This is an optimization exercise on Yosys and OpenROAD, whose aim is a short achievable clock period and few clock cycles, not a production implementation.
The RTL was checked by simulation tests, not by an equivalence proof against the original design.
Not every run is shown, and edits may drop behaviour that the tests do not exercise.

==> flow/config.mk <==
export PLATFORM = sky130hd
export DESIGN_NAME = cpu
export DESIGN_NICKNAME = cpu
export VERILOG_FILES = /design/flow/design.v
export SDC_FILE = /design/flow/constraint.sdc
export NUM_CORES = 4
export LEC_CHECK = 0
export ABC_CLOCK_PERIOD_IN_PS = 4000
export CAP_MARGIN = 20
export CORE_MARGIN = 2
export CORE_UTILIZATION = 20
export SETUP_SLACK_MARGIN = 5
export SLEW_MARGIN = 20
==> flow/constraint.sdc <==
create_clock -name core_clock -period 10.0 [get_ports {clk}]
set_input_delay 2.0000 -clock core_clock [delete_from_list [all_inputs] [get_ports {clk}]]
set_output_delay 2.0000 -clock core_clock [all_outputs]
set_load 0.01 [all_outputs]
==> flow/design.v <==
`timescale 1ns / 1ps
module reg_file (
    input  clk, reset,
    input  wen0,
    input  [2:0] AdrWrite0,
    input  [31:0] DATA0,
    input  wenP,
    input  [2:0] AdrWriteP,
    input  [31:0] DATAP,
    input  wen1,
    input  [2:0] AdrWrite1,
    input  [31:0] DATA1,
    input  [2:0] AdrA0,
    input  [2:0] AdrB0,
    input  [2:0] AdrA1,
    input  [2:0] AdrB1,
    input  [2:0] AdrF,
    input  [2:0] AdrDbg,
    output [31:0] OperandA0,
    output [31:0] OperandB0,
    output [31:0] OperandA1,
    output [31:0] OperandB1,
    output [31:0] OperandF,
    output [31:0] OperandDbg
    );
    reg [31:0] GPR [2:7];
    function [31:0] rd;
        input [2:0] a;
        begin
            if (a == 3'd0)
                rd = 32'd0;
            else if (a == 3'd1)
                rd = 32'd1;
            else
                rd = GPR[a];
        end
    endfunction
    integer i;
    always @(posedge clk)
        for (i = 2; i < 8; i = i + 1)
            if (reset)
                GPR[i] <= 32'd0;
            else if (wen1 && AdrWrite1 == i)
                GPR[i] <= DATA1;
            else if (wen0 && AdrWrite0 == i)
                GPR[i] <= DATA0;
            else if (wenP && AdrWriteP == i)
                GPR[i] <= DATAP;
    assign OperandA0 = rd(AdrA0);
    assign OperandB0 = rd(AdrB0);
    assign OperandA1 = rd(AdrA1);
    assign OperandB1 = rd(AdrB1);
    assign OperandF = rd(AdrF);
    assign OperandDbg = rd(AdrDbg);
endmodule
`timescale 1ns / 1ps
module cpu(
    input clk, reset,
    output [5:0] imem_addr,
    input [38:0] imem_data,
    output reg halted,
    input [6:0] dbg_addr,
    output [31:0] dbg_data
    );
localparam NOP = 0, INCR = 1, LTR = 2, NTR = 3, LTM = 4, SUB = 5, JLZ = 6, PTR = 7, SWP = 8, JMP = 9, HLT = 15;
reg [5:0] pc;
reg [5:0] pc1, pc2;       
assign imem_addr = pc;
reg [38:0] ir0;           
reg [9:0]  ir1;           
reg        chk;           
reg [5:0]  jt, jt1, jt2;  
reg [4:0]  xo, xe;        
reg        x0;            
reg lz;
wire [3:0] op0 = ir0[38:35];
wire [2:0] a10 = ir0[34:32];
wire [2:0] a20 = ir0[31:29];
wire [31:0] lit = ir0[31:0];
wire [3:0] op1 = ir1[9:6];
wire [2:0] a11 = ir1[5:3];
wire [2:0] a21 = ir1[2:0];
wire [31:0] ra0, rb0, ra1, rb1, rdbg;
reg        wen0, wenp, wen1;
reg  [2:0] wa0, wap, wa1;
reg [31:0] wd0, wdp, wd1;
wire [31:0] fr;
wire [2:0] fa1;
reg_file GPR (
    .clk(clk), .reset(reset),
    .wen0(wen0), .AdrWrite0(wa0), .DATA0(wd0),
    .wenP(wenp), .AdrWriteP(wap), .DATAP(wdp),
    .wen1(wen1), .AdrWrite1(wa1), .DATA1(wd1),
    .AdrA0(a10), .AdrB0(a20), .AdrA1(a11), .AdrB1(a21), .AdrF(fa1), .AdrDbg(dbg_addr[2:0]),
    .OperandA0(ra0), .OperandB0(rb0), .OperandA1(ra1), .OperandB1(rb1), .OperandF(fr), .OperandDbg(rdbg)
);
wire [32:0] diff0 = {1'b0, ra0} - {1'b0, rb0};
wire [32:0] diff1 = {1'b0, ra1} - {1'b0, rb1};
reg [31:0] mem [0:63];
wire [4:0] rxo = halted ? dbg_addr[5:1] : xo;
wire [4:0] rxe = halted ? dbg_addr[5:1] : xe;
wire [31:0] me = mem[{rxe, 1'b0}];
wire [31:0] mo = mem[{rxo, 1'b1}];
wire [31:0] m0 = x0 ? mo : me;    
wire [31:0] m1 = x0 ? me : mo;    
wire [31:0] wd_even = (op0 == LTM) ? lit : mo;
wire [31:0] wd_odd  = (op0 == LTM) ? lit : me;
wire wr_even = (op0 == LTM && !x0) || op0 == SWP;
wire wr_odd  = (op0 == LTM && x0) || op0 == SWP;
integer i;
always @(posedge clk)
    if (!reset)
        for (i = 0; i < 32; i = i + 1) begin
            if (wr_even && xe == i)
                mem[2 * i] <= wd_even;
            if (wr_odd && xo == i)
                mem[2 * i + 1] <= wd_odd;
        end
always @(*) begin
    wen0 = 1'b0; wa0 = a10; wd0 = lit;
    wenp = 1'b0; wap = a20 + 3'd1; wdp = m1;
    case (op0)
        INCR: begin wen0 = 1'b1; wd0 = ra0 + 32'd1; end
        LTR:  begin wen0 = 1'b1; wd0 = lit; end
        NTR:  begin wen0 = 1'b1; wd0 = 32'd0; end
        SUB:  begin wen0 = 1'b1; wa0 = 3'd4; wd0 = diff0[31:0]; end
        PTR:  begin wen0 = 1'b1; wa0 = a20; wd0 = m0; wenp = 1'b1; end
        default: ;
    endcase
    wen1 = 1'b0; wa1 = a11; wd1 = ra1 + 32'd1;
    case (op1)
        INCR: begin wen1 = 1'b1; end
        NTR:  begin wen1 = 1'b1; wd1 = 32'd0; end
        SUB:  begin wen1 = 1'b1; wa1 = 3'd4; wd1 = diff1[31:0]; end
        default: ;
    endcase
end
wire lz_new = (op1 == SUB) ? diff1[32] : (op0 == SUB) ? diff0[32] : lz;
wire redirect = chk && !lz_new;
always @(posedge clk)
    if (reset)
        lz <= 1'b0;
    else
        lz <= lz_new;
reg [5:0] e0_lo, e1_lo;
always @(*) begin
    case (op0)
        INCR:    e0_lo = ra0[5:0] + 6'd1;
        LTR:     e0_lo = lit[5:0];
        SUB:     e0_lo = ra0[5:0] - rb0[5:0];
        default: e0_lo = 6'd0;
    endcase
    case (op1)
        INCR:    e1_lo = ra1[5:0] + 6'd1;
        SUB:     e1_lo = ra1[5:0] - rb1[5:0];
        default: e1_lo = 6'd0;
    endcase
end
wire e0_w = (op0 == INCR || op0 == LTR || op0 == NTR || op0 == SUB);
wire [2:0] e0_r = (op0 == SUB) ? 3'd4 : a10;
wire e1_w = (op1 == INCR || op1 == NTR || op1 == SUB);
wire [2:0] e1_r = (op1 == SUB) ? 3'd4 : a11;
reg [9:0] cw [0:63];
reg [63:0] cv;
wire [9:0] c1 = cw[pc1];
wire [9:0] c2 = cw[pc2];
wire v1 = cv[pc1];
wire v2 = cv[pc2];
always @(posedge clk)
    if (reset)
        cv <= 64'd0;
    else if (!halted) begin
        cv[pc] <= 1'b1;
        cw[pc] <= imem_data[38:29];
    end
wire [3:0] fop = imem_data[38:35];
assign     fa1 = imem_data[34:32];
wire [2:0] fa2 = imem_data[31:29];
wire [5:0] fja = imem_data[34:29];
wire f_br  = (fop == JMP) || (fop == JLZ);
wire f_hlt = (fop == HLT);
wire f_sub = (fop == SUB);
wire f_mem = (fop == LTM) || (fop == PTR) || (fop == SWP);
wire fa1_rw = fa1[2:1] != 2'b00;
wire stall = f_mem && fa1_rw && op0 == PTR && (a20 == fa1 || a20 + 3'd1 == fa1);
wire [5:0] fx = (fa1_rw && e1_w && e1_r == fa1) ? e1_lo :
                (fa1_rw && e0_w && e0_r == fa1) ? e0_lo :
                fr[5:0];
wire       fwa_v = (fop == INCR || fop == LTR || fop == NTR || fop == SUB || fop == PTR);
wire [2:0] fwa   = f_sub ? 3'd4 : (fop == PTR) ? fa2 : fa1;
wire       fwb_v = (fop == PTR);
wire [2:0] fwb   = fa2 + 3'd1;
wire [3:0] c1op = c1[9:6];
wire [2:0] c1a1 = c1[5:3];
wire [2:0] c1a2 = c1[2:0];
wire c1_alu = (c1op == NOP) || (c1op == INCR) || (c1op == NTR) || (c1op == SUB) ||
              (c1op >= 4'd10 && c1op <= 4'd14);
wire c1_ra = (c1op == INCR) || (c1op == SUB);
wire c1_rb = (c1op == SUB);
wire hz_a = c1_ra && c1a1[2:1] != 2'b00 && ((fwa_v && fwa == c1a1) || (fwb_v && fwb == c1a1));
wire hz_b = c1_rb && c1a2[2:1] != 2'b00 && ((fwa_v && fwa == c1a2) || (fwb_v && fwb == c1a2));
wire pair = v1 && c1_alu && !hz_a && !hz_b && !f_br && !f_hlt;
wire [9:0] bw = pair ? c2 : c1;
wire       bv = pair ? v2 : v1;
wire [3:0] bop = bw[9:6];
wire [5:0] bja = bw[5:0];
wire [5:0] bnext = pair ? pc2 + 6'd1 : pc2;    
wire fold = bv && (bop == JMP || bop == JLZ) && !f_br && !f_hlt;
wire g_sub = f_sub || (pair && c1op == SUB);
reg [5:0] npc;
always @(*) begin
    if (f_hlt || stall)
        npc = pc;
    else if (f_br)
        npc = (fop == JMP || !lz_new) ? fja : pc1;
    else if (fold) begin
        if (bop == JMP)
            npc = bja;
        else if (g_sub)
            npc = bnext;
        else
            npc = lz_new ? bnext : bja;
    end else
        npc = pair ? pc2 : pc1;
end
always @(posedge clk)
    if (reset) begin
        pc <= 6'd0;
        pc1 <= 6'd1;
        pc2 <= 6'd2;
    end else if (!halted) begin
        pc <= redirect ? jt : npc;
        pc1 <= redirect ? jt1 : npc + 6'd1;
        pc2 <= redirect ? jt2 : npc + 6'd2;
    end
always @(posedge clk)
    if (reset) begin
        ir0 <= 39'd0;
        ir1 <= 10'd0;
        chk <= 1'b0;
        halted <= 1'b0;
    end else if (halted || redirect || stall) begin
        ir0 <= 39'd0;
        ir1 <= 10'd0;
        chk <= 1'b0;
    end else begin
        ir0 <= (f_br || f_hlt) ? 39'd0 : imem_data;
        ir1 <= pair ? c1 : 10'd0;
        chk <= fold && bop == JLZ && g_sub;
        if (f_hlt)
            halted <= 1'b1;
    end
always @(posedge clk) begin
    jt <= bja;
    jt1 <= bja + 6'd1;
    jt2 <= bja + 6'd2;
    xo <= fx[5:1];
    xe <= fx[5:1] + {4'd0, fx[0]};
    x0 <= fx[0];
end
assign dbg_data = dbg_addr[6] ? (dbg_addr[0] ? mo : me) : rdbg;
endmodule
==> flow/run.sh <==
#!/bin/bash
# synth_recipe.tcl (not shown) runs the flow's synth.tcl, then flattens the netlist and writes it again
# the make line also repeats each setting of config.mk as NAME=value (left out here)
make -C /OpenROAD-flow-scripts/flow DESIGN_CONFIG=/design/flow/config.mk WORK_HOME=/design/flow/orfs CLKGATE_MAP_FILE= SYNTH_SCRIPT=/design/flow/synth_recipe.tcl finish
Run 1, met1 routing:
The bar under the picture is 200 um long. Supply wires on this layer in gray.
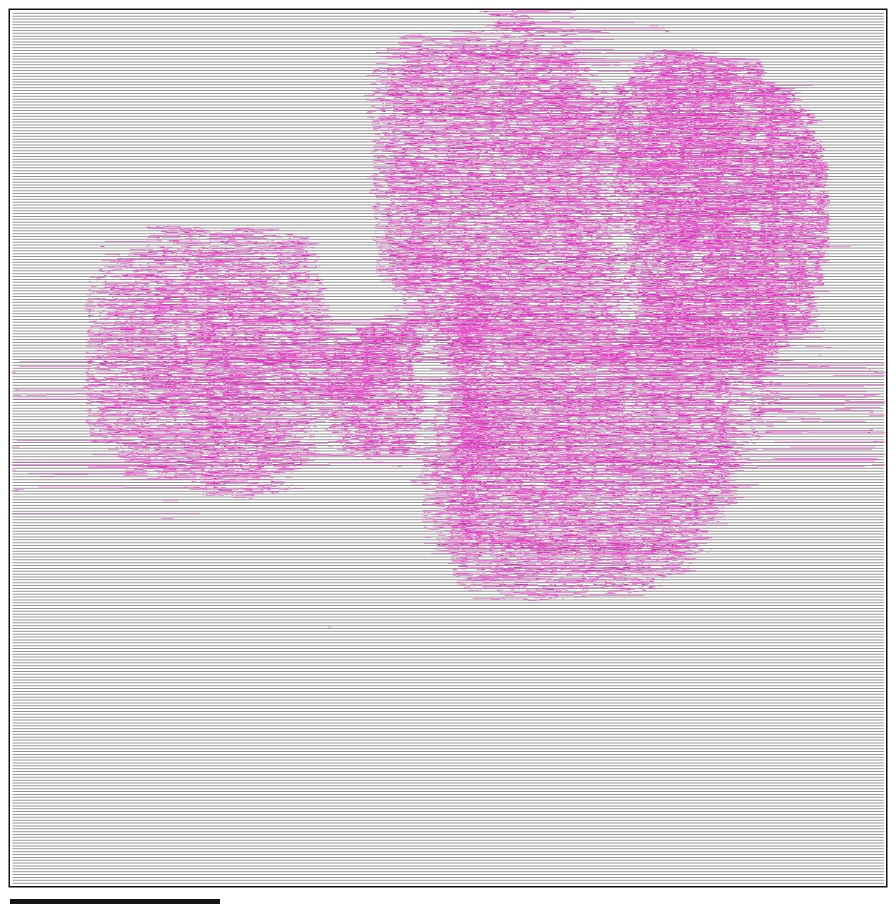
The layer carries 213 mm of wire. The longest straight run is 179 um.
DRT Wirelength: 604000 um
met1 usage: 20.5%
routed via count: 107k

Run 1, pin map:
The bar under the picture is 200 um long. Pins as bars across the die edge, other pins in gray.
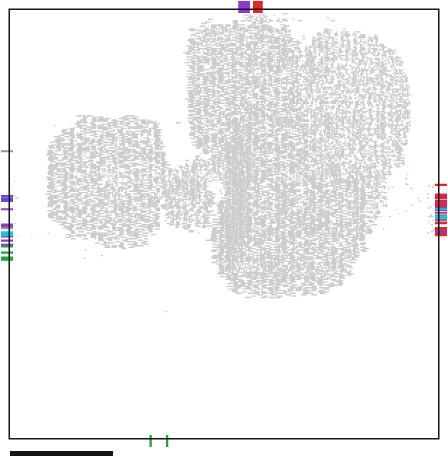
dbg_data: shown in red, pins 32, direction output, edge 17 top, 15 right. imem_data: shown in purple, pins 39, direction input, edge 15 right, 14 top, 10 left. imem_addr: shown in green, pins 6, direction output, edge 4 left, 2 bottom. reset: shown in blue, pins 1, direction input, edge left. dbg_addr: shown in cyan, pins 7, direction input, edge 4 left, 3 right.
All pins by edge: 33 right, 31 top, 21 left, 2 bottom.

==> flow_summary.toml, run 1 <==
[finish]
num-nonclk-inverters = 86
nonClkBufAreaFrac_pct = 7.31
final_cell_area_mm2 = 0.176
final_cell_mix = "2688 x edfxtp_1, 750 x nor2_1, 729 x buf_4"
fill_cells = 69713
final_core_util_pct = 25.7
multi_input_area_share_pct = 30.1
regMostFlops = "mem"
largestRegisters = "mem (2048), cw (640), GPR.GPR (192)"
seq_area_mm2 = 0.0881
nets = 10862

[min_path]
worstHoldStart = "cv[35]"
hold_end = "cv[35]"

[cts]
cts_setup_buffers = 462
insertion_delay_ps = 1020
cts_buffers = 312
cts.path.max_buffers = 4
h-tree-depth = 5
cts_root_buf = "clkbuf_16"
cts_resized = 1044

[job]
max_cap_viol_count = 0

[synthesis]
synth-seq-cells = 3053
ys.flop_type = "edfxtp_1"
netlist_area_mm2 = 0.137
syn_inst = 9902
synth_xor_area_share_pct = 0.950
syn_avg_cell_area_um2 = 13.9
synth_fa_ha_area_share_pct = 0.905
synth.mux.area_fraction_pct = 10.1
synth-simple-area-share_pct = 7.88
yosysUniqueCellTypes = 93
synth_top_area_share_pct = 58.8
synth_compound_area_share_pct = 13.7
syn-num-nets = 10047

[timing]
hold_violations = 0
drv_slew = 0
timing.hold.ws_ps = 488
relSlewSlack_pct = 9.31
rsz0062_at_grt = "true"
setup_ws_ps = 2880
tns_ps = 0

[placement]
pre_cts_slack_ps = 549
dpl_cell_area_mm2 = 0.153
hpwl_um = 354000
place_inst = 18921

[grt]
grt_util_all_layers_pct = 16.3
grt_pass1_vias = 99011
antenna_found_initial = 41

[die]
die_y_um = 833
n_tap_cell = 9180
std_cell_rows = 304
die_area_mm2 = 0.694
die_x_um = 833
pin_count = 87

[detailed_routing]
routedWlPerCell_um = 30.0
dr.pass1.iters = 10

[worst_setup_path]
cp-startpoint = "dbg_addr[4]"
critPathCaptureType = "output pin"
r2r_slack_ps = 3320
crit_type = "in2out"

[outcome]
status = "finished clean"
Testbench counts for the RTL of run 1, summed over its fixed seeds: cycles 38,212.
Run 1, metal 2:
Cells faint in the background.
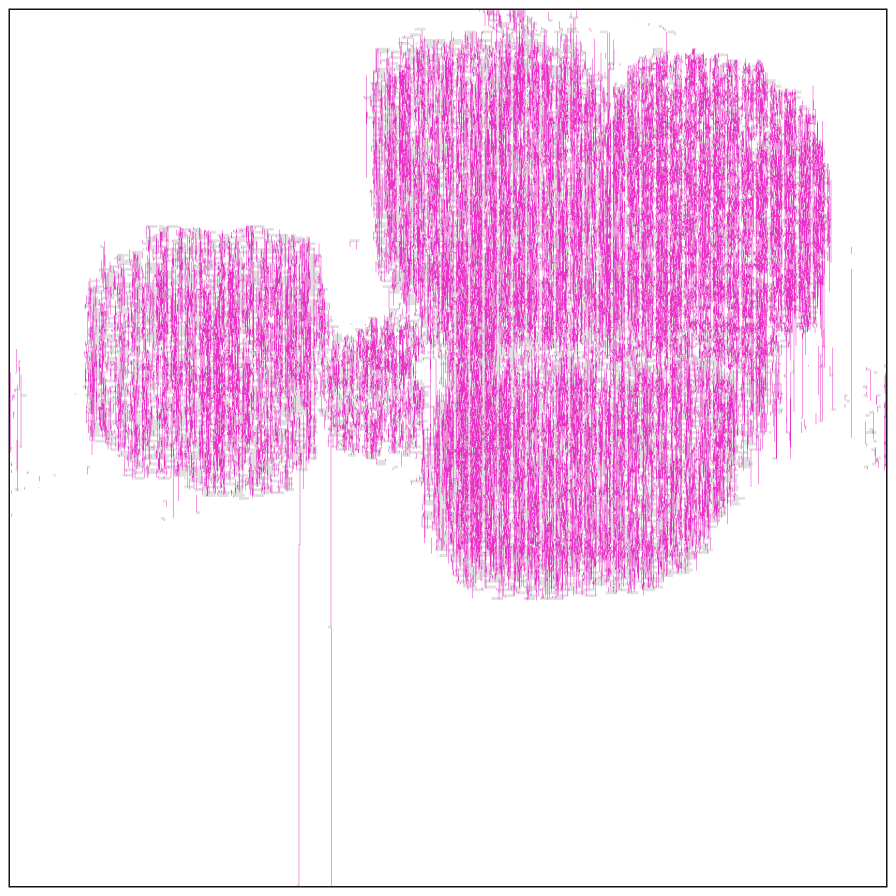
The longest straight run is 323 um. 9285 nets have wire on it.

[run 1: metal layers]
layer	up-vias	track usage [%]
li1	41558	-
met1	53415	20.5
met2	9304	24.1
met3	2239	5.99
met4	22	9.09
met5	-	0
[run 1: cells in the mapped netlist (all sizes together) (20+ instances only)]
cell	n
nor3	126
a2111oi	29
buf	165
a22o	257
mux2	106
or3	62
nand4	143
o221ai	42
mux4	417
xor2	50
nor4	26
and2	71
nand3	201
clkbuf	554
nand2	583
inv	86
nor2	891
o211ai	80
a21oi	347
a22oi	629
o22ai	57
a221oi	305
a222oi	93
ha	93
nand2b	63
a311oi	20
a31o	35
dfxtp	365
and3	42
a211oi	99
o21ai	367
edfxtp	2688
a21o	54
xnor2	99
a31oi	59
nor2b	57
mux2i	324
[run 1: critical path: stages]
cell and delay (ps):
buf_6 120, nand3b_1 120, buf_6 150, buf_6 140, a221oi_4 70, buf_4 170, clkbuf_16 180, a22o_1 230
a221oi_2 250, nand4_1 260, nor3_4 460, buf_6 170, a21oi_4 70, mux2i_4 350, o21ai_4 160, buf_6 180
Run 1, a small window of the routed layout:
The bar under the picture is 20 um long. Region (391, 558) to (441, 608) um. Cells in gray, sequential cells in the stronger gray; small squares are vias.
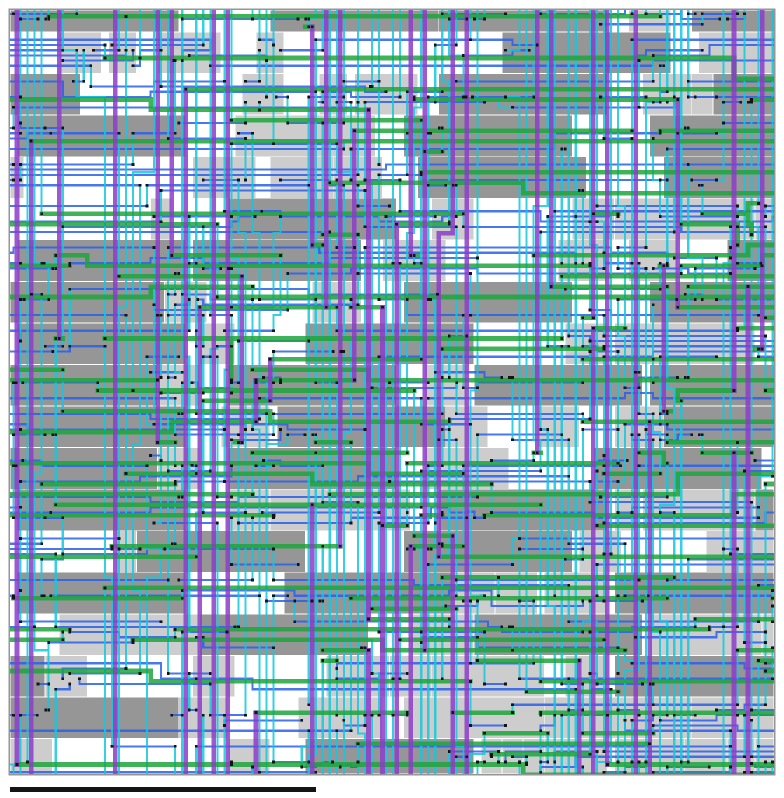

==> run 2: a larger rewrite; changed files in full <==
==> flow/design.v <==
`timescale 1ns / 1ps
module reg_file (
    input  clk, reset,
    input  wenA,
    input  [2:0] AdrWriteA,
    input  [31:0] DATAA,
    input  wenB,
    input  [2:0] AdrWriteB,
    input  [31:0] DATAB,
    input  wenM,
    input  [2:0] AdrWriteM,
    input  [31:0] DATAM0,
    input  [31:0] DATAM1,
    input  [1:0] MPos,
    input  [2:0] AdrA0,
    input  [2:0] AdrA1,
    input  [2:0] AdrB0,
    input  [2:0] AdrB1,
    input  [2:0] AdrF,
    input  [2:0] AdrDbg,
    output [31:0] OperandA0,
    output [31:0] OperandA1,
    output [31:0] OperandB0,
    output [31:0] OperandB1,
    output [31:0] OperandF,
    output [31:0] OperandDbg
    );
    reg [31:0] GPR [2:7];
    function [31:0] rd;
        input [2:0] a;
        begin
            if (a == 3'd0)
                rd = 32'd0;
            else if (a == 3'd1)
                rd = 32'd1;
            else
                rd = GPR[a];
        end
    endfunction
    wire [2:0] AdrWriteM1 = AdrWriteM + 3'd1;
    integer i;
    always @(posedge clk)
        for (i = 2; i < 8; i = i + 1)
            if (reset)
                GPR[i] <= 32'd0;
            else if (wenM && MPos == 2'd2 && (AdrWriteM == i || AdrWriteM1 == i))
                GPR[i] <= (AdrWriteM == i) ? DATAM0 : DATAM1;
            else if (wenB && AdrWriteB == i)
                GPR[i] <= DATAB;
            else if (wenM && MPos == 2'd1 && (AdrWriteM == i || AdrWriteM1 == i))
                GPR[i] <= (AdrWriteM == i) ? DATAM0 : DATAM1;
            else if (wenA && AdrWriteA == i)
                GPR[i] <= DATAA;
            else if (wenM && (AdrWriteM == i || AdrWriteM1 == i))
                GPR[i] <= (AdrWriteM == i) ? DATAM0 : DATAM1;
    assign OperandA0 = rd(AdrA0);
    assign OperandA1 = rd(AdrA1);
    assign OperandB0 = rd(AdrB0);
    assign OperandB1 = rd(AdrB1);
    assign OperandF = rd(AdrF);
    assign OperandDbg = rd(AdrDbg);
endmodule
`timescale 1ns / 1ps
module cpu(
    input clk, reset,
    output [5:0] imem_addr,
    input [38:0] imem_data,
    output reg halted,
    input [6:0] dbg_addr,
    output [31:0] dbg_data
    );
localparam NOP = 0, INCR = 1, LTR = 2, NTR = 3, LTM = 4, SUB = 5, JLZ = 6, PTR = 7, SWP = 8, JMP = 9, HLT = 15;
reg [5:0] pc;
reg [5:0] pf;             
reg lz;
reg [38:0] ea, eb, em;    
reg ea_v, eb_v, em_v;     
reg ea_late, eb_late, em_late;    
reg [1:0] m_pos;          
reg        chk;           
reg        chk_sub;       
reg [5:0]  jt;            
reg [31:0] xo_oh, xe_oh;  
reg        x0;            
wire [3:0] opa = ea_v ? ea[38:35] : NOP;
wire [2:0] a1a = ea[34:32];
wire [2:0] a2a = ea[31:29];
wire [3:0] opb = eb_v ? eb[38:35] : NOP;
wire [2:0] a1b = eb[34:32];
wire [2:0] a2b = eb[31:29];
wire [3:0] opm = em_v ? em[38:35] : NOP;
wire [2:0] a2m = em[31:29];
wire [31:0] litm = em[31:0];
wire [31:0] raa, rba, rab, rbb, rf, rdbg;
wire [2:0] fa1;
wire       wena, wenb, wenm;
wire [2:0] waa, wab;
wire [31:0] wda, wdb, m0, m1;
reg_file GPR (
    .clk(clk), .reset(reset),
    .wenA(wena), .AdrWriteA(waa), .DATAA(wda),
    .wenB(wenb), .AdrWriteB(wab), .DATAB(wdb),
    .wenM(wenm), .AdrWriteM(a2m), .DATAM0(m0), .DATAM1(m1), .MPos(m_pos),
    .AdrA0(a1a), .AdrA1(a2a), .AdrB0(a1b), .AdrB1(a2b), .AdrF(fa1), .AdrDbg(dbg_addr[2:0]),
    .OperandA0(raa), .OperandA1(rba), .OperandB0(rab), .OperandB1(rbb), .OperandF(rf),
    .OperandDbg(rdbg)
);
wire [32:0] diffa = {1'b0, raa} - {1'b0, rba};
wire [32:0] diffb = {1'b0, rab} - {1'b0, rbb};
wire lz_chk = !chk_sub ? lz : (opa == SUB) ? diffa[32] : diffb[32];
wire redirect = chk && !lz_chk;
wire lz_new = (opa == SUB && !(ea_late && redirect)) ? diffa[32] :
              (opb == SUB && !(eb_late && redirect)) ? diffb[32] : lz;
wire e_sub = (opa == SUB) || (opb == SUB);
function [31:0] alu_res;
    input [3:0] op;
    input [31:0] ra, lit;
    input [32:0] diff;
    case (op)
        INCR:    alu_res = ra + 32'd1;
        LTR:     alu_res = lit;
        SUB:     alu_res = diff[31:0];
        default: alu_res = 32'd0;
    endcase
endfunction
function alu_w;
    input [3:0] op;
    alu_w = (op == INCR || op == LTR || op == NTR || op == SUB);
endfunction
assign wena = alu_w(opa) && !(ea_late && redirect);
assign wenb = alu_w(opb) && !(eb_late && redirect);
assign waa = (opa == SUB) ? 3'd4 : a1a;
assign wab = (opb == SUB) ? 3'd4 : a1b;
assign wda = alu_res(opa, raa, ea[31:0], diffa);
assign wdb = alu_res(opb, rab, eb[31:0], diffb);
assign wenm = (opm == PTR) && !(em_late && redirect);
always @(posedge clk)
    if (reset)
        lz <= 1'b0;
    else
        lz <= lz_new;
function [5:0] alu_lo;
    input [3:0] op;
    input [5:0] ra, rb, lit;
    case (op)
        INCR:    alu_lo = ra + 6'd1;
        LTR:     alu_lo = lit;
        SUB:     alu_lo = ra - rb;
        default: alu_lo = 6'd0;
    endcase
endfunction
wire [5:0] ea_lo = alu_lo(opa, raa[5:0], rba[5:0], ea[5:0]);
wire [5:0] eb_lo = alu_lo(opb, rab[5:0], rbb[5:0], eb[5:0]);
reg [31:0] mem [0:63];
wire dbg_mem = halted && dbg_addr[6];
wire [31:0] se, so;
genvar g;
generate
    for (g = 0; g < 32; g = g + 1) begin : bank_sel
        assign se[g] = xe_oh[g] || (dbg_mem && dbg_addr[5:0] == 2 * g);
        assign so[g] = xo_oh[g] || (dbg_mem && dbg_addr[5:0] == 2 * g + 1);
    end
endgenerate
integer j;
reg [31:0] me, mo;
always @(*) begin
    me = 32'd0;
    mo = 32'd0;
    for (j = 0; j < 32; j = j + 1) begin
        me = me | ({32{se[j]}} & mem[2 * j]);
        mo = mo | ({32{so[j]}} & mem[2 * j + 1]);
    end
end
assign m0 = x0 ? mo : me;    
assign m1 = x0 ? me : mo;    
wire m_go = !(em_late && redirect);
wire [31:0] wd_even = (opm == LTM) ? litm : mo;
wire [31:0] wd_odd  = (opm == LTM) ? litm : me;
wire wr_even = m_go && ((opm == LTM && !x0) || opm == SWP);
wire wr_odd  = m_go && ((opm == LTM && x0) || opm == SWP);
integer i;
always @(posedge clk)
    if (!reset)
        for (i = 0; i < 32; i = i + 1) begin
            if (wr_even && xe_oh[i])
                mem[2 * i] <= wd_even;
            if (wr_odd && xo_oh[i])
                mem[2 * i + 1] <= wd_odd;
        end
assign dbg_data = me | mo | (dbg_addr[6] ? 32'd0 : rdbg);
reg [38:0] cw [0:63];
reg [63:0] cv;
wire [3:0] pcq  = pc[5:2];
wire [3:0] pcq1 = pc[5:2] + 4'd1;
wire [38:0] bw [0:3];      
wire [3:0]  bv;
generate
    for (g = 0; g < 4; g = g + 1) begin : cache_bank
        wire [3:0] q = (g >= pc[1:0]) ? pcq : pcq1;
        assign bw[g] = cw[{q, g[1:0]}];
        assign bv[g] = cv[{q, g[1:0]}];
    end
endgenerate
wire [38:0] sw [0:3];
wire [3:0]  sv;
generate
    for (g = 0; g < 4; g = g + 1) begin : window
        wire [1:0] b = pc[1:0] + g[1:0];
        assign sw[g] = bw[b];
        assign sv[g] = bv[b];
    end
endgenerate
wire cached0 = sv[0];
assign imem_addr = cached0 ? pf : pc;
always @(posedge clk)
    if (reset) begin
        cv <= 64'd0;
        pf <= 6'd0;
    end else if (!halted) begin
        cv[imem_addr] <= 1'b1;
        cw[imem_addr] <= imem_data;
        if (cached0)
            pf <= pf + 6'd1;
    end
wire [38:0] w [0:3];
assign w[0] = cached0 ? sw[0] : imem_data;
assign w[1] = sw[1];
assign w[2] = sw[2];
assign w[3] = sw[3];
wire [3:0] op [0:3];
wire [3:0] is_alu, is_sub, is_mem, is_jlz, is_jmp, is_hlt;
wire [3:0] wa_v, wb_v, ra_v, rb_v;
wire [2:0] wa [0:3];
wire [2:0] wb [0:3];
wire [2:0] ra [0:3];
wire [2:0] rb [0:3];
generate
    for (g = 0; g < 4; g = g + 1) begin : dec
        wire [3:0] o = w[g][38:35];
        wire [2:0] a1 = w[g][34:32];
        wire [2:0] a2 = w[g][31:29];
        assign op[g] = o;
        assign is_alu[g] = (o == INCR || o == LTR || o == NTR || o == SUB);
        assign is_sub[g] = (o == SUB);
        assign is_mem[g] = (o == LTM || o == PTR || o == SWP);
        assign is_jlz[g] = (o == JLZ);
        assign is_jmp[g] = (o == JMP);
        assign is_hlt[g] = (o == HLT);
        assign wa[g] = (o == SUB) ? 3'd4 : (o == PTR) ? a2 : a1;
        assign wa_v[g] = (is_alu[g] || o == PTR) && wa[g][2:1] != 2'b00;
        assign wb[g] = a2 + 3'd1;
        assign wb_v[g] = (o == PTR) && wb[g][2:1] != 2'b00;
        assign ra[g] = a1;
        assign ra_v[g] = (o == INCR || o == SUB || is_mem[g]) && a1[2:1] != 2'b00;
        assign rb[g] = a2;
        assign rb_v[g] = (o == SUB) && a2[2:1] != 2'b00;
    end
endgenerate
function conflict;
    input       wa_e_v, wb_e_v;
    input [2:0] wa_e, wb_e;
    input       ra_k_v, rb_k_v;
    input [2:0] ra_k, rb_k;
    conflict = (wa_e_v && ((ra_k_v && ra_k == wa_e) || (rb_k_v && rb_k == wa_e))) ||
               (wb_e_v && ((ra_k_v && ra_k == wb_e) || (rb_k_v && rb_k == wb_e)));
endfunction
wire c01 = conflict(wa_v[0], wb_v[0], wa[0], wb[0], ra_v[1], rb_v[1], ra[1], rb[1]);
wire c02 = conflict(wa_v[0], wb_v[0], wa[0], wb[0], ra_v[2], rb_v[2], ra[2], rb[2]);
wire c12 = conflict(wa_v[1], wb_v[1], wa[1], wb[1], ra_v[2], rb_v[2], ra[2], rb[2]);
wire c03 = conflict(wa_v[0], wb_v[0], wa[0], wb[0], ra_v[3], rb_v[3], ra[3], rb[3]);
wire c13 = conflict(wa_v[1], wb_v[1], wa[1], wb[1], ra_v[3], rb_v[3], ra[3], rb[3]);
wire c23 = conflict(wa_v[2], wb_v[2], wa[2], wb[2], ra_v[3], rb_v[3], ra[3], rb[3]);
wire [1:0] nalu1 = {1'b0, is_alu[0]};
wire [1:0] nalu2 = nalu1 + {1'b0, is_alu[1]};
wire [1:0] nalu3 = nalu2 + {1'b0, is_alu[2]};
wire nsub1 = is_sub[0];
wire nsub2 = nsub1 || is_sub[1];
wire nsub3 = nsub2 || is_sub[2];
wire nmem1 = is_mem[0];
wire nmem2 = nmem1 || is_mem[1];
wire nmem3 = nmem2 || is_mem[2];
wire ck0 = is_jlz[0] && e_sub;
wire ck1 = is_jlz[1] && (nsub1 || e_sub);
wire ck2 = is_jlz[2] && (nsub2 || e_sub);
wire ck3 = is_jlz[3] && (nsub3 || e_sub);
wire ok1 = sv[1] && !is_hlt[1] && !c01 &&
           !(is_alu[1] && (nalu1 == 2'd2 || (is_sub[1] && nsub1))) && !(is_mem[1] && nmem1) &&
           !(ck1 && ck0);
wire ok2 = sv[2] && !is_hlt[2] && !c02 && !c12 &&
           !(is_alu[2] && (nalu2 == 2'd2 || (is_sub[2] && nsub2))) && !(is_mem[2] && nmem2) &&
           !(ck2 && (ck0 || ck1));
wire ok3 = sv[3] && !is_hlt[3] && !c03 && !c13 && !c23 &&
           !(is_alu[3] && (nalu3 == 2'd2 || (is_sub[3] && nsub3))) && !(is_mem[3] && nmem3) &&
           !(ck3 && (ck0 || ck1 || ck2));
wire jlz_taken = !lz;
wire end0 = is_jmp[0] || (is_jlz[0] && !ck0 && jlz_taken);
wire end1 = is_jmp[1] || (is_jlz[1] && !ck1 && jlz_taken);
wire end2 = is_jmp[2] || (is_jlz[2] && !ck2 && jlz_taken);
wire end3 = is_jmp[3] || (is_jlz[3] && !ck3 && jlz_taken);
wire in0 = !is_hlt[0];
wire in1 = in0 && !end0 && ok1;
wire in2 = in1 && !end1 && ok2;
wire in3 = in2 && !end2 && ok3;
wire mv0 = in0 && is_mem[0];
wire mv1 = in1 && is_mem[1];
wire mv2 = in2 && is_mem[2];
wire mv3 = in3 && is_mem[3];
wire f_mem = mv0 || mv1 || mv2 || mv3;
wire [38:0] fm = is_mem[0] ? w[0] : is_mem[1] ? w[1] : is_mem[2] ? w[2] : w[3];
assign fa1 = fm[34:32];
wire fa1_rw = fa1[2:1] != 2'b00;
wire ea_wr = alu_w(opa) && waa == fa1;
wire eb_wr = alu_w(opb) && wab == fa1;
wire [5:0] fx = (fa1_rw && eb_wr) ? eb_lo : (fa1_rw && ea_wr) ? ea_lo : rf[5:0];
wire stall = f_mem && fa1_rw && opm == PTR && (a2m == fa1 || a2m + 3'd1 == fa1);
wire sa0 = is_alu[0];
wire sa1 = !is_alu[0] && is_alu[1];
wire sa2 = !is_alu[0] && !is_alu[1] && is_alu[2];
wire sa3 = !is_alu[0] && !is_alu[1] && !is_alu[2] && is_alu[3];
wire [38:0] fa_w = sa0 ? w[0] : sa1 ? w[1] : sa2 ? w[2] : w[3];
wire fa_v = (sa0 && in0) || (sa1 && in1) || (sa2 && in2) || (sa3 && in3);
wire sb1 = is_alu[0] && is_alu[1];
wire sb2 = (is_alu[0] ^ is_alu[1]) && is_alu[2];
wire sb3 = ((is_alu[0] ^ is_alu[1] ^ is_alu[2]) && !(is_alu[0] && is_alu[1])) && is_alu[3];
wire [38:0] fb_w = sb1 ? w[1] : sb2 ? w[2] : w[3];
wire fb_v = (sb1 && in1) || (sb2 && in2) || (sb3 && in3);
wire sm0 = is_mem[0];
wire sm1 = !is_mem[0] && is_mem[1];
wire sm2 = !is_mem[0] && !is_mem[1] && is_mem[2];
wire sm3 = !is_mem[0] && !is_mem[1] && !is_mem[2] && is_mem[3];
wire kv0 = in0 && ck0;
wire kv1 = in1 && ck1;
wire kv2 = in2 && ck2;
wire kv3 = in3 && ck3;
wire f_chk = kv0 || kv1 || kv2 || kv3;
wire f_chk_sub = (kv1 && nsub1) || (kv2 && nsub2) || (kv3 && nsub3);
wire [5:0] f_jt = kv0 ? w[0][34:29] : kv1 ? w[1][34:29] : kv2 ? w[2][34:29] : w[3][34:29];
wire late1 = kv0;
wire late2 = kv0 || kv1;
wire late3 = kv0 || kv1 || kv2;
wire a_late = (sa1 && late1) || (sa2 && late2) || (sa3 && late3);
wire b_late = (sb1 && late1) || (sb2 && late2) || (sb3 && late3);
wire m_late = (sm1 && late1) || (sm2 && late2) || (sm3 && late3);
wire [1:0] f_m_pos = sm1 ? nalu1 : sm2 ? nalu2 : sm3 ? nalu3 : 2'd0;
wire [5:0] npc = (is_hlt[0] || stall) ? pc :
                 end0 ? w[0][34:29] :
                 !in1 ? pc + 6'd1 :
                 end1 ? w[1][34:29] :
                 !in2 ? pc + 6'd2 :
                 end2 ? w[2][34:29] :
                 !in3 ? pc + 6'd3 :
                 end3 ? w[3][34:29] : pc + 6'd4;
always @(posedge clk)
    if (reset)
        pc <= 6'd0;
    else if (!halted)
        pc <= redirect ? jt : npc;
always @(posedge clk)
    if (reset) begin
        ea_v <= 1'b0;
        eb_v <= 1'b0;
        em_v <= 1'b0;
        chk <= 1'b0;
        halted <= 1'b0;
    end else if (halted || redirect || stall) begin
        ea_v <= 1'b0;
        eb_v <= 1'b0;
        em_v <= 1'b0;
        chk <= 1'b0;
    end else begin
        ea_v <= fa_v;
        eb_v <= fb_v;
        em_v <= f_mem;
        chk <= f_chk;
        if (is_hlt[0])
            halted <= 1'b1;
    end
always @(posedge clk) begin
    ea <= fa_w;
    eb <= fb_w;
    em <= fm;
    jt <= f_jt;
    chk_sub <= f_chk_sub;
    ea_late <= a_late;
    eb_late <= b_late;
    em_late <= m_late;
    m_pos <= f_m_pos;
    x0 <= fx[0];
end
wire [4:0] fxe = fx[5:1] + {4'd0, fx[0]};
always @(posedge clk)
    if (halted || is_hlt[0]) begin
        xo_oh <= 32'd0;
        xe_oh <= 32'd0;
    end else begin
        xo_oh <= 32'd1 << fx[5:1];
        xe_oh <= 32'd1 << fxe;
    end
endmodule
==> flow/config.mk <==
export PLATFORM = sky130hd
export DESIGN_NAME = cpu
export DESIGN_NICKNAME = cpu
export VERILOG_FILES = /design/flow/design.v
export SDC_FILE = /design/flow/constraint.sdc
export NUM_CORES = 4
export LEC_CHECK = 0
export CAP_MARGIN = 20
export CELL_PAD_IN_SITES_DETAIL_PLACEMENT = 1
export CORE_MARGIN = 2
export CORE_UTILIZATION = 30
export PLACE_DENSITY = 0.45
export SETUP_SLACK_MARGIN = 3.5
export SLEW_MARGIN = 20
export TNS_END_PERCENT = 20
Run 2, a small window of the routed layout:
The bar under the picture is 20 um long. Region (407, 579) to (457, 629) um. Cells in gray, sequential cells in the stronger gray; small squares are vias.
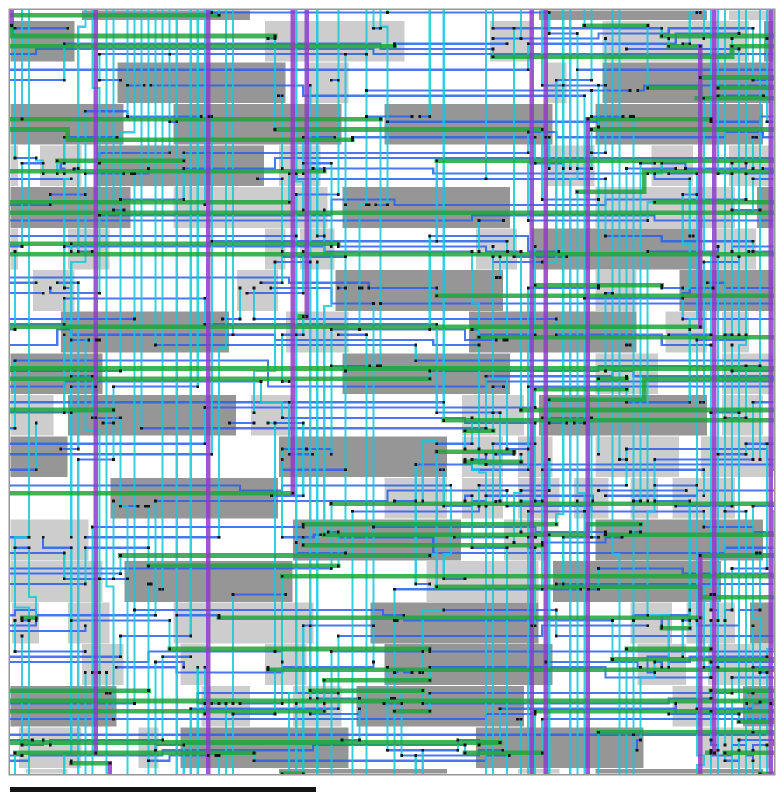
met1: shown in blue. met2: shown in cyan. met3: shown in green. met4: shown in purple.
89 logic cells have their middle in the window. Sequential cells in the window: 30. Most frequent: edfxtp_1 (30), a22oi_1 (13), buf_4 (11). Netlist names of flops here include mem (30).

Run 2, metal 2:
Cells faint in the background.
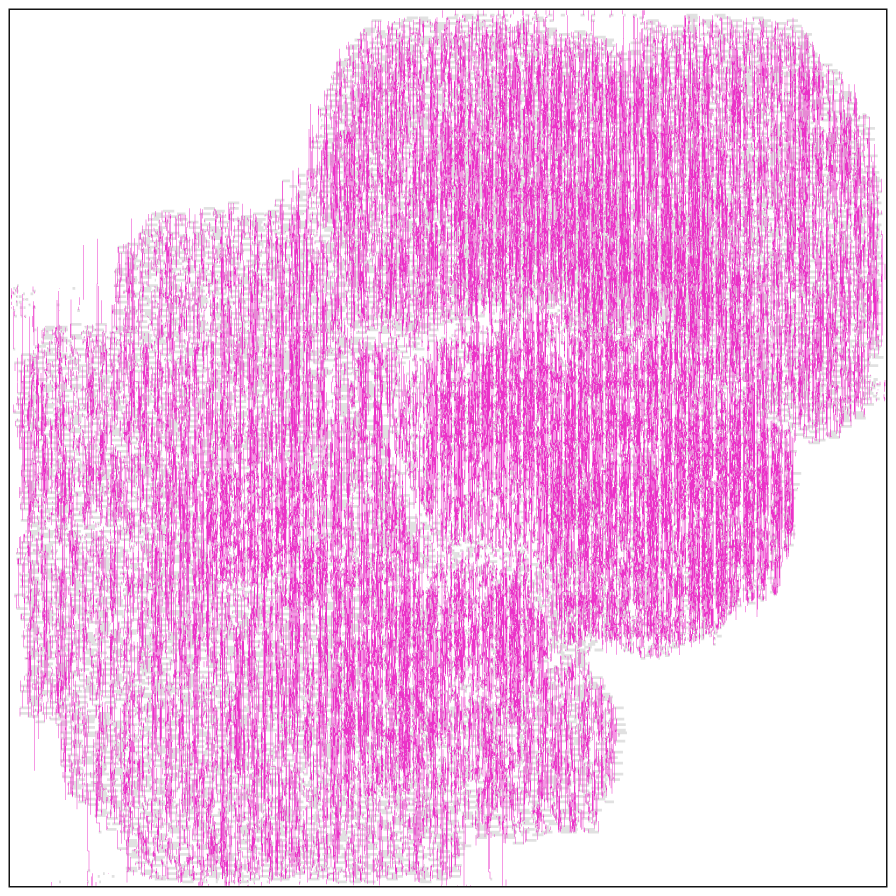
The layer holds 43% of the routed length. The wires run mostly vertical.

Run 2, the worst timing path:
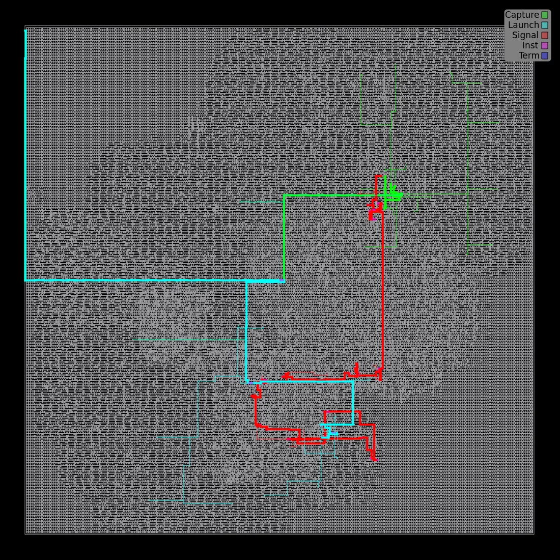
minimum clock period: 7560 ps
Util after Layout: 37.7%

Run 2, met1 routing:
The bar under the picture is 200 um long. Supply wires on this layer in gray.
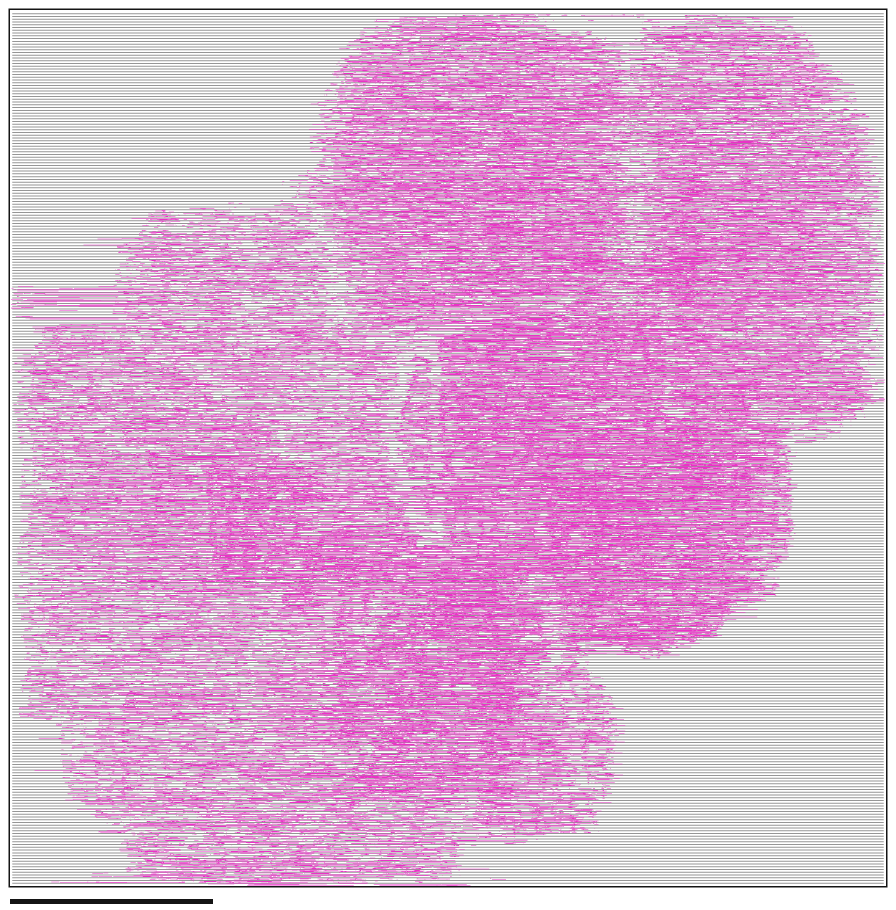
The layer carries 442 mm of wire. The longest straight run is 192 um. The wires run mostly horizontal. The layer holds 40% of the routed length. 17096 nets have wire on it.

==> run 2 against run 1 <==
  * Die area increased by 7.5%
  * Sequential cell count increased by 1956
  * Largest cell class unchanged
==> flow_summary.toml, run 2 <==
[cts]
h-tree-depth = 6
cts.path.max_buffers = 4
cts_buffers = 575
cts_resized = 1181
insertion_delay_ps = 1180
cts_root_buf = "clkbuf_16"

[synthesis]
synth_top_area_share_pct = 61.6
syn_inst = 15918
netlist_area_mm2 = 0.221
synth.mux.area_fraction_pct = 9.80
synth_compound_area_share_pct = 12.6
syn_avg_cell_area_um2 = 13.9
synth_common_cells = "4544 x edfxtp_1, 1681 x nand2_1, 854 x a22oi_1"
synth-simple-area-share_pct = 7.97
synth_fa_ha_area_share_pct = 0.661

[finish]
regMostFlops = "cw"
largestRegisters = "cw (2496), mem (2048), GPR.GPR (192)"
nets = 17652
seq_area_mm2 = 0.146
fill_cells = 75567
final_cell_mix = "4544 x edfxtp_1, 1643 x nand2_1, 1368 x buf_4"

[worst_setup_path]
r2r_slack_ps = 2440
slowest_delay_ps = 1100
crit_type = "reg2reg"

[placement]
place_inst = 25729
dpl_cell_area_mm2 = 0.241
pre_cts_slack_ps = 502

[timing]
rsz0062_at_grt = "true"
timing.hold.ws_ps = 465
relSlewSlack_pct = 7.06
setup_ws_ps = 2440
tns_ps = 0
drv_slew = 0

[min_path]
hold_end = "cv[11]"
worstHoldStart = "cv[11]"

[grt]
antenna_found_initial = 94
grt_util_all_layers_pct = 27.7
grt_pass1_vias = 162745

[die]
die_area_mm2 = 0.745
std_cell_rows = 315

[detailed_routing]
routedWlPerCell_um = 39.2
totalWireLength_um = 1090000
dr.pass1.iters = 7

[outcome]
status = "finished clean"
Testbench counts for the RTL of run 2, summed over its fixed seeds: cycles 25,956.
[run 2: final cells by class]
class                      instances  area share, %
sequential                      5009           52.6
multi-input combinational       9674           28.2
timing repair buffer            2085           8.05
clock buffer                     764           5.58
tap                             9827           4.43
clock inverter                   273          0.846
inverter                         145          0.212
antenna                           64         0.0577
[run 2: worst max path at each step]
stage / start / cells past startpoint / end
2_1_floorplan: pc[2] / 34 / jt[3]
3_3_place_gp: pc[2] / 29 / xe_oh[7]
3_5_place_dp: pc[0] / 28 / xe_oh[17]
4_1_cts: pc[2] / 34 / xe_oh[3]
5_1_grt: pc[2] / 31 / xe_oh[14]
6_report: pc[2] / 31 / xe_oh[26]
[run 2: worst max-delay path: cells and delay by family (launching register included)]
family / cells / cell delay, ps
buffers and inverters: 7 / 1250
adder cells (fa/ha/maj): 3 / 630
flip-flops: 1 / 390
AND/OR/NAND/NOR: 9 / 1780
multiplexers: 1 / 180
XOR/XNOR: 2 / 430
AO/OA/AOI/OAI: 9 / 2790
[run 2: layer usage]
layer	share of wire [%]	track usage [%]
met1	40	37.5
met2	43	41.8
met3	9.7	6.13
met4	6.4	14.4
met5	0.022	0
Run 2, pin map:
The bar under the picture is 200 um long. Pins as bars across the die edge, other pins in gray.
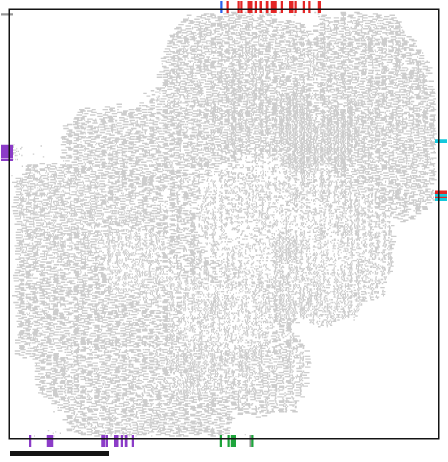

==> run 3, diff against run 2 <==
--- a/flow/design.v
+++ b/flow/design.v
@@ -23,7 +23,8 @@
     output [31:0] OperandB0,
     output [31:0] OperandB1,
     output [31:0] OperandF,
-    output [31:0] OperandDbg
+    output [31:0] OperandDbg,
+    output [35:0] Low6           
     );
     reg [31:0] GPR [2:7];
     function [31:0] rd;
@@ -59,6 +60,7 @@
     assign OperandB1 = rd(AdrB1);
     assign OperandF = rd(AdrF);
     assign OperandDbg = rd(AdrDbg);
+    assign Low6 = {GPR[7][5:0], GPR[6][5:0], GPR[5][5:0], GPR[4][5:0], GPR[3][5:0], GPR[2][5:0]};
 endmodule
 `timescale 1ns / 1ps
 module cpu(
@@ -71,6 +73,7 @@
     );
 localparam NOP = 0, INCR = 1, LTR = 2, NTR = 3, LTM = 4, SUB = 5, JLZ = 6, PTR = 7, SWP = 8, JMP = 9, HLT = 15;
 reg [5:0] pc;
+reg [15:0] pq;            
 reg [5:0] pf;             
 reg lz;
 reg [38:0] ea, eb, em;    
@@ -92,6 +95,7 @@
 wire [2:0] a2m = em[31:29];
 wire [31:0] litm = em[31:0];
 wire [31:0] raa, rba, rab, rbb, rf, rdbg;
+wire [35:0] rlo;
 wire [2:0] fa1;
 wire       wena, wenb, wenm;
 wire [2:0] waa, wab;
@@ -102,7 +106,7 @@
     .wenB(wenb), .AdrWriteB(wab), .DATAB(wdb),
     .wenM(wenm), .AdrWriteM(a2m), .DATAM0(m0), .DATAM1(m1), .MPos(m_pos),
     .AdrA0(a1a), .AdrA1(a2a), .AdrB0(a1b), .AdrB1(a2b), .AdrF(fa1), .AdrDbg(dbg_addr[2:0]),
-    .OperandA0(raa), .OperandA1(rba), .OperandB0(rab), .OperandB1(rbb), .OperandF(rf),
+    .OperandA0(raa), .OperandA1(rba), .OperandB0(rab), .OperandB1(rbb), .OperandF(rf), .Low6(rlo),
     .OperandDbg(rdbg)
 );
 wire [32:0] diffa = {1'b0, raa} - {1'b0, rba};
@@ -152,23 +156,15 @@
 wire [5:0] ea_lo = alu_lo(opa, raa[5:0], rba[5:0], ea[5:0]);
 wire [5:0] eb_lo = alu_lo(opb, rab[5:0], rbb[5:0], eb[5:0]);
 reg [31:0] mem [0:63];
-wire dbg_mem = halted && dbg_addr[6];
-wire [31:0] se, so;
 genvar g;
-generate
-    for (g = 0; g < 32; g = g + 1) begin : bank_sel
-        assign se[g] = xe_oh[g] || (dbg_mem && dbg_addr[5:0] == 2 * g);
-        assign so[g] = xo_oh[g] || (dbg_mem && dbg_addr[5:0] == 2 * g + 1);
-    end
-endgenerate
 integer j;
 reg [31:0] me, mo;
 always @(*) begin
     me = 32'd0;
     mo = 32'd0;
     for (j = 0; j < 32; j = j + 1) begin
-        me = me | ({32{se[j]}} & mem[2 * j]);
-        mo = mo | ({32{so[j]}} & mem[2 * j + 1]);
+        me = me | ({32{xe_oh[j]}} & mem[2 * j]);
+        mo = mo | ({32{xo_oh[j]}} & mem[2 * j + 1]);
     end
 end
 assign m0 = x0 ? mo : me;    
@@ -187,16 +183,25 @@
             if (wr_odd && xo_oh[i])
                 mem[2 * i + 1] <= wd_odd;
         end
-assign dbg_data = me | mo | (dbg_addr[6] ? 32'd0 : rdbg);
+assign dbg_data = dbg_addr[6] ? mem[dbg_addr[5:0]] : rdbg;
 reg [38:0] cw [0:63];
 reg [63:0] cv;
-wire [3:0] pcq  = pc[5:2];
-wire [3:0] pcq1 = pc[5:2] + 4'd1;
+function [15:0] rows;
+    input [5:0] p;
+    reg [3:0] q, q1;
+    integer b;
+    begin
+        q = p[5:2];
+        q1 = p[5:2] + 4'd1;
+        for (b = 0; b < 4; b = b + 1)
+            rows[4 * b +: 4] = (b >= p[1:0]) ? q : q1;
+    end
+endfunction
 wire [38:0] bw [0:3];      
 wire [3:0]  bv;
 generate
     for (g = 0; g < 4; g = g + 1) begin : cache_bank
-        wire [3:0] q = (g >= pc[1:0]) ? pcq : pcq1;
+        wire [3:0] q = pq[4 * g +: 4];
         assign bw[g] = cw[{q, g[1:0]}];
         assign bv[g] = cv[{q, g[1:0]}];
     end
@@ -311,7 +316,20 @@
 wire fa1_rw = fa1[2:1] != 2'b00;
 wire ea_wr = alu_w(opa) && waa == fa1;
 wire eb_wr = alu_w(opb) && wab == fa1;
-wire [5:0] fx = (fa1_rw && eb_wr) ? eb_lo : (fa1_rw && ea_wr) ? ea_lo : rf[5:0];
+wire [191:0] rf_oh;       
+wire [5:0] rf_x0;
+generate
+    for (g = 0; g < 6; g = g + 1) begin : rdec
+        assign rf_oh[32 * g +: 32] = 32'd1 << rlo[6 * g + 1 +: 5];
+        assign rf_x0[g] = rlo[6 * g];
+    end
+endgenerate
+wire [31:0] ea_oh = 32'd1 << ea_lo[5:1];
+wire [31:0] eb_oh = 32'd1 << eb_lo[5:1];
+wire [31:0] f_rf_oh = fa1_rw ? rf_oh[32 * (fa1 - 3'd2) +: 32] : 32'd1;
+wire        f_rf_x0 = fa1_rw ? rf_x0[fa1 - 3'd2] : fa1[0];
+wire [31:0] f_xo_oh = (fa1_rw && eb_wr) ? eb_oh : (fa1_rw && ea_wr) ? ea_oh : f_rf_oh;
+wire        f_x0 = (fa1_rw && eb_wr) ? eb_lo[0] : (fa1_rw && ea_wr) ? ea_lo[0] : f_rf_x0;
 wire stall = f_mem && fa1_rw && opm == PTR && (a2m == fa1 || a2m + 3'd1 == fa1);
 wire sa0 = is_alu[0];
 wire sa1 = !is_alu[0] && is_alu[1];
@@ -342,19 +360,24 @@
 wire b_late = (sb1 && late1) || (sb2 && late2) || (sb3 && late3);
 wire m_late = (sm1 && late1) || (sm2 && late2) || (sm3 && late3);
 wire [1:0] f_m_pos = sm1 ? nalu1 : sm2 ? nalu2 : sm3 ? nalu3 : 2'd0;
-wire [5:0] npc = (is_hlt[0] || stall) ? pc :
-                 end0 ? w[0][34:29] :
-                 !in1 ? pc + 6'd1 :
-                 end1 ? w[1][34:29] :
-                 !in2 ? pc + 6'd2 :
-                 end2 ? w[2][34:29] :
-                 !in3 ? pc + 6'd3 :
-                 end3 ? w[3][34:29] : pc + 6'd4;
+function [21:0] with_rows;
+    input [5:0] p;
+    with_rows = {p, rows(p)};
+endfunction
+wire [21:0] npc = (is_hlt[0] || stall) ? {pc, pq} :
+                  end0 ? with_rows(w[0][34:29]) :
+                  !in1 ? with_rows(pc + 6'd1) :
+                  end1 ? with_rows(w[1][34:29]) :
+                  !in2 ? with_rows(pc + 6'd2) :
+                  end2 ? with_rows(w[2][34:29]) :
+                  !in3 ? with_rows(pc + 6'd3) :
+                  end3 ? with_rows(w[3][34:29]) : with_rows(pc + 6'd4);
+wire [21:0] jt_rows = with_rows(jt);
 always @(posedge clk)
     if (reset)
-        pc <= 6'd0;
+        {pc, pq} <= 22'd0;
     else if (!halted)
-        pc <= redirect ? jt : npc;
+        {pc, pq} <= redirect ? jt_rows : npc;
 always @(posedge clk)
     if (reset) begin
         ea_v <= 1'b0;
@@ -385,15 +408,10 @@
     eb_late <= b_late;
     em_late <= m_late;
     m_pos <= f_m_pos;
-    x0 <= fx[0];
+    x0 <= f_x0;
+end
+always @(posedge clk) begin
+    xo_oh <= f_xo_oh;
+    xe_oh <= f_x0 ? {f_xo_oh[30:0], f_xo_oh[31]} : f_xo_oh;
 end
-wire [4:0] fxe = fx[5:1] + {4'd0, fx[0]};
-always @(posedge clk)
-    if (halted || is_hlt[0]) begin
-        xo_oh <= 32'd0;
-        xe_oh <= 32'd0;
-    end else begin
-        xo_oh <= 32'd1 << fx[5:1];
-        xe_oh <= 32'd1 << fxe;
-    end
 endmodule
--- a/flow/config.mk
+++ b/flow/config.mk
@@ -10,6 +10,6 @@
 export CORE_MARGIN = 2
 export CORE_UTILIZATION = 30
 export PLACE_DENSITY = 0.45
-export SETUP_SLACK_MARGIN = 3.5
+export SETUP_SLACK_MARGIN = 3.8
 export SLEW_MARGIN = 20
-export TNS_END_PERCENT = 20
+export TNS_END_PERCENT = 25
Run 3, pin map:
The bar under the picture is 200 um long. Pins as bars across the die edge, other pins in gray.
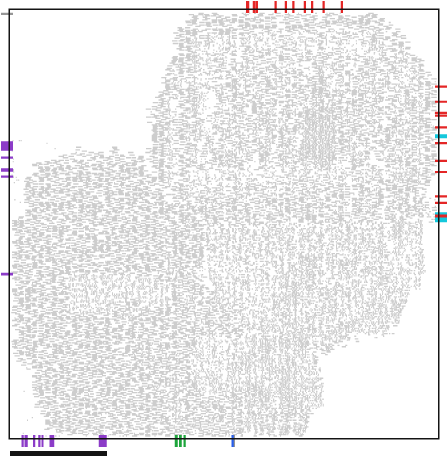
dbg_addr: shown in cyan, pins 7, direction input, edge right. imem_addr: shown in green, pins 6, direction output, edge bottom. reset: shown in blue, pins 1, direction input, edge bottom. imem_data: shown in purple, pins 39, direction input, edge 24 bottom, 15 left. dbg_data: shown in red, pins 32, direction output, edge 19 right, 13 top.
All pins by edge: 32 bottom, 26 right, 16 left, 13 top.

Run 3, the worst timing path:
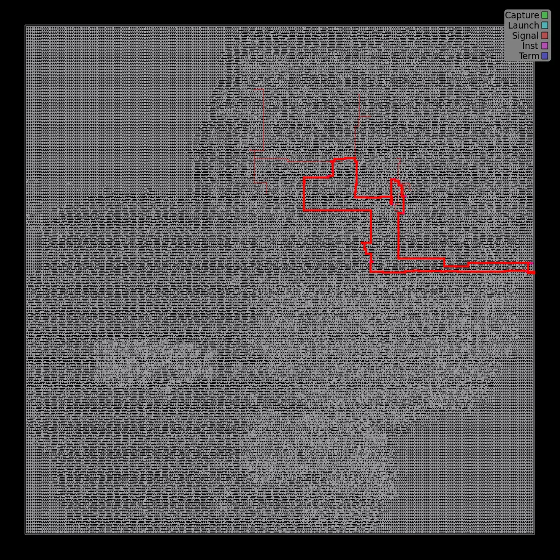
minimum clock period: 7290 ps
setup_tns: 0 ps
fin worst setup slack: 2710 ps

==> run 3 against run 2 <==
  * Now fails the layout checks on antenna violations
  * Sequential share of layout area is 2.1 points lower
  * Largest cell class unchanged
  * Design area is 4.8% higher
  * Wire length is 34% higher
  * Critical path type is now in2out
  * Critical endpoint is now dbg_data[4]
  * Area after synthesis is 5.6% higher
  * Critical path depth is 18 lower
  * Via count is 22% higher
==> flow_summary.toml, run 3 <==
[timing]
relSlewSlack_pct = 2.46
timing.hold.ws_ps = 468
rsz0062_at_grt = "true"
hold_violations = 0
drv_slew = 0

[worst_setup_path]
slowest_delay_ps = 850
crit_buf_inv = 6
path_cells = "buf_16 > clkinv_8 > nand3_4 > buf_4 > nor2_4 > buf_6 > a22oi_2 > nand4_1 > or4_4 > nor4_4 > buf_4 > o22ai_4 > buf_6"
crit_type = "in2out"
cp.arrival_ps = 5290
critPathSlowestCell = "nor4_4"
critical_path.top_delay_family = "simple AND/OR/NAND/NOR gates"

[grt]
grt_util_all_layers_pct = 35.3
use_met2_pct = 48.3
overflow = 0
grt_max_degree = 104
use_met3_pct = 15.8
busiest_layer = "met2"
antenna_found_initial = 195
grt_pass1_vias = 184472
grt_use_met1_pct = 44.8

[synthesis]
syn_avg_cell_area_um2 = 13.8
synth-seq-cells = 5037
synth_top_area_cell = "edfxtp_1"
synth.mux.area_fraction_pct = 10.8
synth_common_cells = "4544 x edfxtp_1, 1598 x a22oi_1, 1201 x nor2_1"
synth_area_leaders = "edfxtp_1 58%, mux4_2 7.1%, a22oi_1 5.1%"
netlist_area_mm2 = 0.234
synth_fa_ha_area_share_pct = 0.711
synth_top_family_by_area = "compound AO/OA/AOI/OAI gates"
synth-simple-area-share_pct = 7.44
synth_xor_area_share_pct = 1.03
yosysMostFrequentCell = "edfxtp_1"
syn_inst = 17000
synth_top_area_share_pct = 58.4
synthArstFlopShare_pct = 0
synth_compound_area_share_pct = 14.8

[detailed_routing]
first_iter_violations = 40851
routedWlPerCell_um = 49.8
ant_nets = 1
dr.pass1.iters = 13
post-route-drc-count = 0
vias = 203856
wl_met3_um = 217000
dr.max_layer_used = "met5"
met1_length_um = 539000
wl_met2_um = 579000
totalWireLength_um = 1460000

[placement]
pre_cts_slack_ps = 792
dpl_cell_area_mm2 = 0.255
place_congestion = 1.09
place_inst = 27164

[die]
pin_count = 87
std_cell_rows = 324
coreArea_mm2 = 0.778
die_area_mm2 = 0.786

[cts]
h-tree-depth = 6
cts_resized = 1106
cts_root_buf = "clkbuf_16"
insertion_delay_ps = 1260
cts_sinks = 5037
cts.path.max_buffers = 4
cts_buffers = 580

[finish]
drive_above_1_share_pct = 26.7
largest_register_ffs = 2496
regMostFlops = "cw"
nets = 18565
largestRegisters = "cw (2496), mem (2048), GPR.GPR (192)"
final_core_util_pct = 37.4
final_cell_mix = "4544 x edfxtp_1, 1492 x a22oi_1, 1322 x buf_4"
fin_cells = 29352

[outcome]
violations = "antenna violations"
status = "complete, but fails checks"

[job]
max_cap_viol_count = 0

[min_path]
worstHoldPathType = "reg2reg"
Testbench counts for the RTL of run 3, summed over its fixed seeds: cycles 25,956.
Run 3, metal 2:
Cells faint in the background.
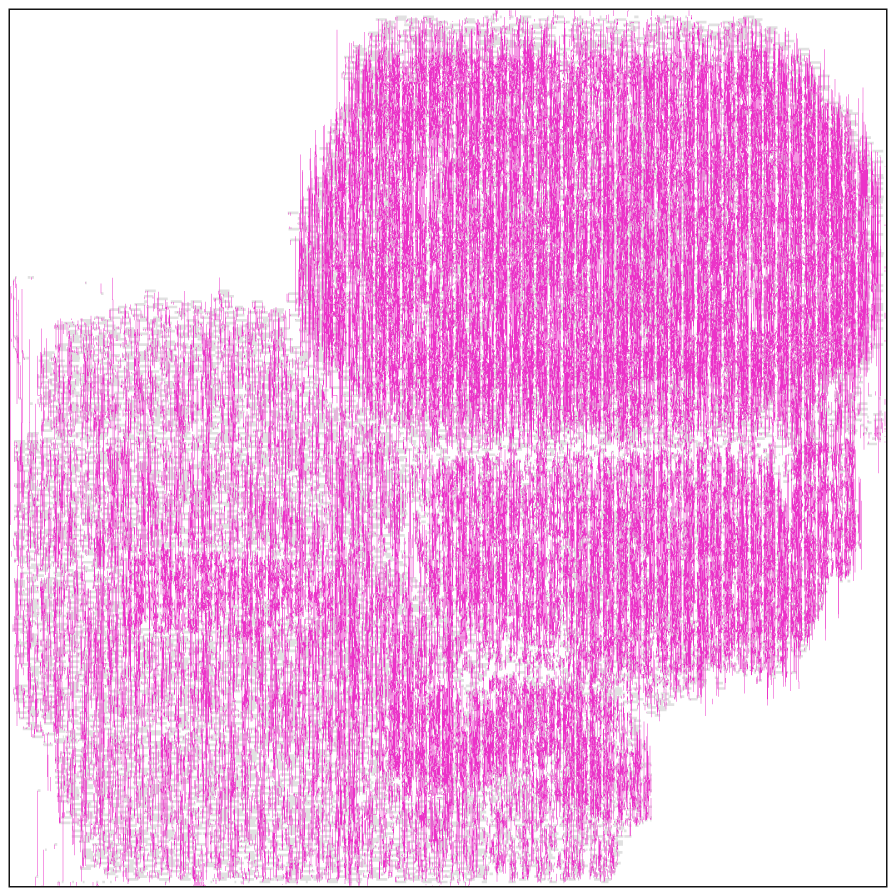
The wires run mostly vertical. The layer holds 40% of the routed length. The layer carries 579 mm of wire. 16696 nets have wire on it.

Run 3, met1 routing:
The bar under the picture is 200 um long. Supply wires on this layer in gray.
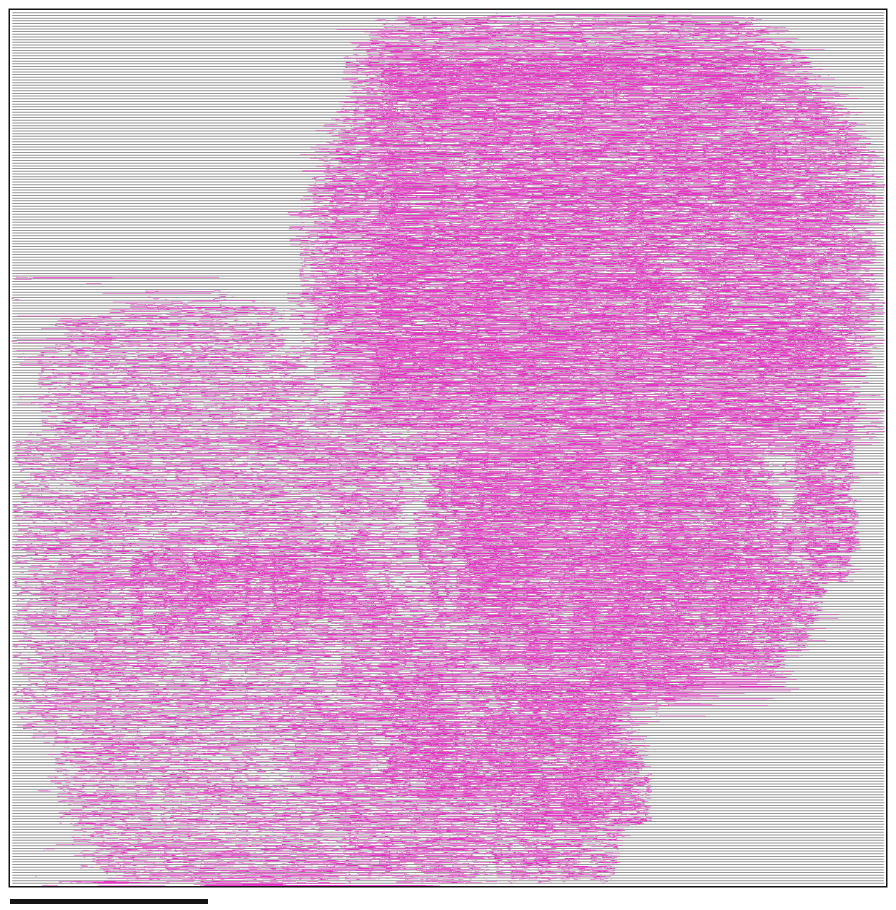
The layer holds 37% of the routed length. The layer carries 539 mm of wire.

## run 3: cell types whose count changed in the layout (fill, tap and decap cells not counted), moves of 162 or more
| cell | change |
|---|---|
| mux4_2 | +252 |
| diode_2 | +162 |
| a22oi_1 | +718 |
| nor2_1 | +333 |
| nand2_1 | -893 |
| mux2i_1 | -171 |
## run 3: logic make-up (layout without fill, tap and decap cells)
family                     after synthesis  count (layout)
buffers and inverters                 1529            3380
xor gates and xnor gates               272             272
adders and majority gates              130             130
and+or+nand+nor                       3635            3638
other                                    0             226
AOI/OAI and AO/OA                     4829            4829
muxes                                 1568            1571
DFF                                   5037            5037
## run 3: layout make-up
cell class	count	area, um^2
fill	79506	487000
sequential	5037	147000
multi-input combinational	10440	88300
timing repair buffer	2122	23300
clock buffer	760	15600
tap	10269	12800
clock inverter	291	2760
inverter	207	862
antenna	226	566
## run 3: final timing paths
kind                             startpoint           to  slack, ps  cells past startpoint
worst max register to register        pq[8]         flop       3440                     29
worst max-delay path            dbg_addr[2]  dbg_data[4]       2710                     13
worst min-delay path                 cv[23]       cv[23]        470                      2
worst min register to register       cv[23]       cv[23]        470                      2
Run 3, a small window of the routed layout:
The bar under the picture is 20 um long. Region (418, 596) to (468, 646) um. Cells in gray, sequential cells in the stronger gray; small squares are vias.
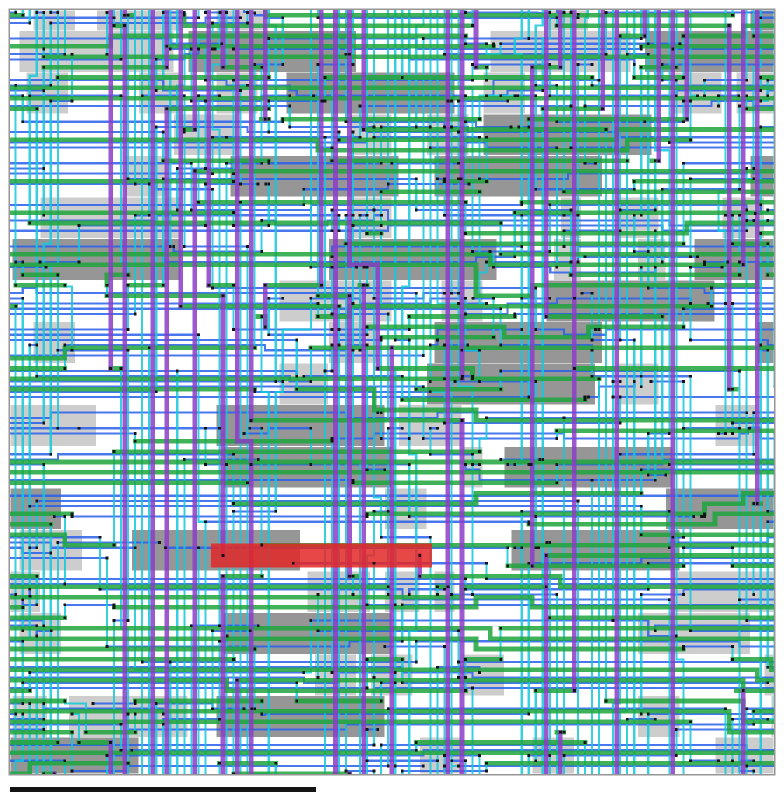

## Run 4: files that changed since run 3, shown whole
==> flow/design.v <==
`timescale 1ns / 1ps
module reg_file (
    input  clk, reset,
    input  wenA,
    input  [2:0] AdrWriteA,
    input  [31:0] DATAA,
    input  wenB,
    input  [2:0] AdrWriteB,
    input  [31:0] DATAB,
    input  wenC,
    input  [2:0] AdrWriteC,
    input  [31:0] DATAC,
    input  wenM,
    input  [2:0] AdrWriteM,
    input  [31:0] DATAM0,
    input  [31:0] DATAM1,
    input  [1:0] MPos,
    input  [2:0] AdrA0,
    input  [2:0] AdrA1,
    input  [2:0] AdrB0,
    input  [2:0] AdrB1,
    input  [2:0] AdrC0,
    input  [2:0] AdrC1,
    input  [2:0] AdrF,
    input  [2:0] AdrDbg,
    output [31:0] OperandA0,
    output [31:0] OperandA1,
    output [31:0] OperandB0,
    output [31:0] OperandB1,
    output [31:0] OperandC0,
    output [31:0] OperandC1,
    output [31:0] OperandF,
    output [31:0] OperandDbg,
    output [35:0] Low6           
    );
    reg [31:0] GPR [2:7];
    function [31:0] rd;
        input [2:0] a;
        begin
            if (a == 3'd0)
                rd = 32'd0;
            else if (a == 3'd1)
                rd = 32'd1;
            else
                rd = GPR[a];
        end
    endfunction
    wire [2:0] AdrWriteM1 = AdrWriteM + 3'd1;
    integer i;
    always @(posedge clk)
        for (i = 2; i < 8; i = i + 1)
            if (reset)
                GPR[i] <= 32'd0;
            else if (wenM && MPos == 2'd3 && (AdrWriteM == i || AdrWriteM1 == i))
                GPR[i] <= (AdrWriteM == i) ? DATAM0 : DATAM1;
            else if (wenC && AdrWriteC == i)
                GPR[i] <= DATAC;
            else if (wenM && MPos == 2'd2 && (AdrWriteM == i || AdrWriteM1 == i))
                GPR[i] <= (AdrWriteM == i) ? DATAM0 : DATAM1;
            else if (wenB && AdrWriteB == i)
                GPR[i] <= DATAB;
            else if (wenM && MPos == 2'd1 && (AdrWriteM == i || AdrWriteM1 == i))
                GPR[i] <= (AdrWriteM == i) ? DATAM0 : DATAM1;
            else if (wenA && AdrWriteA == i)
                GPR[i] <= DATAA;
            else if (wenM && (AdrWriteM == i || AdrWriteM1 == i))
                GPR[i] <= (AdrWriteM == i) ? DATAM0 : DATAM1;
    assign OperandA0 = rd(AdrA0);
    assign OperandA1 = rd(AdrA1);
    assign OperandB0 = rd(AdrB0);
    assign OperandB1 = rd(AdrB1);
    assign OperandC0 = rd(AdrC0);
    assign OperandC1 = rd(AdrC1);
    assign OperandF = rd(AdrF);
    assign OperandDbg = rd(AdrDbg);
    assign Low6 = {GPR[7][5:0], GPR[6][5:0], GPR[5][5:0], GPR[4][5:0], GPR[3][5:0], GPR[2][5:0]};
endmodule
`timescale 1ns / 1ps
module cpu(
    input clk, reset,
    output [5:0] imem_addr,
    input [38:0] imem_data,
    output reg halted,
    input [6:0] dbg_addr,
    output [31:0] dbg_data
    );
localparam NOP = 0, INCR = 1, LTR = 2, NTR = 3, LTM = 4, SUB = 5, JLZ = 6, PTR = 7, SWP = 8, JMP = 9, HLT = 15;
reg [5:0] pc;
reg [15:0] pq;            
reg [5:0] pf;             
reg lz;
reg [38:0] ea, eb, ec, em;    
reg ea_v, eb_v, ec_v, em_v;   
reg ea_late, eb_late, ec_late, em_late;    
reg [1:0] m_pos;          
reg        chk;           
reg        chk_sub;       
reg [5:0]  jt;            
reg [31:0] xo_oh, xe_oh;  
reg        x0;            
wire [3:0] opa = ea_v ? ea[38:35] : NOP;
wire [2:0] a1a = ea[34:32];
wire [2:0] a2a = ea[31:29];
wire [3:0] opb = eb_v ? eb[38:35] : NOP;
wire [2:0] a1b = eb[34:32];
wire [2:0] a2b = eb[31:29];
wire [3:0] opc = ec_v ? ec[38:35] : NOP;
wire [2:0] a1c = ec[34:32];
wire [2:0] a2c = ec[31:29];
wire [3:0] opm = em_v ? em[38:35] : NOP;
wire [2:0] a2m = em[31:29];
wire [31:0] litm = em[31:0];
wire [31:0] raa, rba, rab, rbb, rac, rbc, rf, rdbg;
wire [35:0] rlo;
wire [2:0] fa1;
wire       wena, wenb, wenc, wenm;
wire [2:0] waa, wab, wac;
wire [31:0] wda, wdb, wdc, m0, m1;
reg_file GPR (
    .clk(clk), .reset(reset),
    .wenA(wena), .AdrWriteA(waa), .DATAA(wda),
    .wenB(wenb), .AdrWriteB(wab), .DATAB(wdb),
    .wenC(wenc), .AdrWriteC(wac), .DATAC(wdc),
    .wenM(wenm), .AdrWriteM(a2m), .DATAM0(m0), .DATAM1(m1), .MPos(m_pos),
    .AdrA0(a1a), .AdrA1(a2a), .AdrB0(a1b), .AdrB1(a2b), .AdrF(fa1), .AdrDbg(dbg_addr[2:0]),
    .AdrC0(a1c), .AdrC1(a2c),
    .OperandA0(raa), .OperandA1(rba), .OperandB0(rab), .OperandB1(rbb),
    .OperandC0(rac), .OperandC1(rbc), .OperandF(rf), .Low6(rlo),
    .OperandDbg(rdbg)
);
wire [32:0] diffa = {1'b0, raa} - {1'b0, rba};
wire [32:0] diffb = {1'b0, rab} - {1'b0, rbb};
wire [32:0] diffc = {1'b0, rac} - {1'b0, rbc};
wire lz_chk = !chk_sub ? lz : (opa == SUB) ? diffa[32] : (opb == SUB) ? diffb[32] : diffc[32];
wire redirect = chk && !lz_chk;
wire lz_new = (opa == SUB && !(ea_late && redirect)) ? diffa[32] :
              (opb == SUB && !(eb_late && redirect)) ? diffb[32] :
              (opc == SUB && !(ec_late && redirect)) ? diffc[32] : lz;
wire e_sub = (opa == SUB) || (opb == SUB) || (opc == SUB);
function [31:0] alu_res;
    input [3:0] op;
    input [31:0] ra, lit;
    input [32:0] diff;
    case (op)
        INCR:    alu_res = ra + 32'd1;
        LTR:     alu_res = lit;
        SUB:     alu_res = diff[31:0];
        default: alu_res = 32'd0;
    endcase
endfunction
function alu_w;
    input [3:0] op;
    alu_w = (op == INCR || op == LTR || op == NTR || op == SUB);
endfunction
assign wena = alu_w(opa) && !(ea_late && redirect);
assign wenb = alu_w(opb) && !(eb_late && redirect);
assign wenc = alu_w(opc) && !(ec_late && redirect);
assign waa = (opa == SUB) ? 3'd4 : a1a;
assign wab = (opb == SUB) ? 3'd4 : a1b;
assign wac = (opc == SUB) ? 3'd4 : a1c;
assign wda = alu_res(opa, raa, ea[31:0], diffa);
assign wdb = alu_res(opb, rab, eb[31:0], diffb);
assign wdc = alu_res(opc, rac, ec[31:0], diffc);
assign wenm = (opm == PTR) && !(em_late && redirect);
always @(posedge clk)
    if (reset)
        lz <= 1'b0;
    else
        lz <= lz_new;
function [5:0] alu_lo;
    input [3:0] op;
    input [5:0] ra, rb, lit;
    case (op)
        INCR:    alu_lo = ra + 6'd1;
        LTR:     alu_lo = lit;
        SUB:     alu_lo = ra - rb;
        default: alu_lo = 6'd0;
    endcase
endfunction
wire [5:0] ea_lo = alu_lo(opa, raa[5:0], rba[5:0], ea[5:0]);
wire [5:0] eb_lo = alu_lo(opb, rab[5:0], rbb[5:0], eb[5:0]);
wire [5:0] ec_lo = alu_lo(opc, rac[5:0], rbc[5:0], ec[5:0]);
reg [31:0] mem [0:63];
wire dbg_mem = halted && dbg_addr[6];
wire [31:0] se, so;
genvar g;
generate
    for (g = 0; g < 32; g = g + 1) begin : bank_sel
        assign se[g] = xe_oh[g] || (dbg_mem && dbg_addr[5:0] == 2 * g);
        assign so[g] = xo_oh[g] || (dbg_mem && dbg_addr[5:0] == 2 * g + 1);
    end
endgenerate
integer j;
reg [31:0] me, mo;
always @(*) begin
    me = 32'd0;
    mo = 32'd0;
    for (j = 0; j < 32; j = j + 1) begin
        me = me | ({32{se[j]}} & mem[2 * j]);
        mo = mo | ({32{so[j]}} & mem[2 * j + 1]);
    end
end
assign m0 = x0 ? mo : me;    
assign m1 = x0 ? me : mo;    
wire m_go = !(em_late && redirect);
wire [31:0] wd_even = (opm == LTM) ? litm : mo;
wire [31:0] wd_odd  = (opm == LTM) ? litm : me;
wire wr_even = m_go && ((opm == LTM && !x0) || opm == SWP);
wire wr_odd  = m_go && ((opm == LTM && x0) || opm == SWP);
integer i;
always @(posedge clk)
    if (!reset)
        for (i = 0; i < 32; i = i + 1) begin
            if (wr_even && xe_oh[i])
                mem[2 * i] <= wd_even;
            if (wr_odd && xo_oh[i])
                mem[2 * i + 1] <= wd_odd;
        end
assign dbg_data = me | mo | (dbg_addr[6] ? 32'd0 : rdbg);
reg [38:0] cw [0:63];
reg [63:0] cv;
function [15:0] rows;
    input [5:0] p;
    reg [3:0] q, q1;
    integer b;
    begin
        q = p[5:2];
        q1 = p[5:2] + 4'd1;
        for (b = 0; b < 4; b = b + 1)
            rows[4 * b +: 4] = (b >= p[1:0]) ? q : q1;
    end
endfunction
wire [38:0] bw [0:3];      
wire [3:0]  bv;
generate
    for (g = 0; g < 4; g = g + 1) begin : cache_bank
        wire [3:0] q = pq[4 * g +: 4];
        assign bw[g] = cw[{q, g[1:0]}];
        assign bv[g] = cv[{q, g[1:0]}];
    end
endgenerate
wire [38:0] sw [0:3];
wire [3:0]  sv;
generate
    for (g = 0; g < 4; g = g + 1) begin : window
        wire [1:0] b = pc[1:0] + g[1:0];
        assign sw[g] = bw[b];
        assign sv[g] = bv[b];
    end
endgenerate
wire cached0 = sv[0];
assign imem_addr = cached0 ? pf : pc;
always @(posedge clk)
    if (reset) begin
        cv <= 64'd0;
        pf <= 6'd0;
    end else if (!halted) begin
        cv[imem_addr] <= 1'b1;
        cw[imem_addr] <= imem_data;
        if (cached0)
            pf <= pf + 6'd1;
    end
wire [38:0] w [0:3];
assign w[0] = cached0 ? sw[0] : imem_data;
assign w[1] = sw[1];
assign w[2] = sw[2];
assign w[3] = sw[3];
wire [3:0] op [0:3];
wire [3:0] is_alu, is_sub, is_mem, is_jlz, is_jmp, is_hlt;
wire [3:0] wa_v, wb_v, ra_v, rb_v;
wire [2:0] wa [0:3];
wire [2:0] wb [0:3];
wire [2:0] ra [0:3];
wire [2:0] rb [0:3];
generate
    for (g = 0; g < 4; g = g + 1) begin : dec
        wire [3:0] o = w[g][38:35];
        wire [2:0] a1 = w[g][34:32];
        wire [2:0] a2 = w[g][31:29];
        assign op[g] = o;
        assign is_alu[g] = (o == INCR || o == LTR || o == NTR || o == SUB);
        assign is_sub[g] = (o == SUB);
        assign is_mem[g] = (o == LTM || o == PTR || o == SWP);
        assign is_jlz[g] = (o == JLZ);
        assign is_jmp[g] = (o == JMP);
        assign is_hlt[g] = (o == HLT);
        assign wa[g] = (o == SUB) ? 3'd4 : (o == PTR) ? a2 : a1;
        assign wa_v[g] = (is_alu[g] || o == PTR) && wa[g][2:1] != 2'b00;
        assign wb[g] = a2 + 3'd1;
        assign wb_v[g] = (o == PTR) && wb[g][2:1] != 2'b00;
        assign ra[g] = a1;
        assign ra_v[g] = (o == INCR || o == SUB || is_mem[g]) && a1[2:1] != 2'b00;
        assign rb[g] = a2;
        assign rb_v[g] = (o == SUB) && a2[2:1] != 2'b00;
    end
endgenerate
function conflict;
    input       wa_e_v, wb_e_v;
    input [2:0] wa_e, wb_e;
    input       ra_k_v, rb_k_v;
    input [2:0] ra_k, rb_k;
    conflict = (wa_e_v && ((ra_k_v && ra_k == wa_e) || (rb_k_v && rb_k == wa_e))) ||
               (wb_e_v && ((ra_k_v && ra_k == wb_e) || (rb_k_v && rb_k == wb_e)));
endfunction
wire c01 = conflict(wa_v[0], wb_v[0], wa[0], wb[0], ra_v[1], rb_v[1], ra[1], rb[1]);
wire c02 = conflict(wa_v[0], wb_v[0], wa[0], wb[0], ra_v[2], rb_v[2], ra[2], rb[2]);
wire c12 = conflict(wa_v[1], wb_v[1], wa[1], wb[1], ra_v[2], rb_v[2], ra[2], rb[2]);
wire c03 = conflict(wa_v[0], wb_v[0], wa[0], wb[0], ra_v[3], rb_v[3], ra[3], rb[3]);
wire c13 = conflict(wa_v[1], wb_v[1], wa[1], wb[1], ra_v[3], rb_v[3], ra[3], rb[3]);
wire c23 = conflict(wa_v[2], wb_v[2], wa[2], wb[2], ra_v[3], rb_v[3], ra[3], rb[3]);
wire [1:0] nalu1 = {1'b0, is_alu[0]};
wire [1:0] nalu2 = nalu1 + {1'b0, is_alu[1]};
wire [1:0] nalu3 = nalu2 + {1'b0, is_alu[2]};    
wire nsub1 = is_sub[0];
wire nsub2 = nsub1 || is_sub[1];
wire nsub3 = nsub2 || is_sub[2];
wire nmem1 = is_mem[0];
wire nmem2 = nmem1 || is_mem[1];
wire nmem3 = nmem2 || is_mem[2];
wire ck0 = is_jlz[0] && e_sub;
wire ck1 = is_jlz[1] && (nsub1 || e_sub);
wire ck2 = is_jlz[2] && (nsub2 || e_sub);
wire ck3 = is_jlz[3] && (nsub3 || e_sub);
wire ok1 = sv[1] && !is_hlt[1] && !c01 &&
           !(is_alu[1] && is_sub[1] && nsub1) && !(is_mem[1] && nmem1) &&
           !(ck1 && ck0);
wire ok2 = sv[2] && !is_hlt[2] && !c02 && !c12 &&
           !(is_alu[2] && is_sub[2] && nsub2) && !(is_mem[2] && nmem2) &&
           !(ck2 && (ck0 || ck1));
wire ok3 = sv[3] && !is_hlt[3] && !c03 && !c13 && !c23 &&
           !(is_alu[3] && (nalu3 == 2'd3 || (is_sub[3] && nsub3))) && !(is_mem[3] && nmem3) &&
           !(ck3 && (ck0 || ck1 || ck2));
wire jlz_taken = !lz;
wire end0 = is_jmp[0] || (is_jlz[0] && !ck0 && jlz_taken);
wire end1 = is_jmp[1] || (is_jlz[1] && !ck1 && jlz_taken);
wire end2 = is_jmp[2] || (is_jlz[2] && !ck2 && jlz_taken);
wire end3 = is_jmp[3] || (is_jlz[3] && !ck3 && jlz_taken);
wire in0 = !is_hlt[0];
wire in1 = in0 && !end0 && ok1;
wire in2 = in1 && !end1 && ok2;
wire in3 = in2 && !end2 && ok3;
wire mv0 = in0 && is_mem[0];
wire mv1 = in1 && is_mem[1];
wire mv2 = in2 && is_mem[2];
wire mv3 = in3 && is_mem[3];
wire f_mem = mv0 || mv1 || mv2 || mv3;
wire [38:0] fm = is_mem[0] ? w[0] : is_mem[1] ? w[1] : is_mem[2] ? w[2] : w[3];
assign fa1 = fm[34:32];
wire fa1_rw = fa1[2:1] != 2'b00;
wire ea_wr = alu_w(opa) && waa == fa1;
wire eb_wr = alu_w(opb) && wab == fa1;
wire ec_wr = alu_w(opc) && wac == fa1;
wire [191:0] rf_oh;       
wire [5:0] rf_x0;
generate
    for (g = 0; g < 6; g = g + 1) begin : rdec
        assign rf_oh[32 * g +: 32] = 32'd1 << rlo[6 * g + 1 +: 5];
        assign rf_x0[g] = rlo[6 * g];
    end
endgenerate
wire [31:0] ea_oh = 32'd1 << ea_lo[5:1];
wire [31:0] eb_oh = 32'd1 << eb_lo[5:1];
wire [31:0] ec_oh = 32'd1 << ec_lo[5:1];
wire [31:0] f_rf_oh = fa1_rw ? rf_oh[32 * (fa1 - 3'd2) +: 32] : 32'd1;
wire        f_rf_x0 = fa1_rw ? rf_x0[fa1 - 3'd2] : fa1[0];
wire [31:0] f_xo_oh = (fa1_rw && ec_wr) ? ec_oh : (fa1_rw && eb_wr) ? eb_oh :
                      (fa1_rw && ea_wr) ? ea_oh : f_rf_oh;
wire        f_x0 = (fa1_rw && ec_wr) ? ec_lo[0] : (fa1_rw && eb_wr) ? eb_lo[0] :
                   (fa1_rw && ea_wr) ? ea_lo[0] : f_rf_x0;
wire stall = f_mem && fa1_rw && opm == PTR && (a2m == fa1 || a2m + 3'd1 == fa1);
wire sa0 = is_alu[0];
wire sa1 = !is_alu[0] && is_alu[1];
wire sa2 = !is_alu[0] && !is_alu[1] && is_alu[2];
wire sa3 = !is_alu[0] && !is_alu[1] && !is_alu[2] && is_alu[3];
wire [38:0] fa_w = sa0 ? w[0] : sa1 ? w[1] : sa2 ? w[2] : w[3];
wire fa_v = (sa0 && in0) || (sa1 && in1) || (sa2 && in2) || (sa3 && in3);
wire sb1 = is_alu[0] && is_alu[1];
wire sb2 = (is_alu[0] ^ is_alu[1]) && is_alu[2];
wire sb3 = ((is_alu[0] ^ is_alu[1] ^ is_alu[2]) && !(is_alu[0] && is_alu[1])) && is_alu[3];
wire [38:0] fb_w = sb1 ? w[1] : sb2 ? w[2] : w[3];
wire fb_v = (sb1 && in1) || (sb2 && in2) || (sb3 && in3);
wire sc2 = is_alu[0] && is_alu[1] && is_alu[2];
wire sc3 = nalu3 == 2'd2 && is_alu[3];
wire [38:0] fc_w = sc2 ? w[2] : w[3];
wire fc_v = (sc2 && in2) || (sc3 && in3);
wire sm0 = is_mem[0];
wire sm1 = !is_mem[0] && is_mem[1];
wire sm2 = !is_mem[0] && !is_mem[1] && is_mem[2];
wire sm3 = !is_mem[0] && !is_mem[1] && !is_mem[2] && is_mem[3];
wire kv0 = in0 && ck0;
wire kv1 = in1 && ck1;
wire kv2 = in2 && ck2;
wire kv3 = in3 && ck3;
wire f_chk = kv0 || kv1 || kv2 || kv3;
wire f_chk_sub = (kv1 && nsub1) || (kv2 && nsub2) || (kv3 && nsub3);
wire [5:0] f_jt = kv0 ? w[0][34:29] : kv1 ? w[1][34:29] : kv2 ? w[2][34:29] : w[3][34:29];
wire late1 = kv0;
wire late2 = kv0 || kv1;
wire late3 = kv0 || kv1 || kv2;
wire a_late = (sa1 && late1) || (sa2 && late2) || (sa3 && late3);
wire b_late = (sb1 && late1) || (sb2 && late2) || (sb3 && late3);
wire c_late = (sc2 && late2) || (sc3 && late3);
wire m_late = (sm1 && late1) || (sm2 && late2) || (sm3 && late3);
wire [1:0] f_m_pos = sm1 ? nalu1 : sm2 ? nalu2 : sm3 ? nalu3 : 2'd0;
function [21:0] with_rows;
    input [5:0] p;
    with_rows = {p, rows(p)};
endfunction
wire [21:0] npc = (is_hlt[0] || stall) ? {pc, pq} :
                  end0 ? with_rows(w[0][34:29]) :
                  !in1 ? with_rows(pc + 6'd1) :
                  end1 ? with_rows(w[1][34:29]) :
                  !in2 ? with_rows(pc + 6'd2) :
                  end2 ? with_rows(w[2][34:29]) :
                  !in3 ? with_rows(pc + 6'd3) :
                  end3 ? with_rows(w[3][34:29]) : with_rows(pc + 6'd4);
wire [21:0] jt_rows = with_rows(jt);
always @(posedge clk)
    if (reset)
        {pc, pq} <= 22'd0;
    else if (!halted)
        {pc, pq} <= redirect ? jt_rows : npc;
always @(posedge clk)
    if (reset) begin
        ea_v <= 1'b0;
        eb_v <= 1'b0;
        ec_v <= 1'b0;
        em_v <= 1'b0;
        chk <= 1'b0;
        halted <= 1'b0;
    end else if (halted || redirect || stall) begin
        ea_v <= 1'b0;
        eb_v <= 1'b0;
        ec_v <= 1'b0;
        em_v <= 1'b0;
        chk <= 1'b0;
    end else begin
        ea_v <= fa_v;
        eb_v <= fb_v;
        ec_v <= fc_v;
        em_v <= f_mem;
        chk <= f_chk;
        if (is_hlt[0])
            halted <= 1'b1;
    end
always @(posedge clk) begin
    ea <= fa_w;
    eb <= fb_w;
    ec <= fc_w;
    em <= fm;
    jt <= f_jt;
    chk_sub <= f_chk_sub;
    ea_late <= a_late;
    eb_late <= b_late;
    ec_late <= c_late;
    em_late <= m_late;
    m_pos <= f_m_pos;
    x0 <= f_x0;
end
always @(posedge clk)
    if (halted || is_hlt[0]) begin
        xo_oh <= 32'd0;
        xe_oh <= 32'd0;
    end else begin
        xo_oh <= f_xo_oh;
        xe_oh <= f_x0 ? {f_xo_oh[30:0], f_xo_oh[31]} : f_xo_oh;
    end
endmodule
==> flow/config.mk <==
export PLATFORM = sky130hd
export DESIGN_NAME = cpu
export DESIGN_NICKNAME = cpu
export VERILOG_FILES = /design/flow/design.v
export SDC_FILE = /design/flow/constraint.sdc
export NUM_CORES = 4
export LEC_CHECK = 0
export CAP_MARGIN = 20
export CELL_PAD_IN_SITES_DETAIL_PLACEMENT = 1
export CORE_MARGIN = 2
export CORE_UTILIZATION = 30
export PLACE_DENSITY = 0.45
export SETUP_SLACK_MARGIN = 3.5
export SLEW_MARGIN = 20
export TNS_END_PERCENT = 20
Run 4, a small window of the routed layout:
The bar under the picture is 20 um long. Region (417, 594) to (467, 644) um. Cells in gray, sequential cells in the stronger gray; small squares are vias.
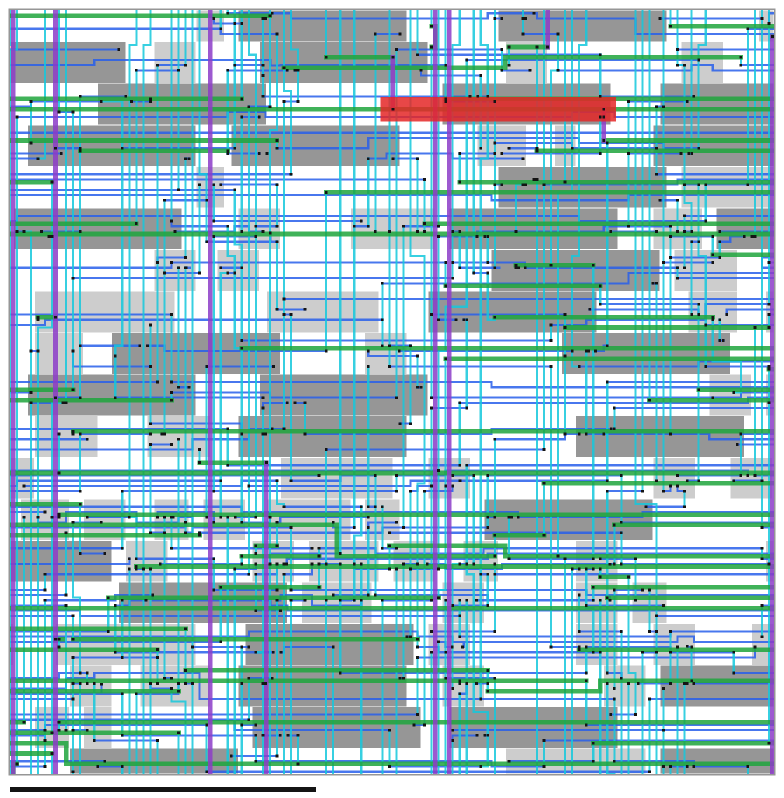
met4: shown in purple. met2: shown in cyan. met1: shown in blue. met3: shown in green. met5: shown in red.
Most frequent: edfxtp_1 (31), a22oi_1 (17), buf_4 (8). Sequential cells in the window: 31. 84 logic cells have their middle in the window. Netlist names of flops here include mem (31).

Run 4, the worst timing path:
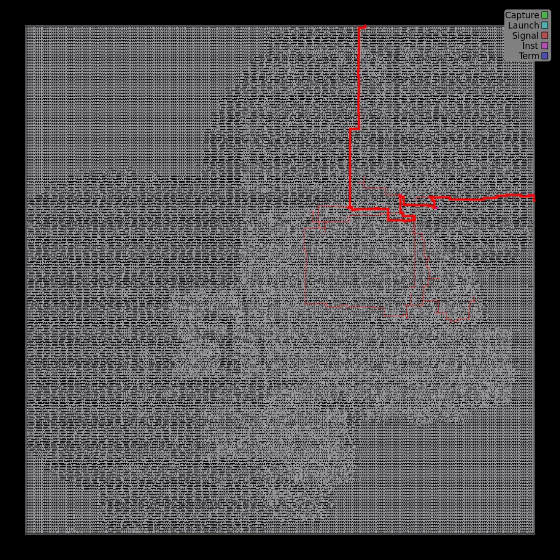
Util after Layout: 37.0%
minimum clock period: 6970 ps
fin worst setup slack: 3030 ps

Run 4, pin map:
The bar under the picture is 200 um long. Pins as bars across the die edge, other pins in gray.
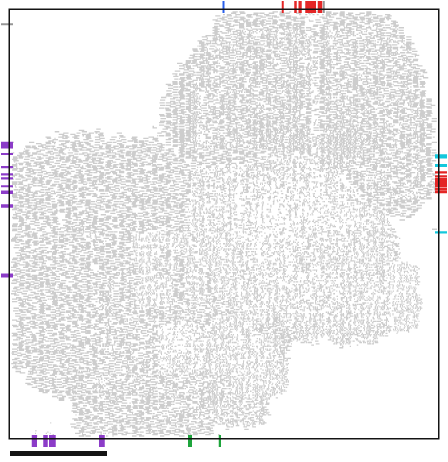
dbg_data: shown in red, pins 32, direction output, edge 16 right, 16 top. imem_addr: shown in green, pins 6, direction output, edge bottom. dbg_addr: shown in cyan, pins 7, direction input, edge right. imem_data: shown in purple, pins 39, direction input, edge 20 bottom, 19 left. reset: shown in blue, pins 1, direction input, edge top.
All pins by edge: 26 bottom, 23 right, 20 left, 18 top.

Run 4, metal 2:
Cells faint in the background.
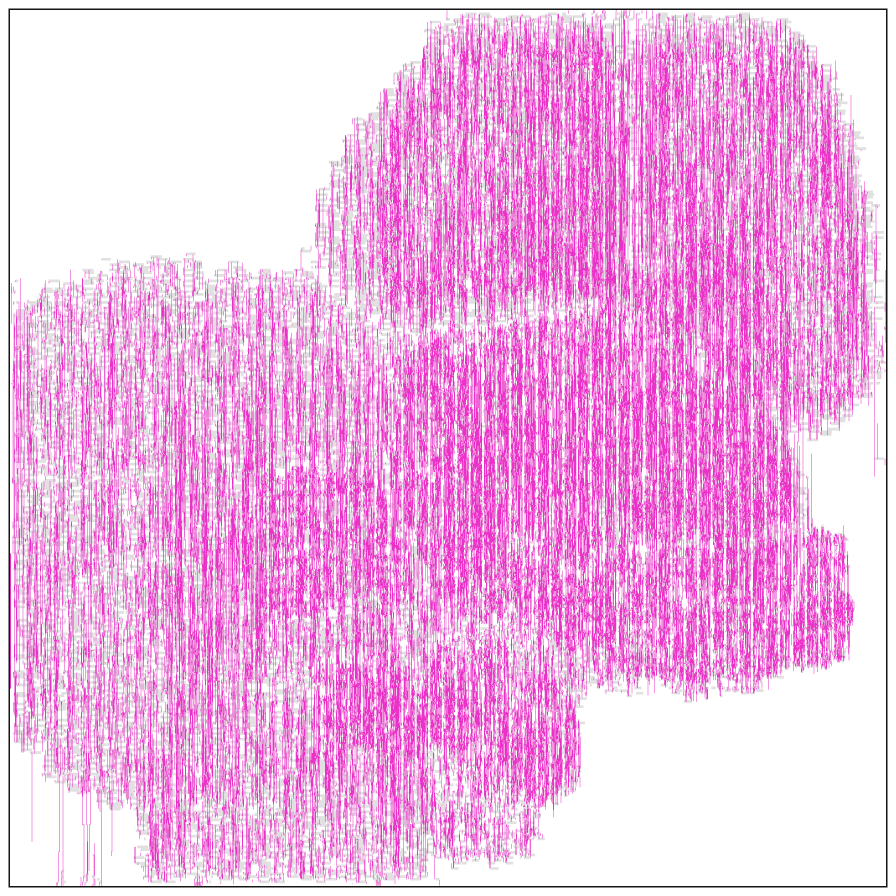
16182 nets have wire on it. The longest straight run is 269 um.
DRT Wirelength: 1200000 um
routed via count: 179k
met2 usage: 44.1%

==> run 4 against run 3 <==
  * The run now finishes clean
  * Critical path depth down 2
  * Critical endpoint is now dbg_data[25]
  * Largest cell class unchanged
==> flow_summary.toml, run 4 <==
[synthesis]
synth-seq-cells = 5078
synth_area_leaders = "edfxtp_1 59%, mux4_2 7.3%, dfxtp_1 4.6%"
yosysMostFrequentCell = "edfxtp_1"
synth_common_cells = "4544 x edfxtp_1, 1313 x nor2_1, 980 x nand2_1"
netlist_area_mm2 = 0.232
synth_top_area_share_pct = 58.8
syn_avg_cell_area_um2 = 13.8

[worst_setup_path]
rr_endpoint = "GPR.GPR[6][14]"
critPathSlowestCell = "nor2_1"
cp.depth = 11
cp.arrival_ps = 4970
critical_path.top_delay_family = "buffers and inverters"
reg2reg_from = "GPR.GPR[7][1]"
rr_worst_depth = 30
crit_path_end = "dbg_data[25]"
r2r_slack_ps = 3380

[min_path]
worstHoldPathType = "reg2reg"
min_path_cells = 2

[grt]
grt_util_all_layers_pct = 29.5
grt_use_met1_pct = 39.1
grt_max_degree = 81
busiest_layer = "met2"
use_met3_pct = 7.85
grt_pass1_vias = 173324

[cts]
h-tree-depth = 6
cts_buffers = 572
cts_root_buf = "clkbuf_16"

[finish]
fin_cells = 28929
final_cell_mix = "4544 x edfxtp_1, 1381 x buf_4, 1109 x nor2_1"
regMostFlops = "cw"
nets = 18408
largest_register_ffs = 2496
fill_cells = 79505

[detailed_routing]
met1_length_um = 478000
wl_met2_um = 519000
post-route-drc-count = 0

[outcome]
status = "finished clean"

[placement]
dpl_cell_area_mm2 = 0.254
place_inst = 27161

[timing]
hold_violations = 0
rsz0062_at_grt = "true"
relSlewSlack_pct = 12.1
timing.hold.ws_ps = 463

[job]
max_cap_viol_count = 0
Testbench counts for the RTL of run 4, summed over its fixed seeds: cycles 25,453.
## run 4: cell families after synthesis
logic type / Yosys count / synth area share [%]
flops: 5078 / 63.4
mux: 1499 / 10.6
xor+xnor: 315 / 1.20
fa+ha+maj: 170 / 0.936
compound gates: 4449 / 13.6
simple gates: 3901 / 7.84
buf+inv: 1415 / 2.41
## run 4: how the worst min path moves through the flow
stage / slack [ps] / end / start
final: 460 / cv[5] / cv[5]
after global routing: 490 / cv[26] / cv[26]
after CTS: 470 / GPR.GPR[2][17] / GPR.GPR[2][17]
after detailed placement: 450 / cv[26] / cv[26]
after global placement: 440 / cv[7] / cv[7]
after floorplan: 430 / cv[16] / cv[16]
## run 4: layout make-up
| cell class | count | area (um^2) | area share [%] |
|---|---|---|---|
| Sequential cell | 5078 | 147000 | 51.5 |
| Multi-Input combinational cell | 10352 | 86000 | 30.1 |
| Timing Repair Buffer | 2007 | 20900 | 7.30 |
| Clock buffer | 714 | 15200 | 5.30 |
| Tap cell | 10237 | 12800 | 4.48 |
| Clock inverter | 320 | 3180 | 1.11 |
| Inverter | 181 | 746 | 0.261 |
| Antenna cell | 40 | 100 | 0.0350 |
Run 4, met1 routing:
The bar under the picture is 200 um long. Supply wires on this layer in gray.
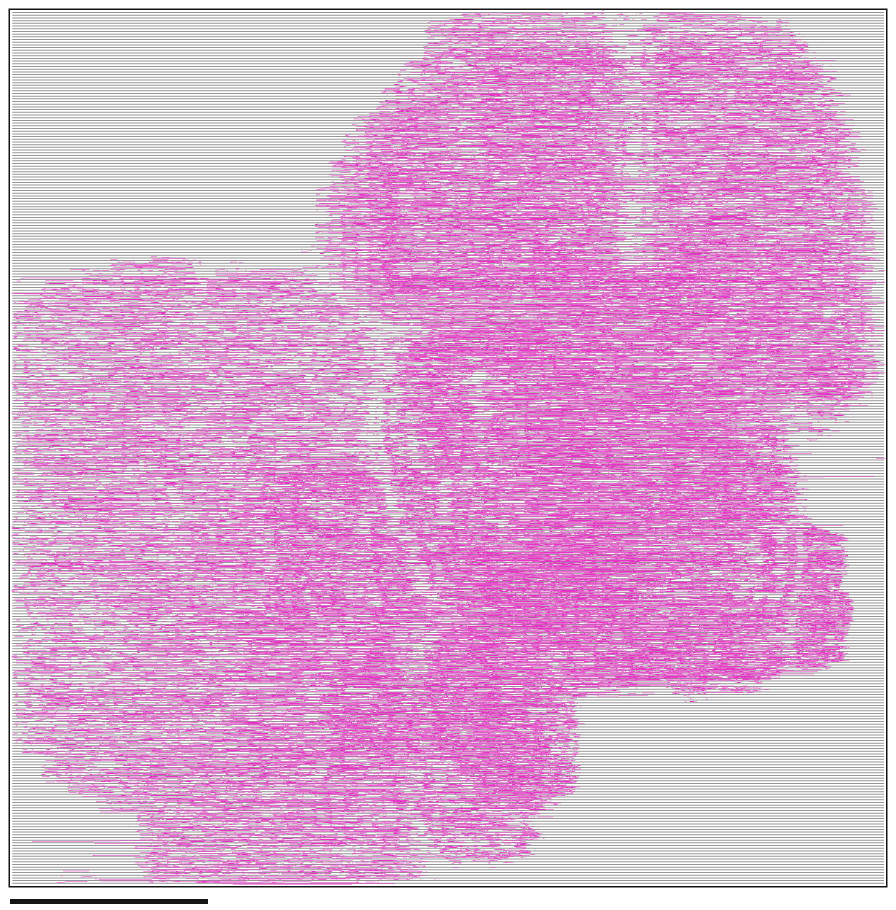

==> run 5, diff against run 4 <==
--- a/flow/config.mk
+++ b/flow/config.mk
@@ -8,7 +8,7 @@
 export CAP_MARGIN = 20
 export CELL_PAD_IN_SITES_DETAIL_PLACEMENT = 1
 export CORE_MARGIN = 2
-export CORE_UTILIZATION = 30
+export CORE_UTILIZATION = 25
 export PLACE_DENSITY = 0.45
 export SETUP_SLACK_MARGIN = 3.5
 export SLEW_MARGIN = 20
Run 5, met1 routing:
The bar under the picture is 200 um long. Supply wires on this layer in gray.
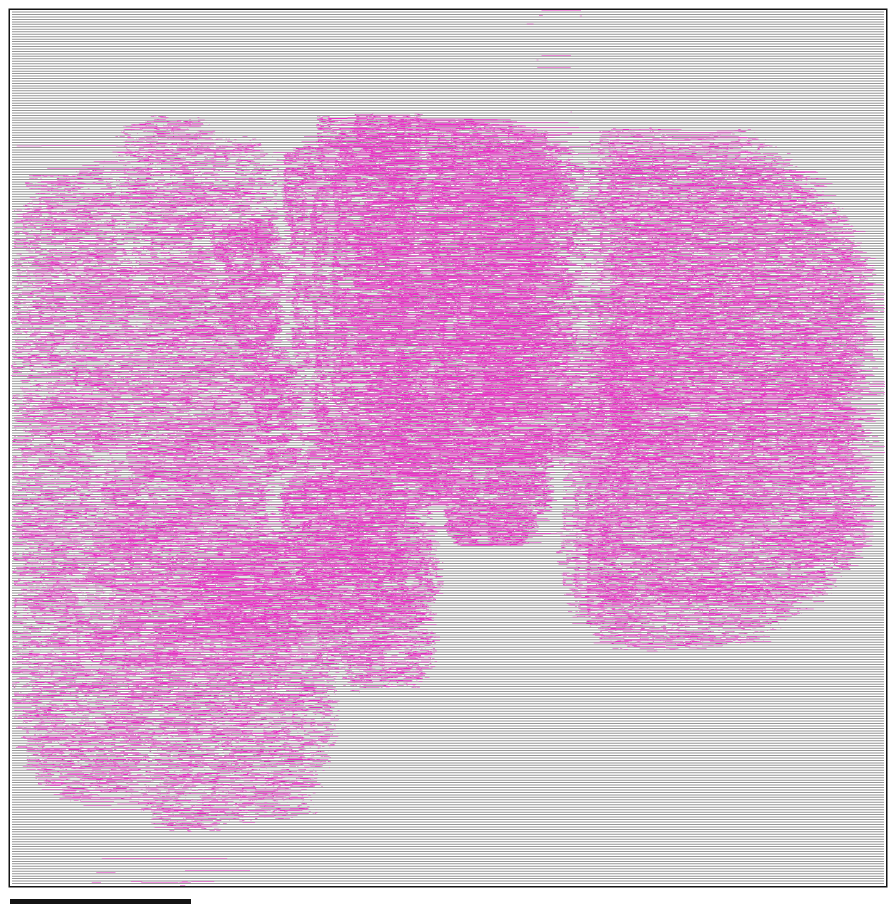
The layer holds 41% of the routed length. 17553 nets have wire on it. The longest straight run is 239 um. The layer carries 467 mm of wire.
DRT Wirelength: 1140000 um
routed via count: 177k
met1 usage: 31.8%

Run 5, a small window of the routed layout:
The bar under the picture is 20 um long. Region (459, 653) to (509, 703) um. Cells in gray, sequential cells in the stronger gray; small squares are vias.
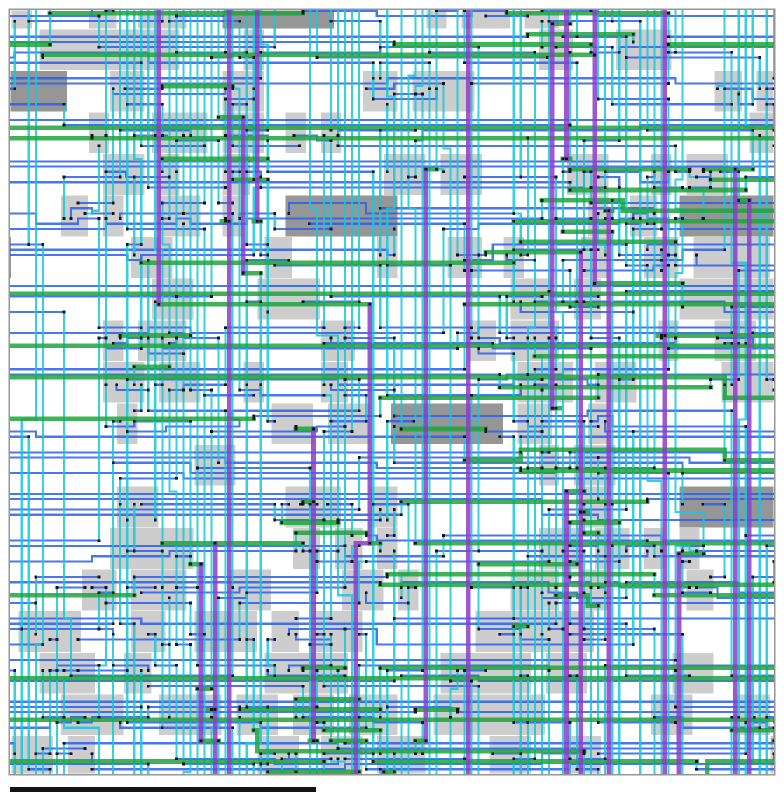
met2: shown in cyan. met1: shown in blue. met4: shown in purple. met3: shown in green.
Netlist names of flops here include GPR.GPR (5). Most frequent: buf_4 (24), nand2_1 (13), o21ai_0 (9). 117 logic cells have their middle in the window. Sequential cells in the window: 5.

Run 5, metal 2:
Cells faint in the background.
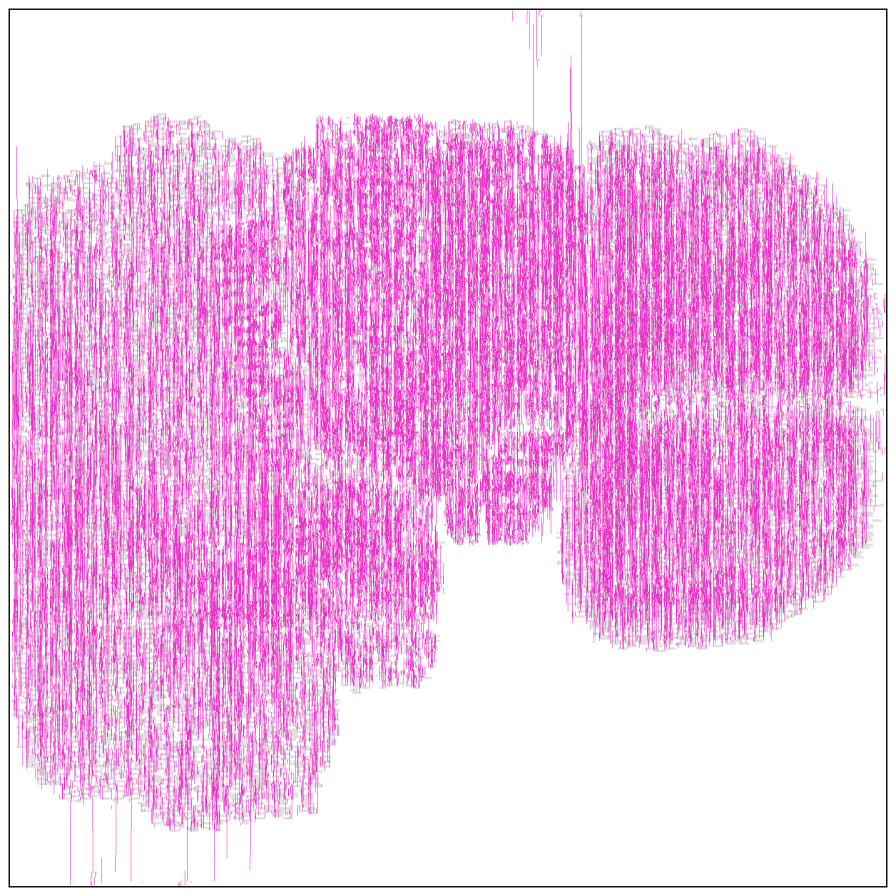
The layer holds 44% of the routed length. The longest straight run is 436 um. The layer carries 505 mm of wire.
met2 usage: 36.0%

Run 5, pin map:
The bar under the picture is 200 um long. Pins as bars across the die edge, other pins in gray.
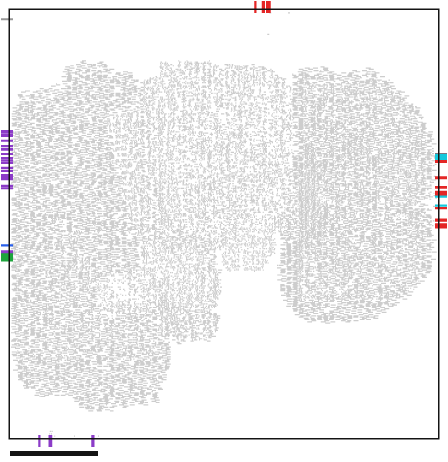
imem_addr: shown in green, pins 6, direction output, edge left. reset: shown in blue, pins 1, direction input, edge left. dbg_data: shown in red, pins 32, direction output, edge 26 right, 6 top. dbg_addr: shown in cyan, pins 7, direction input, edge right. imem_data: shown in purple, pins 39, direction input, edge 31 left, 8 bottom.

==> run 5 against run 4 <==
  * Still clean on timing, DRC and antenna
  * Via count fell by 1.0%
  * Design area fell by 0.37%
  * Critical path depth rose by 3
  * Clock skew rose by 22 ps
  * Non-clock buffer count fell by 207
  * Sequential share of layout area rose by 0.18 points
  * First-iteration DRC count fell by 2.0%
  * Wire length fell by 5.2%
  * Worst hold slack improved by 3.3 ps
  * Critical endpoint is now dbg_data[22]
==> flow_summary.toml, run 5 <==
[outcome]
status = "finished clean"

[timing]
setup_viol = 0
worst_slew_pin_slew_ps = 1380
timing.hold.ws_ps = 467
hold_violations = 0
setup_ws_ps = 3070
final.setup_skew_ps = 125
rsz0062_at_grt = "true"
relSlewSlack_pct = 7.69
drv_slew = 0
fin_crit_ps = 6930
fin_crit_sh_pct = 69.3
tns_ps = 0

[detailed_routing]
met1_length_um = 467000
post-route-drc-count = 0
dr.max_layer_used = "met5"
wl_met3_um = 115000
wl_met2_um = 505000

[min_path]
min_path_cells = 2
worstHoldPathType = "reg2reg"

[finish]
final_core_util_pct = 30.7
syn_to_final_growth_pct = 22.8
fin_cells = 30724
largest_register_ffs = 2496
fill_cells = 98374
final_cell_mix = "4544 x edfxtp_1, 1284 x buf_4, 1116 x nor2_1"
regMostFlops = "cw"
nets = 18217

[synthesis]
yosysUniqueCellTypes = 120
ys.flop_type = "edfxtp_1"
synth_compound_area_share_pct = 13.6
synth_common_cells = "4544 x edfxtp_1, 1313 x nor2_1, 980 x nand2_1"
synth-edff-count = 4544
synth-seq-cells = 5078
synth_xor_area_share_pct = 1.20
synth_top_area_share_pct = 58.8
ys_seq_area_share_pct = 63.4
synthArstFlopShare_pct = 0
yosysMostFrequentCell = "edfxtp_1"
netlist_area_mm2 = 0.232
synth_top_family_by_area = "compound AO/OA/AOI/OAI gates"
syn-num-nets = 17043
synth_area_leaders = "edfxtp_1 59%, mux4_2 7.3%, dfxtp_1 4.6%"
yosysWarnings = 68
synth.mux.area_fraction_pct = 10.6
synth-simple-area-share_pct = 7.84
synth_fa_ha_area_share_pct = 0.936
syn_avg_cell_area_um2 = 13.8

[die]
die_area_mm2 = 0.937
die_x_um = 968
initial_core_util_pct = 25.0
coreArea_mm2 = 0.927

[worst_setup_path]
reg2reg_from = "pc[0]"
critPathSlowestCell = "or4_4"
crit_buf_inv = 7
crit_type = "in2out"
rr_worst_depth = 19
cp.depth = 14
crit_required_ps = 8000
r2r_slack_ps = 3480
crit_path_end = "dbg_data[22]"
cp-startpoint = "dbg_addr[2]"
cp.arrival_ps = 4930
critical_path.top_delay_family = "simple AND/OR/NAND/NOR gates"

[cts]
cts.path.max_buffers = 5
cts_buffers = 580
cts_root_buf = "clkbuf_16"
h-tree-depth = 6

[placement]
place_inst = 28915
io_buffers = 86
dpl_cell_area_mm2 = 0.253
place_congestion = 0.991
pre_cts_slack_ps = 746
hpwl_um = 735000

[grt]
grt_pass1_vias = 171618
overflow = 0
grt_max_degree = 89
grt_util_all_layers_pct = 23.4

[job]
max_cap_viol_count = 0
-- run 5: layout make-up --
type                            instances  area [um^2]  share of cell area [%]
Antenna cell                           49          123                  0.0430
Clock buffer                          729        15500                    5.43
Clock inverter                        245         2210                   0.776
Inverter                              181          739                   0.259
Multi-Input combinational cell      10360        86100                    30.2
Sequential cell                      5078       147000                    51.6
Tap cell                            12282        15400                    5.39
Timing Repair Buffer                 1800        17800                    6.25
-- run 5: logic make-up after synthesis --
group | Yosys count
AOI/OAI and AO/OA | 4449
muxes | 1499
and+or+nand+nor | 3901
buffers and inverters | 1415
DFF | 5078
xor gates and xnor gates | 315
adders and majority gates | 170
-- run 5: how the worst min path moves through the flow --
stage,startpoint,endpoint
floorplan,cv[16],cv[16]
global placement,cv[17],cv[17]
detailed placement,cv[54],cv[54]
CTS,cv[17],cv[17]
global route,cv[63],cv[63]
finish,cv[4],cv[4]
-- run 5: per-layer routing --
layer  vias up  GRT usage, %
li1      70060             -
met3      2139          5.64
met5         -             0
met1     93960          31.8
met2     10647          36.0
met4        28          9.19

==> what the ideal ports hide <==
Ports are ideal in the flow. The routed layouts listed here were re-timed in OpenROAD.
Step 1 assumes that a clkbuf_16 drives the clock port and a buf_2 every other input.
Step 2 adds t to the input delays and takes it off the output delays; t is the mean of the earliest and latest rising clock arrival at the registers after step 1. Input paths then give back, and output paths get back, about the clock's delay inside the block.
Slacks: ideal ports / drivers / drivers and shift; pairs: ideal ports / drivers.
run	t, ns	setup slack, ns	clock arrival spread, ns	worst register clock-pin slew, ns	cell pins on the clock port's net
run 1	1.033	2.884 / 2.572 / 2.572	0.155 / 0.156	0.07 / 0.07	1
run 2	1.252	2.443 / 2.443 / 2.443	0.125 / 0.125	0.07 / 0.07	1
run 3	1.308	2.711 / 2.427 / 2.427	0.204 / 0.204	0.08 / 0.08	1
run 4	1.252	3.026 / 2.866 / 2.511	0.104 / 0.104	0.07 / 0.07	1
run 5	1.216	3.073 / 2.795 / 2.795	0.141 / 0.140	0.08 / 0.08	1
The setup slack of run 4, which loses most, moves by -0.160 ns with the drivers and by -0.515 ns with both steps.
